Background: an optimization exercise with open tools, aiming at small area. Do not read the settings as production practice.
At most, simulation tests tie the RTL to the original design; equivalence was not proved.
Some runs may be left out. An edit can pass the tests and still lose a function that they never use.
The RTL of run 3 was laid out without a check of its function.
Power and IR drop assume default switching activity.

$ cat flow/run.sh
#!/bin/bash
# synth_recipe.tcl (not shown) runs the flow's synth.tcl, then flattens the netlist and writes it again
# the make line also repeats each setting of config.mk as NAME=value (left out here)
make -C /OpenROAD-flow-scripts/flow DESIGN_CONFIG=/design/flow/config.mk WORK_HOME=/design/flow/orfs CLKGATE_MAP_FILE= SYNTH_SCRIPT=/design/flow/synth_recipe.tcl finish
$ cat flow/config.mk
export PLATFORM = sky130hd
export DESIGN_NAME = Top
export DESIGN_NICKNAME = Top
export VERILOG_FILES = /design/flow/design.v
export SDC_FILE = /design/flow/constraint.sdc
export NUM_CORES = 4
export LEC_CHECK = 0
export CAP_MARGIN = 20
export CORE_MARGIN = 2
export CORE_UTILIZATION = 40
export PLACE_DENSITY = 0.6
export SLEW_MARGIN = 20
$ cat flow/constraint.sdc
create_clock -name core_clock -period 10.0 [get_ports {clk}]
set_input_delay 2.0000 -clock core_clock [delete_from_list [all_inputs] [get_ports {clk}]]
set_output_delay 2.0000 -clock core_clock [all_outputs]
set_load 0.01 [all_outputs]
$ cat flow/design.v
`timescale 1ns / 1ps
 module PWM(
    input clk,
	 input rst,
	 input  wire   [2:0] ctr,
	 output reg 	pwm_left_out,				 
	 output reg    pwm_right_out,           
	 output reg [3:0] ctr_dir_out       
    );
	 reg  [19:0]  countleft; 
	 reg  [19:0]  countright; 
	 reg [19:0]left;
	 reg [19:0]right;
	 always@(posedge clk)
	 if(rst)
		begin
		left<=20'h0;
		right<=20'h0;
		ctr_dir_out<=4'b0000;
		end
	 else
	 casex(ctr)
		3'b000:                   
			begin
			left<=20'h24a;
			right<=20'h24a;
			ctr_dir_out<=4'b0101;
			end
		3'b110:                      
			begin
			left<=20'h24a;
			right<=20'h75;
			ctr_dir_out<=4'b0101;
			end
		3'b111:                      
			begin
			left<=20'h24a;
			right<=20'h111;
			ctr_dir_out<=4'b0101; 
			end
		3'b101:                      
			begin
			left<=20'h75;
			right<=20'h24a;
			ctr_dir_out<=4'b0101;
			end
		3'b100:                      
			begin
			left<=20'h111;
			right<=20'h24a;
			ctr_dir_out<=4'b0101;
			end
		3'b011:                      
			begin
			left<=20'h298;
			right<=20'h298;
			ctr_dir_out<=4'b1010;
			end
		3'b010:                      
			begin
			left<=20'h298;
			right<=20'h298;
			ctr_dir_out<=4'b0101;
			end
		3'b001:                      
			begin
			left<=20'h187;
			right<=20'h187;
			ctr_dir_out<=4'b0000;
			end
		endcase
	always@(posedge clk)
		if(rst)
			begin
			countleft=20'b0;
			pwm_left_out=0;
			end
		else
		begin
			countleft=countleft+1;
			if(countleft<=left)
				begin
				pwm_left_out=1;
				end
			else begin
			pwm_left_out=0;
			end
			if(countleft>=20'h30d)
			begin
			countleft=0;
			end
		end
	always@(posedge clk)
		if(rst)
			begin
			countright=20'b0;
			pwm_right_out=0;
			end
		else
		begin
			countright=countright+1;
			if(countright<=right)
				begin
				pwm_right_out=1;
				end
			else begin
			pwm_right_out=0;
			end
			if(countright>=20'h30d)
			begin
			countright=0;
			end
		end
endmodule
`timescale 1ns / 1ps
module HongWai(
	 input clk,
	 input rst,
    output reg [2:0]ctr,
	 input wire [1:0]hwsignal,
	 output reg [1:0]leds_hw
    );
	 always@(posedge clk)                  
    begin
	 if(rst)
		leds_hw<=2'b00;
	 else
	 leds_hw<=hwsignal;
	 end
	 always@(posedge clk)
		if(rst)
			ctr<=3'b000;
		else
		casex(hwsignal)
		2'b00:
			begin
			ctr<=3'b000;
			end
		2'b10:
			begin
			ctr<=3'b101;       
			end
		2'b01:
			begin
			ctr<=3'b110;
			end
		2'b11:
			begin
			ctr<=3'b000;
			end
		endcase
endmodule
`timescale 1ns / 1ps
module ChaoShengBo(
	 input clk,
	 input rst,
	 output reg [2:0]ctr,
	 output reg En_o,
	 output reg En_negedge_o,
	 output reg Trig,
	 input wire Echo,
	 input wire [1:0]hwsignal,
	output reg En_tag
    );
	 reg [23:0]count;           
	 reg [23:0]timecount;       
	 reg [23:0]keep_obstacle_time;
	 reg [23:0]keep_no_obstacle_time;     
	 reg En;                     
	 reg [31:0]turnleft_count;      
	 reg [1:0]temp;
	 reg [1:0]Echo_temp;
	 reg En_negedge;
	 reg tag;
	 reg [31:0]tag_count;      
	 reg [31:0]count_total; 
	 reg count_tag;
	 always@(posedge clk)
	 if(rst)
	 begin
	 count=24'b0;
	 Trig=1'b0;
	 end
	 else
	 begin
	 count=count+1;
	 if(count>=24'h1312d)       
		begin
		Trig=1'b1;
		end
	if(count==24'h13136)           
		begin
		Trig=1'b0;
		count=24'b0;
		end
	 end
	 always@(posedge clk)
	 if(rst)
		begin
		timecount=24'b0;
		keep_obstacle_time<=24'b0;
		En=0;
		keep_no_obstacle_time=24'b0;
		turnleft_count=32'b0;
		temp<=2'b0;
		Echo_temp<=2'b0;
		En_negedge=0;
		ctr<=3'b000;
		En_tag=0;
		tag=0;
		tag_count=0;
		count_total=0;
		count_tag=0;
		En_o<=0;
		En_negedge_o<=0;
		end
	 else
	 begin
	 keep_obstacle_time<=timecount;
	 if(Echo)
		begin
		timecount=timecount+1;
		end
	  Echo_temp[0]<=Echo;
	  Echo_temp[1]<=Echo_temp[0]; 
	  if((Echo_temp==2'b10)&&(keep_obstacle_time>=24'h1e84))
	  begin
	  timecount=24'b0;
	  En=0;
	  end
	  if((keep_obstacle_time<=24'h6b7)&&(keep_obstacle_time>=24'h4e)&&(Echo_temp==2'b10))
		begin
		timecount=24'b0;
		En=1;
		ctr<=3'b111;
		end
	 temp[0]<=En;
	 temp[1]<=temp[0];
	 if(temp==2'b10)
	 begin
	 En_negedge=1;
	 tag=1;
	 count_tag=1;
	 end
	 if(count_tag==1)
	 begin
	 count_total=count_total+1;
	 end
	 if(En_negedge&(turnleft_count<=32'h1443fd)&(turnleft_count>32'h8583b))
	 begin
	 turnleft_count=turnleft_count+1;
	  ctr<=3'b100;
	 end
	 if(En_negedge&(turnleft_count<=32'h8583b))
	 begin
	 turnleft_count=turnleft_count+1;
	  ctr<=3'b000;
	 end
	  if(En_negedge&(turnleft_count<=32'h1a39de)&(turnleft_count>32'h1443fd))
	 begin
	 turnleft_count=turnleft_count+1;
	  ctr<=3'b111;
	 end
	 if(turnleft_count>=32'h1a39de)
	 begin
	 En_negedge=0;
	 turnleft_count=32'b0;
	 end
	 if(tag==1&((hwsignal==2'b10)|(hwsignal==2'b00)))
	 begin
	 En_tag=1;
	 tag_count=tag_count+1;
	 ctr<=3'b110;
	 end
	 if(tag_count>=32'h5f5e1)
	 begin
	 En_tag=0;
	 tag_count=0;
	 tag=0;
	 count_total=0;
	 count_tag=0;
	 end
	 if(count_total>=32'h5f5e10)
	 begin
	 En_tag=0;
	 tag_count=0;
	 tag=0;
	 count_total=0;
	 count_tag=0;
	 end
	 En_o<=En;
	 En_negedge_o<=En_negedge;
	 end
endmodule
`timescale 1ns / 1ps
module Bluetooth(
    input clk,
	 input rst,
	 input Rx,
	 output Tx,
	 output reg [7:0] seg_data,
	 output [7:0] seg_slect,
	 output reg bl_En,
	 output reg [2:0] bl_ctr
    );
	 reg EnRead;
	 reg [19:0]fp;
	 reg [16:0]seg_fp;
	 reg seg_fp_clk;
	 reg [7:0]data;
	 reg [7:0]seg_data_r;
	 reg bl_En_r;
	 reg [2:0]bl_ctr_r;
	 assign seg_slect=8'hfe;
	 assign Tx=1'b0;
	 always@(posedge clk)
	 if(rst)
	 begin
	 EnRead=0;
	 fp=20'h0;
	 data=8'hfe;
	 seg_fp=17'h0;
	 seg_fp_clk=0;
	 seg_data_r=8'h0;
	 bl_En_r=0;
	 bl_ctr_r=3'b001;
	 seg_data<=8'h0;
	 bl_En<=0;
	 bl_ctr<=3'b001;
	 end
	 else
	 begin
		if(Rx==0)
			begin
				EnRead=1;
			end
		if(EnRead)
			begin
				fp=fp+1;
			end
		case(fp)
		20'h7a:
			begin
				data[0]=Rx;
			end
		20'hcb:
			begin
				data[1]=Rx;
			end
		20'h11d:
			begin
				data[2]=Rx;
			end
		20'h16e:
			begin
				data[3]=Rx;
			end
		20'h1c0:
			begin
				data[4]=Rx;
			end
		20'h211:
			begin
				data[5]=Rx;
			end	
		20'h262:
			begin
				data[6]=Rx;
			end
		20'h2b4:
			begin
				data[7]=Rx;
			end
		20'h305:               
			begin
				EnRead=0;
				fp=20'h0;
			end
		endcase
	 seg_fp=seg_fp+1;
	 if(seg_fp==17'h1fff)
		begin
		seg_fp_clk=0;
		end
		if(seg_fp==17'h3d09)
		begin
		if(seg_fp_clk==0)
		case(data)
	  8'h0:
		begin
		seg_data_r=8'b11000000;
		bl_ctr_r=3'b010;                  
		end
	  8'h1:
		begin
		seg_data_r=8'b11111001;
		bl_ctr_r=3'b111;                  
		end
	  8'h2:
		begin
		seg_data_r=8'b10100100;
		bl_ctr_r=3'b011;                  
		end
	  8'h3:
		begin
		seg_data_r=8'b10110000;
		bl_ctr_r=3'b100;                  
		end
	  8'h4:
		begin
		seg_data_r=8'b10011001;
		bl_ctr_r=3'b001;                 
		end
	  8'h5:
		begin
		seg_data_r=8'b10010010;
		bl_En_r=1;                       
		end
	  8'h6:
		begin
		seg_data_r=8'b10000010;
		bl_En_r=0;                        
		end
	  8'h7:
		begin
		seg_data_r=8'b00000111;
		end
	  8'h8:
		begin
		seg_data_r=8'b01111111;
		end
	  8'h9:
		begin
		seg_data_r=8'b01101111;
		end
	 8'hff:
		begin
		seg_data_r=8'b01110110;
		end
	 8'hfe:
		begin
		seg_data_r=8'b10001100;
		end
	  endcase
		seg_fp_clk=1;
		end
	 seg_data<=seg_data_r;
	 bl_En<=bl_En_r;
	 bl_ctr<=bl_ctr_r;
	 end
endmodule
`timescale 1ns / 1ps
module Top(
	input  clk,
	input  rst,
	output pwm_left_out,
	output pwm_right_out,
	output [3:0] ctr_dir_out,
	output [2:0] led,
	input  [1:0]hwsignal,
	output [1:0]leds_hw,
	output wire [2:0] led_pwm_ctr,
	output Trig,
	input Echo,
	output En_tag,
	output csb_En_negedge,
	input Rx,
	output Tx,
	output [7:0] data,
	output [7:0] seg_slect
    );
	wire [2:0]hw_ctr;
	wire [2:0]ctr;
	wire [2:0]bl_ctr;
	wire csb_En;                    
	wire bl_En;
	wire [2:0]csb_ctr;
	wire [2:0]middctr;
	PWM pwm(.clk(clk),
				.rst(rst),
				.ctr(ctr),
				.pwm_left_out(pwm_left_out),
				.pwm_right_out(pwm_right_out),
				.ctr_dir_out(ctr_dir_out));
	HongWai hw(.clk(clk),
					.rst(rst),
					.ctr(hw_ctr),
					.hwsignal(hwsignal),
					.leds_hw(leds_hw));
	ChaoShengBo csb(.clk(clk),
					.rst(rst),
					.ctr(csb_ctr),
					.En_o(csb_En),
					.En_negedge_o(csb_En_negedge),
					.Trig(Trig),
					.Echo(Echo),
					.hwsignal(hwsignal),
					.En_tag(En_tag)
					);
	Bluetooth bt(.clk(clk),
					.rst(rst),
					.Rx(Rx),
					.Tx(Tx),
					.seg_data(data),
					.seg_slect(seg_slect),
					.bl_ctr(bl_ctr),
					.bl_En(bl_En));
		assign middctr=(csb_En|csb_En_negedge)?csb_ctr:hw_ctr;
		assign ctr=bl_En?bl_ctr:middctr;
		assign led_pwm_ctr=csb_ctr;
		assign led=ctr;
endmodule
==> impl_metrics.toml, run 1 <==
[synthesis]
avgSynthCellArea_sq_um = 8.10
synth_cell_type_count = 83
ys_warn_count = 4
synth_top_area_share = 0.374
syn_inst = 2009
ys_seq_elements = 304
synth-main-ff-cell = "dfxtp_1"
synth_area_leaders = "dfxtp_1 (37%), nor2_1 (6.5%), xnor2_1 (5.7%)"
synth_edf_count = 0
syn-cell-area_sq_um = 16300
synth-seq-area-share = 0.374
synth_area_leader_cell = "dfxtp_1"
async_flop_share = 0

[global_route]
grt_pass1_wl_mm = 63.3
first_global_vias = 13000
grt_max_degree = 58
overflow = 0
antenna_found_initial = 2

[clocking]
cts_hold_buf = 0
clockRootBuffer = "clkbuf_16"
clockBufferDepth = 3
numCtsBuffers = 35
htree_levels = 2
clk_pin_slew_worst_paths_ns = 0.06
cts_tree = "done"
cts_setup_buffers = 0
cts.sinks = 304
cts_resized = 0

[place]
place_inst = 2548
dpl_cell_area_sq_um = 17200
globalplace.congestion = 0.954
dp_hpwl_mm = 27.6
place_ws_ns = 1.43
io_buffers = 30

[worst_setup_path]
timing.rr.end = "csb.turnleft_count[5]$_SDFF_PP0_"
crit_family = "simple AND/OR/NAND/NOR gates"
crit_cells = 22
critPathLaunchType = "register"
path_buf_inv = 1
critPathSlowestCell = "a311oi_4"
crit_start = "csb.turnleft_count[29]$_SDFF_PP0_"
cp.arrival_ns = 9.15
ff2ff_setup_slack_ns = 1.23
critPathMaxFanout = 18
crit_top_cell = "a2111o_1"
required_ns = 10.38
path_class = "reg2reg"
reg2reg_depth = 22
crit_chain = "nor4_1 > nand3b_1 > or3_1 > a211o_1 > nor2_1 > o21ai_0 > ha_1 > inv_1 > a22oi_1 > a2111o_1 > a2111o_1 > a2111oi_1 > xnor2_1 > nand3_1 > or4_1 > o41a_1 > and2_1 > nor4b_2 > xor2_1 > nand4_1 > a311oi_4 > nor3_1"
max_stage_delay_ns = 0.83
crit_path_end_kind = "register"
endpoint = "csb.turnleft_count[5]$_SDFF_PP0_"
worst_r2r_startpoint = "csb.turnleft_count[29]$_SDFF_PP0_"

[min_path]
hp-class = "reg2reg"
hold_depth = 1
min_to = "bt.seg_fp[0]$_SDFF_PP0_"
min_from = "bt.seg_fp[0]$_SDFF_PP0_"

[die]
coreArea_sq_um = 39900
die_w_um = 206
io_pins = 40
initial_core_util = 0.408
dieArea_sq_um = 42300
fp.dieH_um = 206
row_count = 73

[cells_and_area]
fin_nets = 2112
stdcell_count = 2609
design_area_sq_um = 18400
diodes = 0
drive_above_1_share = 0.0566
syn_to_final_growth_pct = 12.9
post-route-util = 0.460

[sta]
finalSetupViolCount = 0
fin_ws_ns = 1.23
slew_headroom = 0.398
fin_tns_setup_ns = 0
fin_crit_ns = 8.77
finalMaxSlewViolations = 0
worst_pin_slew_ns = 0.877
whs_ns = 0.464
fin_crit_sh = 0.877
rsz0062_at_grt = "false"
max_freq_mhz = 114
hold_viol = 0

[pwr]
leakagePower_nw = 6.63
pwr_density_cell_nw_per_um2 = 146
peakVddDrop_mv = 0.100
power_mw = 2.68

[run_status]
status = "complete, no violations"

[routing]
num_vias = 14000
antenna_left = 0
via_per_inst = 5.35
wl_per_cell_um = 14.6
drt-initial-drc-count = 931
firstDrtPassIters = 6
drc = 0

[flow_run]
maxCapViolCount = 0
==> run 1: cell usage in the layout, fill, tap and decap left out, types with 37 or more instances in the layout <==
cell type and count:
a21oi_1 85, and3_1 45, clkbuf_16 37, conb_1 62, dfxtp_1 304, ha_1 46, inv_1 65, nand2_1 168
nand3_1 104, nand4_1 47, nor2_1 280, nor2b_1 56, nor3_1 85, o21ai_0 66, xnor2_1 106, xor2_1 98
==> run 1: synth_stat cells (7+ instances only) <==
cell,n
or4_1,16
a21oi_1,85
a31oi_1,28
xnor2_1,106
nor2b_1,56
xor2_1,98
nor3_1,85
inv_1,65
nand3_1,104
a31o_2,8
or3_1,15
dfxtp_1,304
or2_2,12
o21ai_0,66
o21a_1,9
mux2i_1,25
o31ai_1,9
clkbuf_1,66
and4_1,11
buf_4,13
a21o_1,10
ha_1,46
nand3b_1,10
a211oi_1,14
nand2b_1,13
o22ai_1,7
nand4_1,47
nor4_1,35
and2_1,26
nor2_1,280
nand2_1,168
mux2_2,7
o211ai_1,11
and3_1,45
==> run 1: report_power, final <==
part / internal, mW / switching, mW
clock network: 0.840 / 0.510
registers: 1.23 / 0.0157
logic: 0.0309 / 0.0477
total: 2.10 / 0.574
==> run 1: per-layer routing <==
layer / wire, um / vias up / GRT usage
met5: 23 / - / 0
met4: 1150 / 4 / 0.0642
met3: 1950 / 93 / 0.0355
met2: 16600 / 332 / 0.285
met1: 18300 / 6460 / 0.245
li1: - / 7073 / -
==> run 1: cell families (layout without fill, tap and decap cells) <==
kind of cell,count (synthesis),after routing,synth area share
simple gates,953,953,0.293
compound gates,313,313,0.127
flops,304,304,0.374
xor+xnor,205,205,0.111
buf+inv,154,169,0.0396
fa+ha+maj,46,46,0.0354
mux,32,32,0.0202
other cells,2,62,0.000461
==> run 1: final cells by class <==
class / count / area, sq um
fillers: 3946 / 21500
multi-input cells: 1611 / 9780
flip-flops and latches: 304 / 6090
clock buffers: 45 / 966
well taps: 525 / 657
repair buffers: 43 / 395
clock inverters: 16 / 248
inverters: 65 / 244
Figure 1. Metal 2 (run 1).
Bar = 50 um. Cells faint in the background.
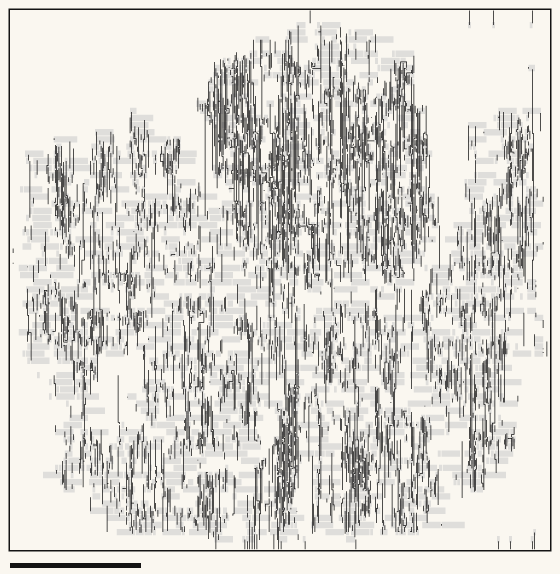
1710 nets have wire on it. The wires run mostly vertical.

Figure 2. Clock wires, drivers and flops (run 1).
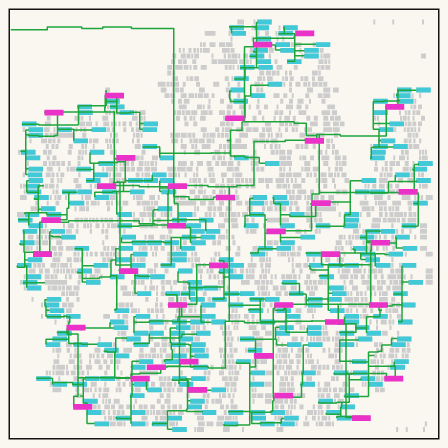
Key: flip-flops = cyan [count 304]; clock wires = green [length 4120 um]; cells driving clock nets = magenta [count 35]
Position of the flops: all over the die.
Clock power frac: 0.504
Setup Skew: 0.0304 ns
worst-skew pair later-pin latency: 0.55 ns

Figure 3. Metal layers overlaid (run 1).
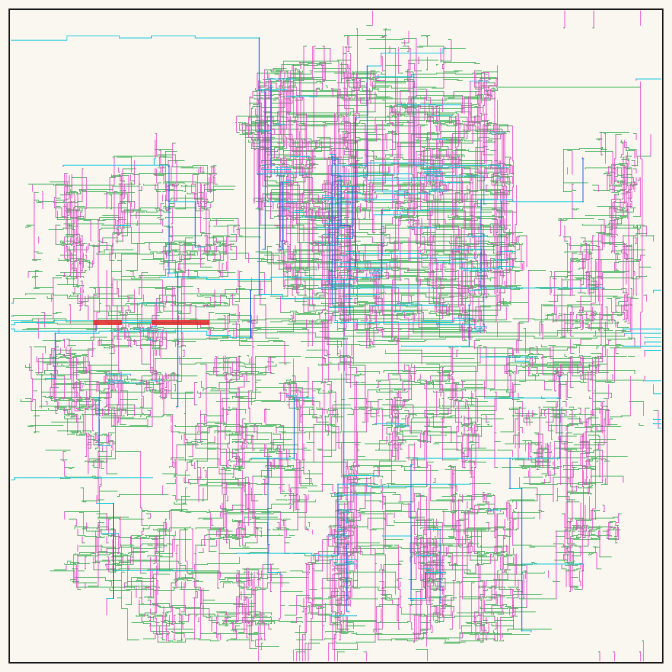
Key: met1 = green [wire length 18300 um]; met4 = blue [wire length 1150 um]; met3 = cyan [wire length 1950 um]; met5 = red [wire length 23.9 um]; met2 = magenta [wire length 16600 um]

Figure 4. Routing view (run 1).
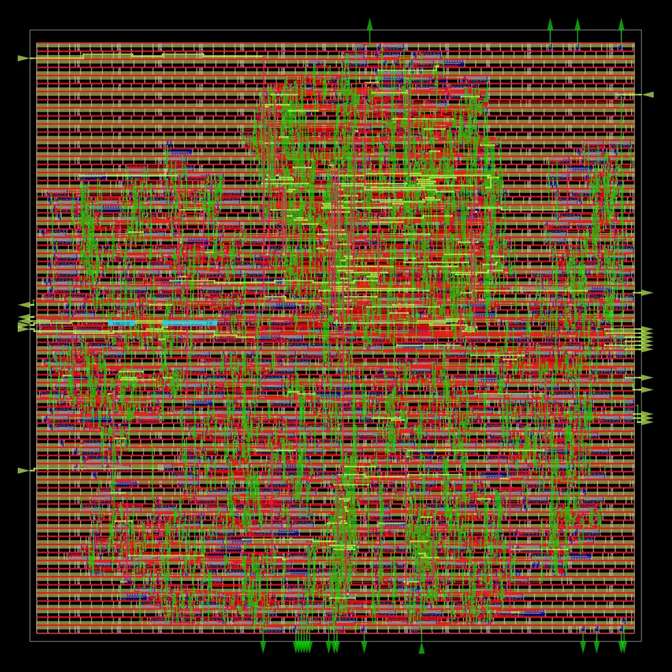
Total GRT Usage: 0.181
DRT met1 WL: 18.3 mm
final WL: 38.0 mm

Figure 5. Where the registers sit (run 1).
Bar = 50 um. Other sequential cells in the stronger gray, the rest of the logic in the fainter gray.
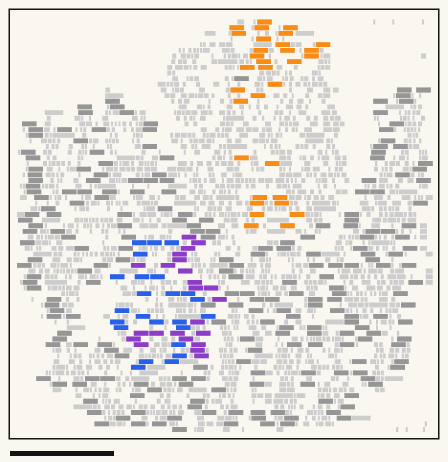

==> run 2: a larger rewrite; changed files in full <==
==> flow/design.v <==
module PWM(
    input            clk,
    input            rst,
    input      [2:0] ctr,
    output reg       pwm_left_out,
    output reg       pwm_right_out,
    output     [3:0] ctr_dir_out
    );
    reg [9:0] cnt;       
    reg [2:0] st;
    reg       v;
    wire wrap = cnt[9] & cnt[8] & cnt[3] & cnt[2];    
    wire l75  = cnt < 10'h075;
    wire l111 = cnt < 10'h111;
    wire l187 = cnt < 10'h187;
    wire l24a = cnt < 10'h24a;
    wire l298 = cnt < 10'h298;
    reg lo, ro;
    always @* begin
        case (st)
            3'b000: begin lo = l24a; ro = l24a; end
            3'b110: begin lo = l24a; ro = l75;  end
            3'b111: begin lo = l24a; ro = l111; end
            3'b101: begin lo = l75;  ro = l24a; end
            3'b100: begin lo = l111; ro = l24a; end
            3'b011: begin lo = l298; ro = l298; end
            3'b010: begin lo = l298; ro = l298; end
            default: begin lo = l187; ro = l187; end
        endcase
    end
    always @(posedge clk)
        if (rst) begin
            cnt <= 10'd0;
            st <= 3'b001;
            v <= 1'b0;
            pwm_left_out <= 1'b0;
            pwm_right_out <= 1'b0;
        end else begin
            cnt <= wrap ? 10'd0 : cnt + 10'd1;
            st <= ctr;
            v <= 1'b1;
            pwm_left_out <= v & lo;
            pwm_right_out <= v & ro;
        end
    wire a = st[2] | ~st[0];
    wire b = ~st[2] & st[1] & st[0];
    assign ctr_dir_out = {b, a, b, a};
endmodule
module HongWai(
    input            clk,
    input            rst,
    input      [1:0] hwsignal,
    output reg [1:0] leds_hw,
    output     [2:0] ctr
    );
    always @(posedge clk)
        leds_hw <= rst ? 2'b00 : hwsignal;
    assign ctr = {leds_hw[1] ^ leds_hw[0], ~leds_hw[1] & leds_hw[0], leds_hw[1] & ~leds_hw[0]};
endmodule
module ChaoShengBo(
    input            clk,
    input            rst,
    input            Echo,
    input      [1:0] hwsignal,
    output reg [2:0] ctr,
    output reg       En,
    output reg       En_negedge,
    output reg       Trig,
    output reg       En_tag
    );
    reg [16:0] count;
    wire cend = (count == 17'h009fb);                    
    always @(posedge clk) begin
        count <= (rst | cend) ? 17'd0 : {count[15:0], ~(count[16] ^ count[13])};
        if (rst | cend) Trig <= 1'b0;
        else if (count == 17'h12404) Trig <= 1'b1;       
    end
    reg [23:0] tc;
    reg [1:0]  ET;
    reg        En_d;
    wire fall = ET[1] & ~ET[0];
    wire ge   = tc >= 24'h1e84;
    wire inr  = (tc >= 24'h4e) && (tc <= 24'h6b7);
    always @(posedge clk)
        if (rst) begin
            tc <= 24'd0;
            ET <= 2'b00;
            En <= 1'b0;
            En_d <= 1'b0;
        end else begin
            ET <= {ET[0], Echo};
            En_d <= En;
            tc <= (fall & (ge | inr)) ? 24'd0 : tc + {23'd0, Echo};
            if (fall & inr) En <= 1'b1;
            else if (fall & ge) En <= 1'b0;
        end
    wire negev = En_d & ~En;
    reg [20:0] u;
    reg        p1, p2;
    wire neg1 = En_negedge | negev;
    wire uend = (u == 21'h0f9a20);                       
    wire uz   = rst | ~neg1 | uend;
    always @(posedge clk) begin
        u <= uz ? 21'd0 : {u[19:0], ~(u[20] ^ u[18])};
        En_negedge <= ~uz;
        p1 <= ~uz & (p1 | (u == 21'h03c061));            
        p2 <= ~uz & (p2 | (u == 21'h16e72a));            
    end
    reg        tag;
    reg [18:0] tgc;
    reg [22:0] ct;
    wire tag1 = tag | negev;
    wire hit  = tag1 & ~hwsignal[0];
    wire clr  = (hit & (tgc == 19'h5f5e0)) | (ct == 23'h777bea);   
    always @(posedge clk)
        if (rst | clr) begin
            tag <= 1'b0;
            tgc <= 19'd0;
        end else begin
            tag <= tag1;
            tgc <= tgc + {18'd0, hit};
        end
    always @(posedge clk)
        ct <= (rst | clr | ~tag1) ? 23'd0 : {ct[21:0], ~(ct[22] ^ ct[17])};
    always @(posedge clk)
        if (rst) En_tag <= 1'b0;
        else if (clr) En_tag <= 1'b0;
        else if (hit) En_tag <= 1'b1;
    always @(posedge clk)
        if (rst) ctr <= 3'b000;
        else if (hit) ctr <= 3'b110;
        else if (neg1) ctr <= {p1, p2, p2};
        else if (fall & inr) ctr <= 3'b111;
endmodule
module Bluetooth(
    input            clk,
    input            rst,
    input            Rx,
    output reg [7:0] seg_data,
    output reg       bl_En,
    output reg [2:0] bl_ctr
    );
    reg [9:0]  fp;        
    reg [16:0] seg_fp;    
    reg [7:0]  data;
    wire       fend = (fp == 10'h3e8);                   
    wire       fidl = (fp == 10'h0) & Rx;
    wire [9:0] fpn  = {fp[8:0], ~(fp[9] ^ fp[6])};
    reg [7:0] dn;
    always @* begin
        dn = data;
        case (fp)
            10'h1ab: dn[0] = Rx;    
            10'h03b: dn[1] = Rx;    
            10'h26e: dn[2] = Rx;    
            10'h0c3: dn[3] = Rx;    
            10'h344: dn[4] = Rx;    
            10'h321: dn[5] = Rx;    
            10'h1c6: dn[6] = Rx;    
            10'h2bf: dn[7] = Rx;    
            default: ;
        endcase
    end
    wire sfb = ~(seg_fp[16] ^ seg_fp[13]) ^ (&seg_fp[15:0]);
    wire ev  = (seg_fp == 17'h1ce27);                    
    always @(posedge clk) begin
        fp <= (rst | fend | fidl) ? 10'd0 : fpn;
        seg_fp <= rst ? 17'd0 : {seg_fp[15:0], sfb};
    end
    always @(posedge clk)
        if (rst) begin
            data <= 8'hfe;
            seg_data <= 8'h0;
            bl_En <= 1'b0;
            bl_ctr <= 3'b001;
        end else begin
            data <= dn;
            if (ev)
                case (dn)
                    8'h0: begin seg_data <= 8'b11000000; bl_ctr <= 3'b010; end
                    8'h1: begin seg_data <= 8'b11111001; bl_ctr <= 3'b111; end
                    8'h2: begin seg_data <= 8'b10100100; bl_ctr <= 3'b011; end
                    8'h3: begin seg_data <= 8'b10110000; bl_ctr <= 3'b100; end
                    8'h4: begin seg_data <= 8'b10011001; bl_ctr <= 3'b001; end
                    8'h5: begin seg_data <= 8'b10010010; bl_En <= 1'b1; end
                    8'h6: begin seg_data <= 8'b10000010; bl_En <= 1'b0; end
                    8'h7: seg_data <= 8'b00000111;
                    8'h8: seg_data <= 8'b01111111;
                    8'h9: seg_data <= 8'b01101111;
                    8'hff: seg_data <= 8'b01110110;
                    8'hfe: seg_data <= 8'b10001100;
                    default: ;
                endcase
        end
endmodule
module Top(
    input        clk,
    input        rst,
    output       pwm_left_out,
    output       pwm_right_out,
    output [3:0] ctr_dir_out,
    output [2:0] led,
    input  [1:0] hwsignal,
    output [1:0] leds_hw,
    output [2:0] led_pwm_ctr,
    output       Trig,
    input        Echo,
    output       En_tag,
    output       csb_En_negedge,
    input        Rx,
    output       Tx,
    output [7:0] data,
    output [7:0] seg_slect
    );
    wire [2:0] hw_ctr;
    wire [2:0] csb_ctr;
    wire [2:0] bl_ctr;
    wire       csb_En;
    wire       bl_En;
    wire [2:0] ctr;
    PWM pwm(.clk(clk), .rst(rst), .ctr(ctr),
            .pwm_left_out(pwm_left_out), .pwm_right_out(pwm_right_out),
            .ctr_dir_out(ctr_dir_out));
    HongWai hw(.clk(clk), .rst(rst), .hwsignal(hwsignal), .leds_hw(leds_hw), .ctr(hw_ctr));
    ChaoShengBo csb(.clk(clk), .rst(rst), .Echo(Echo), .hwsignal(hwsignal),
                    .ctr(csb_ctr), .En(csb_En), .En_negedge(csb_En_negedge),
                    .Trig(Trig), .En_tag(En_tag));
    Bluetooth bt(.clk(clk), .rst(rst), .Rx(Rx), .seg_data(data), .bl_En(bl_En), .bl_ctr(bl_ctr));
    assign ctr = bl_En ? bl_ctr : ((csb_En | csb_En_negedge) ? csb_ctr : hw_ctr);
    assign led = ctr;
    assign led_pwm_ctr = csb_ctr;
    assign seg_slect = 8'hfe;
    assign Tx = 1'b0;
endmodule
Figure 6. Where the registers sit (run 2).
Bar = 50 um. Other sequential cells in the stronger gray, the rest of the logic in the fainter gray.
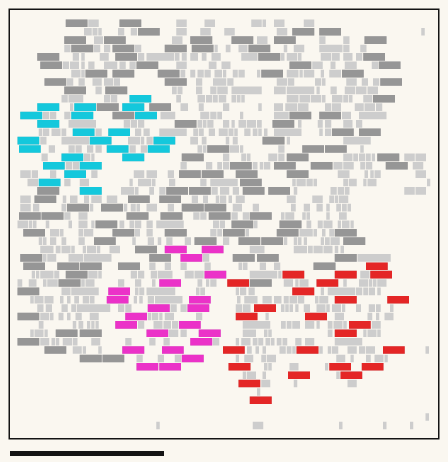
Key: `csb.ct` = cyan [placed flops 23]; `csb.tc` = red [placed flops 24]; `csb.u` = magenta [placed flops 21]
Another 114 sequential cells are not colored.

Figure 7. Routing view (run 2).
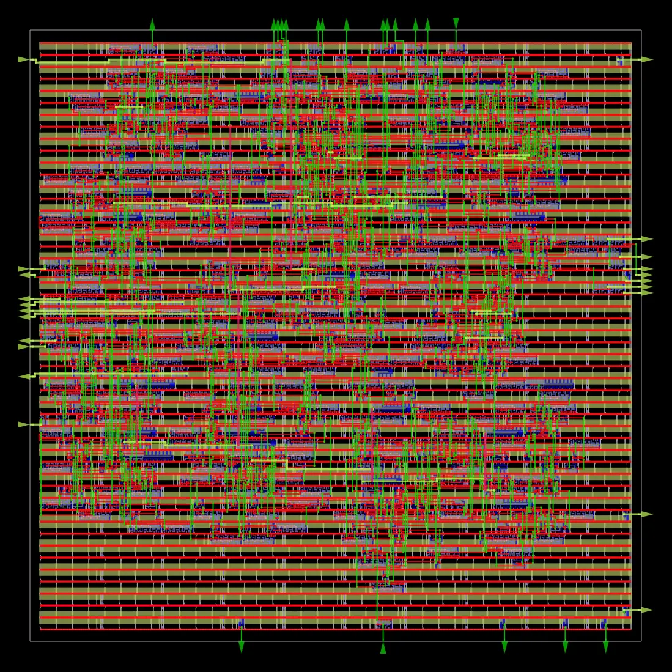
routed wl met2: 5.53 mm
Total GRT Usage: 0.143
final WL: 12.9 mm
wire per inst: 12.4 um
DR top layer: met4

Figure 8. Metal layers overlaid (run 2).
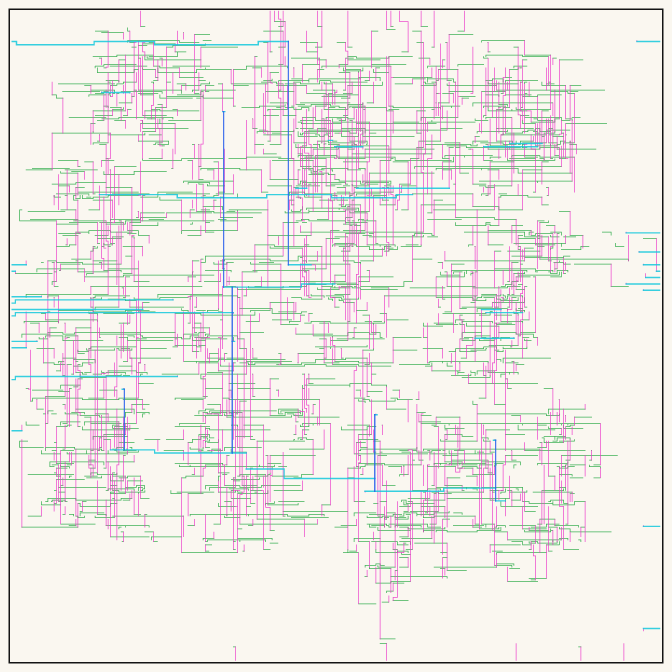
Key: met4 = blue [wire length 163 um]; met2 = magenta [wire length 5530 um]; met1 = green [wire length 6700 um]; met3 = cyan [wire length 532 um]

==> run 2 against run 1 <==
  * Setup slack better by 4.5 ns
  * Fmax increased by 100%
  * Routed wire length is 66% lower
  * First-iteration DRC count down 79%
  * Largest cell class is now sequential cells
  * Clock skew down 0.023 ns
  * Global-route usage decreased by 3.7 points
  * Still clean
  * Critical path depth is 16 lower
  * Sequential share of layout area grew 11 points
  * Highest routed layer is now met4
==> impl_metrics.toml, run 2 <==
[run_status]
status = "complete, no violations"

[worst_setup_path]
critPathLaunchType = "register"
critPathMaxFanout = 3
critPathSlowestCell = "clkdlybuf4s50_1"
path_class = "reg2out"
max_stage_delay_ns = 0.61
required_ns = 8.00
cp.arrival_ns = 2.30
crit_chain = "inv_1 > ha_1 > nand2_1 > o21ai_0 > o21ai_0 > clkdlybuf4s50_1"
crit_top_cell = "o21ai_0"
ff2ff_setup_slack_ns = 6.93
crit_path_end_kind = "output pin"

[synthesis]
syn-cell-area_sq_um = 7290
synth_top_area_share = 0.500
synth_most_common_cell = "dfxtp_1"
synth_area_leaders = "dfxtp_1 (50%), and2_1 (5.8%), nor2_1 (4.7%)"
synth-seq-area-share = 0.500
syn_inst = 782
synth-main-ff-cell = "dfxtp_1"
avgSynthCellArea_sq_um = 9.32
ys_warn_count = 4
synth_cell_type_count = 58
netlist_top_cells_count = "dfxtp_1 (182), nor2_1 (91), and2_1 (68)"
ys_seq_elements = 182
synth_edf_count = 0
synth_area_leader_cell = "dfxtp_1"
async_flop_share = 0

[routing]
firstDrtPassIters = 4
antenna_left = 0
via_per_inst = 4.93
drt-initial-drc-count = 199
num_vias = 5122
drc = 0

[cells_and_area]
diodes = 0
largest_reg_flops = 24
mostFrequentLayoutCells = "dfxtp_1 (182), nor2_1 (91), and2_1 (68)"
drive_above_1_share = 0.0630
final_common_cell = "dfxtp_1"
largest_register = "csb.tc"
syn_to_final_growth_pct = 14.4
fin_nets = 811
post-route-util = 0.466

[sta]
worst_pin_slew_ns = 0.976
finalMaxSlewViolations = 0
fin_tns_setup_ns = 0
hold_viol = 0
finalSetupViolCount = 0
fin_worst_skew_ns = 0.00755
fin_crit_ns = 4.30
rsz0062_at_grt = "false"
slew_headroom = 0.347
max_freq_mhz = 233
fin_crit_sh = 0.430

[die]
coreArea_sq_um = 17900
io_pins = 40
fp.dieH_um = 139
initial_core_util = 0.407
row_count = 49
die_w_um = 139
dieArea_sq_um = 19300

[place]
io_buffers = 30
dp_hpwl_mm = 8.65
globalplace.congestion = 0.828

[clocking]
numCtsBuffers = 17
htree_levels = 4
cts_hold_buf = 0
cts.sinks = 182
cts_setup_buffers = 0
cts_tree = "done"
clockRootBuffer = "clkbuf_16"
clock_latency_ns = 0.43
clockBufferDepth = 2
cts_resized = 0
clk_pin_slew_worst_paths_ns = 0.06

[global_route]
grtUsageMet1 = 0.193
first_global_vias = 4981
antenna_found_initial = 0
grt_pass1_wl_mm = 23.0
overflow = 0
top_usage_layer = "met2"
global_route.usage.met3 = 0.0511
grt_max_degree = 49
met2_usage = 0.215

[pwr]
pwr_density_cell_nw_per_um2 = 175
leakagePower_nw = 3.05
peakVddDrop_mv = 0.121

[min_path]
hp-class = "reg2reg"

[flow_run]
maxCapViolCount = 0
run 2: changes by cell type in the layout (fill, tap and decap cells not counted), sizes merged, moves of 63 or more:
| cell | delta |
|---|---|
| xnor2 | -85 |
| xor2 | -68 |
| dfxtp | -122 |
| nand2 | -114 |
| nand3 | -71 |
| a21oi | -63 |
| nor2 | -189 |
| nor3 | -66 |
run 2: report_power, final:
group	internal, mW	switching (mW)
logic	0.0160	0.0214
clock network	0.405	0.276
registers	0.732	0.00641
run 2: per-stage QoR:
stage	cells	hold WS [ns]	worst slack (ns)	cell area [sq um]	total power [mW]
finish	1039	0.453	5.70	8340	1.46
global route	1039	0.462	5.51	8340	1.51
CTS	1039	0.453	5.63	8320	1.48
detailed placement	1007	0.444	5.26	7700	0.792
global placement	1007	0.434	5.26	7700	0.792
floorplan	789	0.420	6.32	7310	0.781
run 2: critical path, delay by kind of cell, from the launching register on:
| family | cells | cell delay (ns) |
|---|---|---|
| fa+ha+maj | 1 | 0.28 |
| buf+inv | 2 | 0.67 |
| simple gates | 1 | 0.05 |
| flops | 1 | 0.37 |
| compound gates | 2 | 0.49 |
run 2: layer usage:
| metal | vias up | routed length (um) |
|---|---|---|
| met5 | - | 0 |
| met4 | 0 | 162 |
| met3 | 16 | 532 |
| met2 | 57 | 5530 |
| met1 | 2339 | 6700 |
| li1 | 2710 | - |
run 2: final timing paths:
| path | startpoint | endpoint | depth (start not counted) |
|---|---|---|---|
| setup / recovery | hw.leds_hw[0]$_SDFF_PP0_ | led[2] | 6 |
| hold / removal | csb.ct[4]$_SDFF_PP0_ | csb.ct[5]$_SDFF_PP0_ | 1 |
| setup reg to reg | bt.fp[3]$_SDFF_PP0_ | bt.bl_ctr[0]$_SDFFE_PP1P_ | 7 |
| hold reg to reg | csb.ct[4]$_SDFF_PP0_ | csb.ct[5]$_SDFF_PP0_ | 1 |
run 2: final cells by class:
cell class	count	area (sq um)
clock buffers	24	502
clock inverters	8	111
fillers	1734	9570
inverters	13	48.8
multi-input cells	551	3430
flip-flops and latches	182	3640
well taps	229	287
repair buffers	32	310
run 2: kinds of logic after synthesis:
group | after synthesis | synth area share
simple gates | 393 | 0.295
mux | 15 | 0.0213
flops | 182 | 0.500
buf+inv | 56 | 0.0361
other cells | 2 | 0.00103
compound gates | 74 | 0.0701
fa+ha+maj | 8 | 0.0137
xor+xnor | 52 | 0.0625
Figure 9. Clock wires, drivers and flops (run 2).
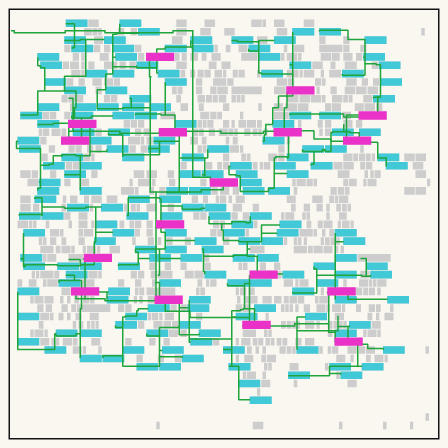

==> run 3: a larger rewrite; changed files in full <==
==> flow/design.v <==
module PWM(
    input            clk,
    input            rst,
    input      [2:0] ctr,
    output reg       pwm_left_out,
    output reg       pwm_right_out,
    output     [3:0] ctr_dir_out
    );
    localparam [7:0] WM = 8'haa;
    reg  [7:0] wr;
    wire [7:0] w = wr ^ WM;
    reg  [2:0] q;         
    reg  [2:0] st;
    reg        v;
    wire adv = (~q[1] & ~q[0] & (w == 8'h51)) |    
               (~q[1] &  q[0] & (w == 8'hd2)) |    
               (~q[2] &  q[1] & (w == 8'ha2)) |    
               (w == 8'h10) |                      
               ( q[1] & ~q[0] & (w == 8'hea));     
    wire l75  = ~q[2] & ~q[0];
    wire l111 = ~q[2] & ~q[1];
    wire l187 = ~q[2];
    wire l24a = ~(q[2] & ~q[0]);
    wire l298 = ~(q[2] & ~q[1]);
    reg lo, ro;
    always @* begin
        case (st)
            3'b000: begin lo = l24a; ro = l24a; end
            3'b110: begin lo = l24a; ro = l75;  end
            3'b111: begin lo = l24a; ro = l111; end
            3'b101: begin lo = l75;  ro = l24a; end
            3'b100: begin lo = l111; ro = l24a; end
            3'b011: begin lo = l298; ro = l298; end
            3'b010: begin lo = l298; ro = l298; end
            default: begin lo = l187; ro = l187; end
        endcase
    end
    always @(posedge clk)
        if (rst) begin
            wr <= WM;
            q <= 3'b000;
            st <= 3'b001;
            v <= 1'b0;
            pwm_left_out <= 1'b0;
            pwm_right_out <= 1'b0;
        end else begin
            wr <= adv ? WM : ({w[6:0], ~(w[7] ^ w[5] ^ w[4] ^ w[3])} ^ WM);
            if (adv) q <= {q[1:0], ~q[2]};
            st <= ctr;
            v <= 1'b1;
            pwm_left_out <= v & lo;
            pwm_right_out <= v & ro;
        end
    wire a = st[2] | ~st[0];
    wire b = ~st[2] & st[1] & st[0];
    assign ctr_dir_out = {b, a, b, a};
endmodule
module HongWai(
    input            clk,
    input            rst,
    input      [1:0] hwsignal,
    output reg [1:0] leds_hw,
    output     [2:0] ctr
    );
    always @(posedge clk)
        leds_hw <= rst ? 2'b00 : hwsignal;
    assign ctr = {leds_hw[1] ^ leds_hw[0], ~leds_hw[1] & leds_hw[0], leds_hw[1] & ~leds_hw[0]};
endmodule
module ChaoShengBo(
    input            clk,
    input            rst,
    input            Echo,
    input      [1:0] hwsignal,
    output reg [2:0] ctr,
    output reg       En,
    output reg       En_negedge,
    output reg       Trig,
    output reg       En_tag
    );
    localparam [16:0] CM = 17'h0aaaa;
    localparam [19:0] WM = 20'haaaaa;
    localparam [22:0] TM = 23'h2aaaaa;
    reg  [16:0] cr;
    wire [16:0] count = cr ^ CM;
    wire cend = (count == 17'h009fb);                    
    always @(posedge clk) begin
        cr <= (rst | cend) ? CM : ({count[15:0], ~(count[16] ^ count[13])} ^ CM);
        if (rst | cend) Trig <= 1'b0;
        else if (count == 17'h12404) Trig <= 1'b1;       
    end
    reg [23:0] tc;
    reg [1:0]  ET;
    reg        En_d;
    wire fall = ET[1] & ~ET[0];
    wire ge   = tc >= 24'h1e84;
    wire inr  = (tc >= 24'h4e) && (tc <= 24'h6b7);
    always @(posedge clk)
        if (rst) begin
            tc <= 24'd0;
            ET <= 2'b00;
            En <= 1'b0;
            En_d <= 1'b0;
        end else begin
            ET <= {ET[0], Echo};
            En_d <= En;
            tc <= (fall & (ge | inr)) ? 24'd0 : tc + {23'd0, Echo};
            if (fall & inr) En <= 1'b1;
            else if (fall & ge) En <= 1'b0;
        end
    wire negev = En_d & ~En;
    reg  [19:0] wr;
    wire [19:0] w = wr ^ WM;
    reg         p1, p2;
    wire neg1 = En_negedge | negev;
    wire e0 = ~p1 & (w == 20'hd87ff);
    wire e1 = (w == 20'h44a5f);
    wire e2 = p2 & (w == 20'h26bb6);
    wire wz = rst | ~neg1 | e0 | e1 | e2;
    always @(posedge clk) begin
        wr <= wz ? WM : ({w[18:0], ~(w[19] ^ w[16])} ^ WM);
        En_negedge <= ~rst & neg1 & ~e2;
        p1 <= ~rst & neg1 & ~e2 & (p1 | e0);
        p2 <= ~rst & neg1 & ~e2 & (p2 | e1);
    end
    reg        tag;
    reg [18:0] tgc;
    reg [22:0] ctr_;
    wire [22:0] ct = ctr_ ^ TM;
    wire tag1 = tag | negev;
    wire hit  = tag1 & ~hwsignal[0];
    wire clr  = (hit & (tgc == 19'h5f5e0)) | (ct == 23'h777bea);   
    always @(posedge clk)
        if (rst | clr) begin
            tag <= 1'b0;
            tgc <= 19'd0;
        end else begin
            tag <= tag1;
            tgc <= tgc + {18'd0, hit};
        end
    always @(posedge clk)
        ctr_ <= (rst | clr | ~tag1) ? TM : ({ct[21:0], ~(ct[22] ^ ct[17])} ^ TM);
    always @(posedge clk)
        if (rst) En_tag <= 1'b0;
        else if (clr) En_tag <= 1'b0;
        else if (hit) En_tag <= 1'b1;
    always @(posedge clk)
        if (rst) ctr <= 3'b000;
        else if (hit) ctr <= 3'b110;
        else if (neg1) ctr <= {p1, p2, p2};
        else if (fall & inr) ctr <= 3'b111;
endmodule
module Bluetooth(
    input            clk,
    input            rst,
    input            Rx,
    output     [7:0] seg_data,
    output reg       bl_En,
    output reg [2:0] bl_ctr
    );
    localparam [9:0]  FM = 10'h2aa;
    localparam [16:0] SM = 17'h0aaaa;
    reg  [9:0]  fpr;
    reg  [16:0] sfr;
    reg  [7:0]  data;
    reg  [3:0]  code;      
    wire [9:0]  fp = fpr ^ FM;        
    wire [16:0] seg_fp = sfr ^ SM;    
    wire       fend = (fp == 10'h3e8);                   
    wire       fidl = (fp == 10'h0) & Rx;
    wire [9:0] fpn  = {fp[8:0], ~(fp[9] ^ fp[6])};
    reg [7:0] dn;
    always @* begin
        dn = data;
        case (fp)
            10'h1ab: dn[0] = Rx;    
            10'h03b: dn[1] = Rx;    
            10'h26e: dn[2] = Rx;    
            10'h0c3: dn[3] = Rx;    
            10'h344: dn[4] = Rx;    
            10'h321: dn[5] = Rx;    
            10'h1c6: dn[6] = Rx;    
            10'h2bf: dn[7] = Rx;    
            default: ;
        endcase
    end
    wire sfb = ~(seg_fp[16] ^ seg_fp[13]) ^ (&seg_fp[15:0]);
    wire ev  = (seg_fp == 17'h1ce27);                    
    always @(posedge clk) begin
        fpr <= (rst | fend | fidl) ? FM : (fpn ^ FM);
        sfr <= rst ? SM : ({seg_fp[15:0], sfb} ^ SM);
    end
    wire dig = (dn[7:4] == 4'h0) & (~dn[3] | (dn[2:1] == 2'b00));    
    wire ffe = (dn[7:1] == 7'h7f);                                   
    always @(posedge clk)
        if (rst) begin
            data <= 8'hfe;
            code <= 4'ha;
            bl_En <= 1'b0;
            bl_ctr <= 3'b001;
        end else begin
            data <= dn;
            if (ev) begin
                if (dig | ffe) code <= dn[3:0];
                case (dn)
                    8'h0: bl_ctr <= 3'b010;
                    8'h1: bl_ctr <= 3'b111;
                    8'h2: bl_ctr <= 3'b011;
                    8'h3: bl_ctr <= 3'b100;
                    8'h4: bl_ctr <= 3'b001;
                    8'h5: bl_En <= 1'b1;
                    8'h6: bl_En <= 1'b0;
                    default: ;
                endcase
            end
        end
    wire [7:0] seg =
        ({8{code == 4'h0}} & 8'b11000000) |
        ({8{code == 4'h1}} & 8'b11111001) |
        ({8{code == 4'h2}} & 8'b10100100) |
        ({8{code == 4'h3}} & 8'b10110000) |
        ({8{code == 4'h4}} & 8'b10011001) |
        ({8{code == 4'h5}} & 8'b10010010) |
        ({8{code == 4'h6}} & 8'b10000010) |
        ({8{code == 4'h7}} & 8'b00000111) |
        ({8{code == 4'h8}} & 8'b01111111) |
        ({8{code == 4'h9}} & 8'b01101111) |
        ({8{code == 4'hf}} & 8'b01110110) |
        ({8{code == 4'he}} & 8'b10001100);
    assign seg_data = seg;
endmodule
module Top(
    input        clk,
    input        rst,
    output       pwm_left_out,
    output       pwm_right_out,
    output [3:0] ctr_dir_out,
    output [2:0] led,
    input  [1:0] hwsignal,
    output [1:0] leds_hw,
    output [2:0] led_pwm_ctr,
    output       Trig,
    input        Echo,
    output       En_tag,
    output       csb_En_negedge,
    input        Rx,
    output       Tx,
    output [7:0] data,
    output [7:0] seg_slect
    );
    wire [2:0] hw_ctr;
    wire [2:0] csb_ctr;
    wire [2:0] bl_ctr;
    wire       csb_En;
    wire       bl_En;
    wire [2:0] ctr;
    PWM pwm(.clk(clk), .rst(rst), .ctr(ctr),
            .pwm_left_out(pwm_left_out), .pwm_right_out(pwm_right_out),
            .ctr_dir_out(ctr_dir_out));
    HongWai hw(.clk(clk), .rst(rst), .hwsignal(hwsignal), .leds_hw(leds_hw), .ctr(hw_ctr));
    ChaoShengBo csb(.clk(clk), .rst(rst), .Echo(Echo), .hwsignal(hwsignal),
                    .ctr(csb_ctr), .En(csb_En), .En_negedge(csb_En_negedge),
                    .Trig(Trig), .En_tag(En_tag));
    Bluetooth bt(.clk(clk), .rst(rst), .Rx(Rx), .seg_data(data), .bl_En(bl_En), .bl_ctr(bl_ctr));
    assign ctr = bl_En ? bl_ctr : ((csb_En | csb_En_negedge) ? csb_ctr : hw_ctr);
    assign led = ctr;
    assign led_pwm_ctr = csb_ctr;
    assign seg_slect = 8'hfe;
    assign Tx = 1'b0;
endmodule
==> flow/config.mk <==
export PLATFORM = sky130hd
export DESIGN_NAME = Top
export DESIGN_NICKNAME = Top
export VERILOG_FILES = /design/flow/design.v
export SDC_FILE = /design/flow/constraint.sdc
export NUM_CORES = 4
export LEC_CHECK = 0
export CAP_MARGIN = 20
export CORE_MARGIN = 2
export CORE_UTILIZATION = 40
export CTS_BUF_LIST = sky130_fd_sc_hd__clkbuf_8
export PLACE_DENSITY = 0.6
export SLEW_MARGIN = 20
Figure 10. Clock wires, drivers and flops (run 3).
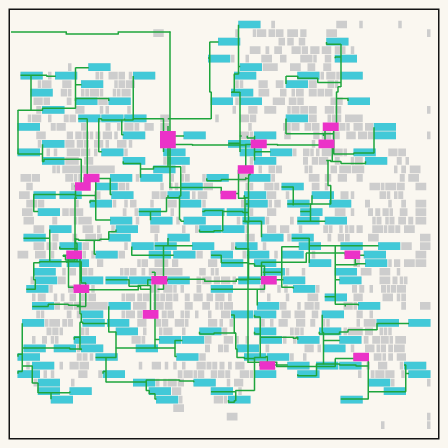
Key: flip-flops = cyan [count 178]; cells driving clock nets = magenta [count 17]; clock wires = green [length 2020 um]
Position of the flops: all over the die. There are 18 routed clock nets.

Figure 11. Routing view (run 3).
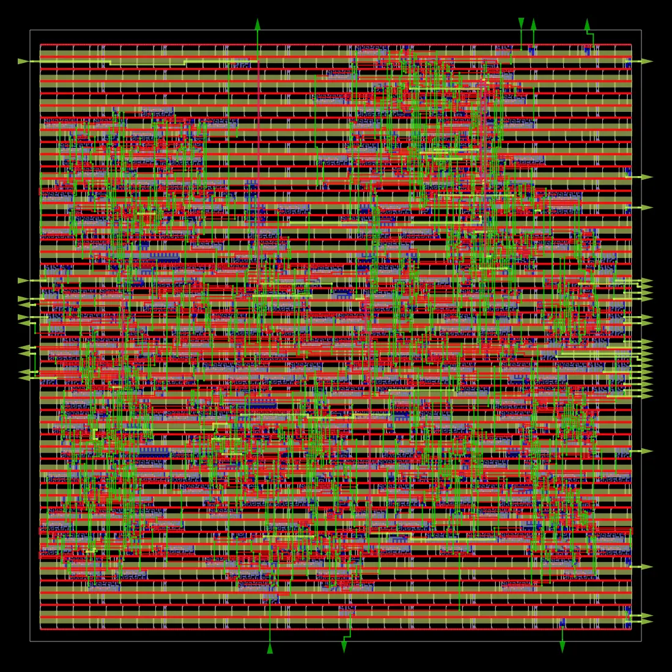
Total GRT Usage: 0.153
wire per inst: 12.8 um
WL met3: 464 um
DRT met1 WL: 6.70 mm

Figure 12. Metal layers overlaid (run 3).
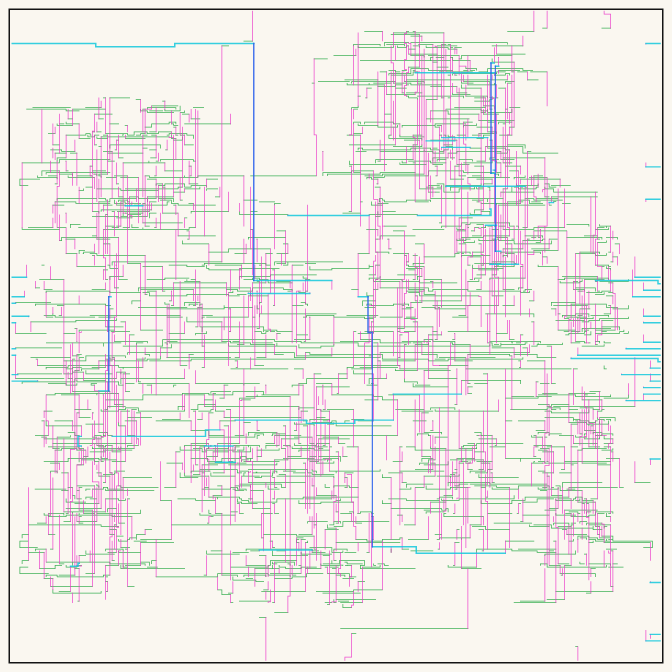
Key: met1 = green [wire length 6700 um]; met4 = blue [wire length 185 um]; met3 = cyan [wire length 465 um]; met2 = magenta [wire length 5850 um]
routed vias: 5219
final WL: 13.2 mm

==> run 3 against run 2 <==
  * Fmax fell by 0.22%
  * Sequential cell count shrank 4
  * Total power decreased by 12%
  * Synthesized cell count down 0.13%
  * Via count increased by 1.9%
  * First-iteration DRC count increased by 46%
  * Clock power shrank 24%
  * Setup slack lost 0.0095 ns
  * Combinational power about the same
  * Worst hold slack worse by 0.069 ns
  * Sequential share of layout area grew 1.6 points
==> impl_metrics.toml, run 3 <==
[sta]
max_freq_mhz = 232
whs_ns = 0.384
rsz0062_at_grt = "false"
fin_crit_sh = 0.431

[worst_setup_path]
cp.arrival_ns = 2.31
crit_path_end_kind = "output pin"
path_class = "reg2out"
ff2ff_setup_slack_ns = 7.32
required_ns = 8.00
critPathMaxFanout = 3
worst_r2r_startpoint = "bt.fpr[9]$_SDFF_PP1_"
reg2reg_depth = 6

[routing]
drc = 0
via_per_inst = 5.05

[run_status]
status = "complete, no violations"

[place]
dp_hpwl_mm = 9.18
globalplace.congestion = 0.760

[pwr]
pwr_density_cell_nw_per_um2 = 163
leakagePower_nw = 2.89

[clocking]
clockRootBuffer = "clkbuf_8"
cts_tree = "done"
cts_resized = 0
cts.sinks = 178
clk_pin_slew_worst_paths_ns = 0.08
clock_latency_ns = 0.45
cts_hold_buf = 0
cts_setup_buffers = 0

[synthesis]
synth_area_leader_cell = "dfxtp_1"
syn_inst = 781
synth_edf_count = 0
synth_area_leaders = "dfxtp_1 (51%), nor2_1 (6.8%), nand2_1 (4.8%)"
synth_top_area_share = 0.507
synth_cell_type_count = 68
synth-seq-area-share = 0.507
netlist_top_cells_count = "dfxtp_1 (178), nor2_1 (128), nand2_1 (89)"

[die]
initial_core_util = 0.408
io_pins = 40

[global_route]
global_route.usage.met3 = 0.0422
overflow = 0
grt_pass1_wl_mm = 22.9
grtUsageMet1 = 0.208

[min_path]
hold_depth = 1
min_to = "bt.sfr[15]$_SDFF_PP1_"

[flow_run]
maxCapViolCount = 0

[cells_and_area]
mostFrequentLayoutCells = "dfxtp_1 (178), nor2_1 (128), nand2_1 (89)"
fillers = 1714
syn_to_final_growth_pct = 11.8
final_common_cell = "dfxtp_1"
[run 3: stage by stage]
step,instance area [sq um],cells,power [mW],utilization,setup slack (ns)
after floorplan,7050,788,0.765,-,6.21
after global placement,7430,1002,0.776,0.431,5.58
after CTS,7860,1034,1.30,0.456,5.63
after detailed placement,7430,1002,0.776,0.431,5.55
final,7860,1034,1.28,0.456,5.69
after global routing,7860,1034,1.33,0.456,5.49
[run 3: layer usage]
layer  wire (um)  vias to the layer above
li1            -                     2707
met1        6700                     2415
met2        5850                       85
met3         464                       12
met4         184                        0
met5           0                        -
[run 3: final cells by class]
type / instances / area [sq um] / area share
Sequential cell: 178 / 3560 / 0.453
Clock buffer: 18 / 248 / 0.0315
Timing Repair Buffer: 32 / 315 / 0.0401
Inverter: 22 / 82.6 / 0.0105
Multi-Input combinational cell: 545 / 3190 / 0.406
Tap cell: 225 / 282 / 0.0358
Clock inverter: 14 / 179 / 0.0228
[run 3: cell families (layout without fill, tap and decap cells)]
logic type,after synthesis,after routing,share of synthesized area
AOI/OAI and AO/OA,85,85,0.0844
and+or+nand+nor,387,387,0.279
other,2,9,0.00107
muxes,8,8,0.0116
DFF,178,178,0.507
xor gates and xnor gates,50,50,0.0623
adders and majority gates,6,6,0.0107
buffers and inverters,65,86,0.0440
[run 3: worst max-delay path by stage]
stage | from | end | slack, ns
finish | hw.leds_hw[0]$_SDFF_PP0_ | led[2] | 5.69
global route | hw.leds_hw[0]$_SDFF_PP0_ | led[2] | 5.49
CTS | hw.leds_hw[0]$_SDFF_PP0_ | led[2] | 5.63
detailed placement | Rx | bt.code[0]$_SDFFE_PP0P_ | 5.55
global placement | Rx | bt.code[0]$_SDFFE_PP0P_ | 5.58
floorplan | Rx | bt.code[0]$_SDFFE_PP0P_ | 6.21
[run 3: worst max-delay path, stage by stage (launching register included)]
cell	delay [ns]
dfxtp_1	0.37
inv_1	0.06
ha_1	0.29
nand2_1	0.05
o21ai_0	0.19
o21ai_0	0.32
clkdlybuf4s50_1	0.59
[run 3: power by group]
group	switching, mW	internal (mW)
sequential	0.00711	0.715
clock	0.260	0.258
combinational	0.0215	0.0157
Figure 13. Metal 2 (run 3).
Bar = 50 um. Cells faint in the background.
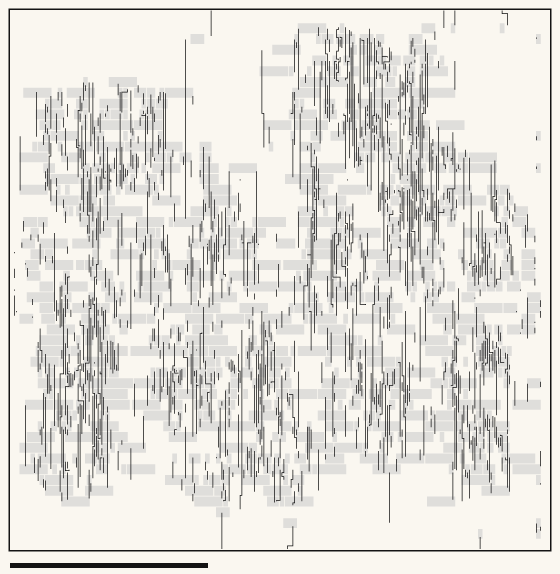

--- run 4 (diff from run 3) ---
--- a/flow/design.v
+++ b/flow/design.v
@@ -93,4 +93,10 @@
     reg        En_d;
     wire fall = ET[1] & ~ET[0];
+    reg [24:0] tcc;
+    integer i;
+    always @* begin
+        tcc[0] = Echo;
+        for (i = 0; i < 24; i = i + 1) tcc[i+1] = tcc[i] & tc[i];
+    end
     wire ge   = tc >= 24'h1e84;
     wire inr  = (tc >= 24'h4e) && (tc <= 24'h6b7);
@@ -104,5 +110,5 @@
             ET <= {ET[0], Echo};
             En_d <= En;
-            tc <= (fall & (ge | inr)) ? 24'd0 : tc + {23'd0, Echo};
+            tc <= (fall & (ge | inr)) ? 24'd0 : tc ^ tcc[23:0];
             if (fall & inr) En <= 1'b1;
             else if (fall & ge) En <= 1'b0;
@@ -129,4 +135,10 @@
     wire tag1 = tag | negev;
     wire hit  = tag1 & ~hwsignal[0];
+    reg [19:0] tgcc;                                 
+    integer j;
+    always @* begin
+        tgcc[0] = hit;
+        for (j = 0; j < 19; j = j + 1) tgcc[j+1] = tgcc[j] & tgc[j];
+    end
     wire clr  = (hit & (tgc == 19'h5f5e0)) | (ct == 23'h777bea);   
     always @(posedge clk)
@@ -136,5 +148,5 @@
         end else begin
             tag <= tag1;
-            tgc <= tgc + {18'd0, hit};
+            tgc <= tgc ^ tgcc[18:0];
         end
     always @(posedge clk)
Figure 14. Metal 2 (run 4).
Bar = 50 um. Cells faint in the background.
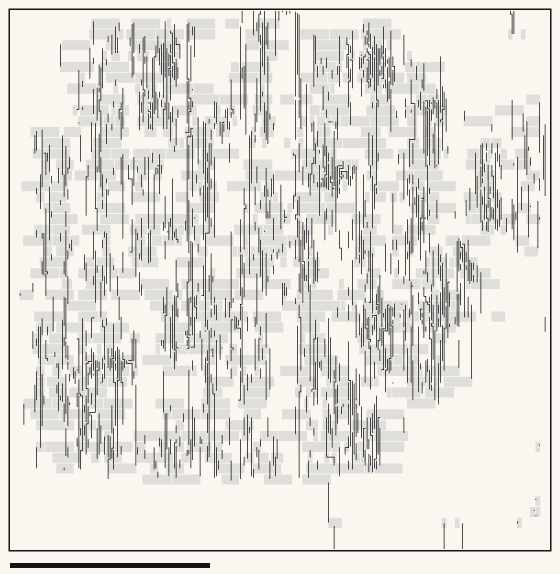
The longest straight run is 34.7 um. The layer carries 6050 um of wire. The layer holds 48% of the routed length. The wires run mostly vertical. 658 nets have wire on it.

Figure 15. Metal layers overlaid (run 4).
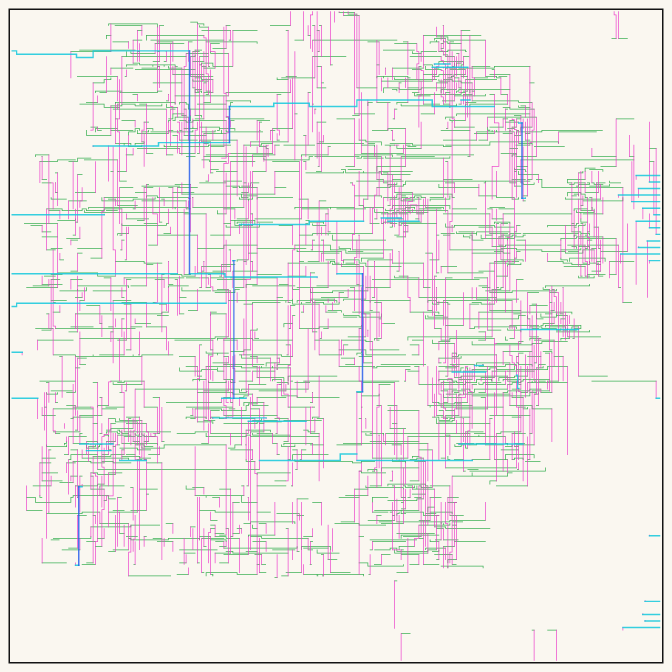
Key: met2 = magenta [wire length 6050 um]; met1 = green [wire length 5900 um]; met3 = cyan [wire length 522 um]; met4 = blue [wire length 139 um]
Total GRT Usage: 0.147
final WL: 12.6 mm
wire per inst: 13.1 um
routed vias: 4826

Figure 16. Where the registers sit (run 4).
Bar = 50 um. Other sequential cells in the stronger gray, the rest of the logic in the fainter gray.
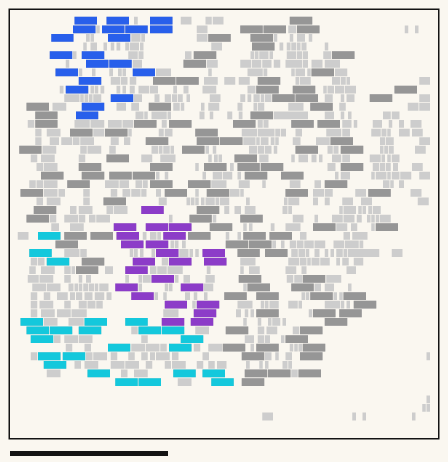
Key: `csb.wr` = blue [placed flops 20, where upper left]; `csb.tc` = cyan [placed flops 24, where lower left]; `csb.ctr_` = purple [placed flops 23]
sequential cell area share: 0.463
Seq. pwr: 0.721 mW

==> run 4 against run 3 <==
  * Fmax shrank 34%
  * Synthesized cell count down 10%
  * Total power decreased by 5.9%
  * Clock skew down 0.0038 ns
==> impl_metrics.toml, run 4 <==
[run_status]
status = "complete, no violations"

[min_path]
hold_depth = 1
hp-class = "reg2reg"
min_from = "bt.sfr[10]$_SDFF_PP0_"
min_to = "bt.sfr[11]$_SDFF_PP1_"

[place]
io_buffers = 30
place_inst = 931
dp_hpwl_mm = 8.95
globalplace.congestion = 0.793

[sta]
finalSetupViolCount = 0
hold_viol = 0
worst_pin_slew_ns = 0.772
fin_worst_skew_ns = 0.00846
slew_headroom = 0.471
max_freq_mhz = 153
rsz0062_at_grt = "false"
finalMaxSlewViolations = 0
fin_crit_ns = 6.53
fin_crit_sh = 0.653
fin_tns_setup_ns = 0

[worst_setup_path]
critPathSlowestCell = "clkdlybuf4s50_1"
critPathMaxFanout = 2
max_stage_delay_ns = 0.42
worst_r2r_startpoint = "csb.tc[0]$_SDFF_PP0_"
crit_path_end_kind = "register"
critPathLaunchType = "primary input"
timing.rr.end = "csb.tc[23]$_SDFF_PP0_"
crit_top_cell = "ha_1"
path_class = "in2reg"
required_ns = 10.34
ff2ff_setup_slack_ns = 5.15
cp.arrival_ns = 6.87
reg2reg_depth = 25

[cells_and_area]
mostFrequentLayoutCells = "dfxtp_1 (178), nor2_1 (81), nand2_1 (80)"
final_common_cell = "dfxtp_1"
largest_reg_flops = 24
syn_to_final_growth_pct = 11.6
stdcell_count = 962
fin_nets = 774
drive_above_1_share = 0.0719
diodes = 0
final-seq-area_sq_um = 3560
largest_register = "csb.tc"
multi_input_area_sq_um = 3110

[pwr]
p_comb_frac = 0.029
pwr_density_cell_nw_per_um2 = 156
seqPwrFrac = 0.600
swShare = 0.223
leakagePower_nw = 3.22
peakVddDrop_mv = 0.0977
clkPwrFrac = 0.371
switchingPower_mw = 0.268
p_int_mw = 0.934

[synthesis]
ys_seq_elements = 178
avgSynthCellArea_sq_um = 9.85
synth_top_area_share = 0.517
synth_cell_type_count = 74
synth_most_common_cell = "dfxtp_1"
syn_inst = 700
synth_edf_count = 0
async_flop_share = 0
synth_area_leader_cell = "dfxtp_1"
netlist_top_cells_count = "dfxtp_1 (178), nor2_1 (81), nand2_1 (80)"
synth-main-ff-cell = "dfxtp_1"
ys_warn_count = 4
syn-cell-area_sq_um = 6900
synth-seq-area-share = 0.517
synth_area_leaders = "dfxtp_1 (52%), ha_1 (7.8%), nor2_1 (4.4%)"

[routing]
drc = 0
antenna_left = 0
via_per_inst = 5.02
firstDrtPassIters = 4
drt-initial-drc-count = 304

[die]
row_count = 48
coreArea_sq_um = 17100
die_w_um = 135
fp.dieH_um = 135
initial_core_util = 0.404
dieArea_sq_um = 18300

[clocking]
numCtsBuffers = 17
cts_resized = 0
cts_tree = "done"
cts.sinks = 178
clk_pin_slew_worst_paths_ns = 0.09
clockBufferDepth = 2
clock_latency_ns = 0.45
cts_setup_buffers = 0
clockRootBuffer = "clkbuf_8"
htree_levels = 4
cts_hold_buf = 0

[global_route]
grt_max_degree = 39
grt_pass1_wl_mm = 21.8
overflow = 0
antenna_found_initial = 0

[flow_run]
maxCapViolCount = 0
## run 4: worst max-delay path by stage
stage	startpoint	endpoint	cells after the start
finish	Echo	csb.tc[23]$_SDFF_PP0_	26
global route	Echo	csb.tc[23]$_SDFF_PP0_	26
CTS	Echo	csb.tc[23]$_SDFF_PP0_	26
detailed placement	Echo	csb.tc[23]$_SDFF_PP0_	26
global placement	Echo	csb.tc[23]$_SDFF_PP0_	26
floorplan	Echo	csb.tc[23]$_SDFF_PP0_	25
## run 4: routing by layer
layer,wire length [um],vias to the layer above,track usage
li1,-,2452,-
met2,6050,80,0.243
met5,0,-,0
met4,138,0,0.0654
met3,522,12,0.0438
met1,5900,2282,0.179
## run 4: kinds of logic (layout without fill, tap and decap cells)
group                    after synthesis  after routing  share of synthesized area
adder cells (fa/ha/maj)               44             44                     0.0795
other                                  2              9                    0.00109
multiplexers                          14             14                     0.0210
AND/OR/NAND/NOR                      315            315                      0.241
XOR/XNOR                              14             14                     0.0178
buffers and inverters                 51             81                     0.0372
flip-flops                           178            178                      0.517
AO/OA/AOI/OAI                         82             82                     0.0862
## run 4: power groups by stage
stage / clock network (mW) / logic [mW] / registers, mW
global route: 0.492 / 0.0390 / 0.722
floorplan: 0 / 0.0254 / 0.736
CTS: 0.464 / 0.0351 / 0.721
finish: 0.447 / 0.0344 / 0.721
detailed placement: 0 / 0.0349 / 0.738
global placement: 0 / 0.0337 / 0.738
## run 4: final cells by class
cell class / count / share of cell area
timing repair buffer: 33 / 0.0419
inverter: 17 / 0.00829
clock buffer: 19 / 0.0340
tap: 225 / 0.0366
multi-input combinational: 478 / 0.404
sequential: 178 / 0.463
clock inverter: 12 / 0.0125
## run 4: through the flow
| step | hold slack (ns) | cell area (sq um) | utilization | power, mW | setup slack [ns] |
|---|---|---|---|---|---|
| floorplan | 0.353 | 6920 | - | 0.762 | 3.66 |
| global route | 0.401 | 7700 | 0.451 | 1.25 | 3.25 |
| CTS | 0.387 | 7700 | 0.451 | 1.22 | 3.47 |
| detailed placement | 0.368 | 7340 | 0.430 | 0.773 | 2.96 |
| global placement | 0.362 | 7330 | 0.430 | 0.771 | 3.13 |
| finish | 0.387 | 7700 | 0.451 | 1.20 | 3.47 |
## run 4: critical path, delay by kind of cell
kind          cells  cell delay (ns)
buf+inv           1             0.42
simple gates      1             0.15
xor+xnor          1             0.13
fa+ha+maj        23             4.19

[what the ideal ports hide]
In the flow no input, the clock included, has a driving cell. The finished layouts below were timed again as built, in two steps. Step 1: set_driving_cell puts a clkbuf_16 on clk and a buf_2 on each other input, an assumption about the parent block. Step 2 times the ports against the registers' clock, not the clock port: input delays grow and output delays shrink by t, the midpoint of the rising clock arrivals with the driver on. Slacks: no drivers / after step 1 / after step 2; pairs: no drivers / after step 1.
| run | shift t [ns] | setup WS [ns] | worst slew at a driven data input, ns |
|---|---|---|---|
| run 1 | 0.583 | 1.235 / 1.235 / 1.235 | 0.07 |
| run 2 | 0.466 | 5.700 / 5.659 / 5.343 | 0.03 |
| run 3 | 0.476 | 5.690 / 5.656 / 5.504 | 0.03 |
| run 4 | 0.483 | 3.470 / 3.485 / 3.002 | 0.03 |
After both steps setup and hold are still met in every run listed. The setup slack of run 4, which loses most, moves by +0.015 ns with the drivers and by -0.468 ns with both steps.
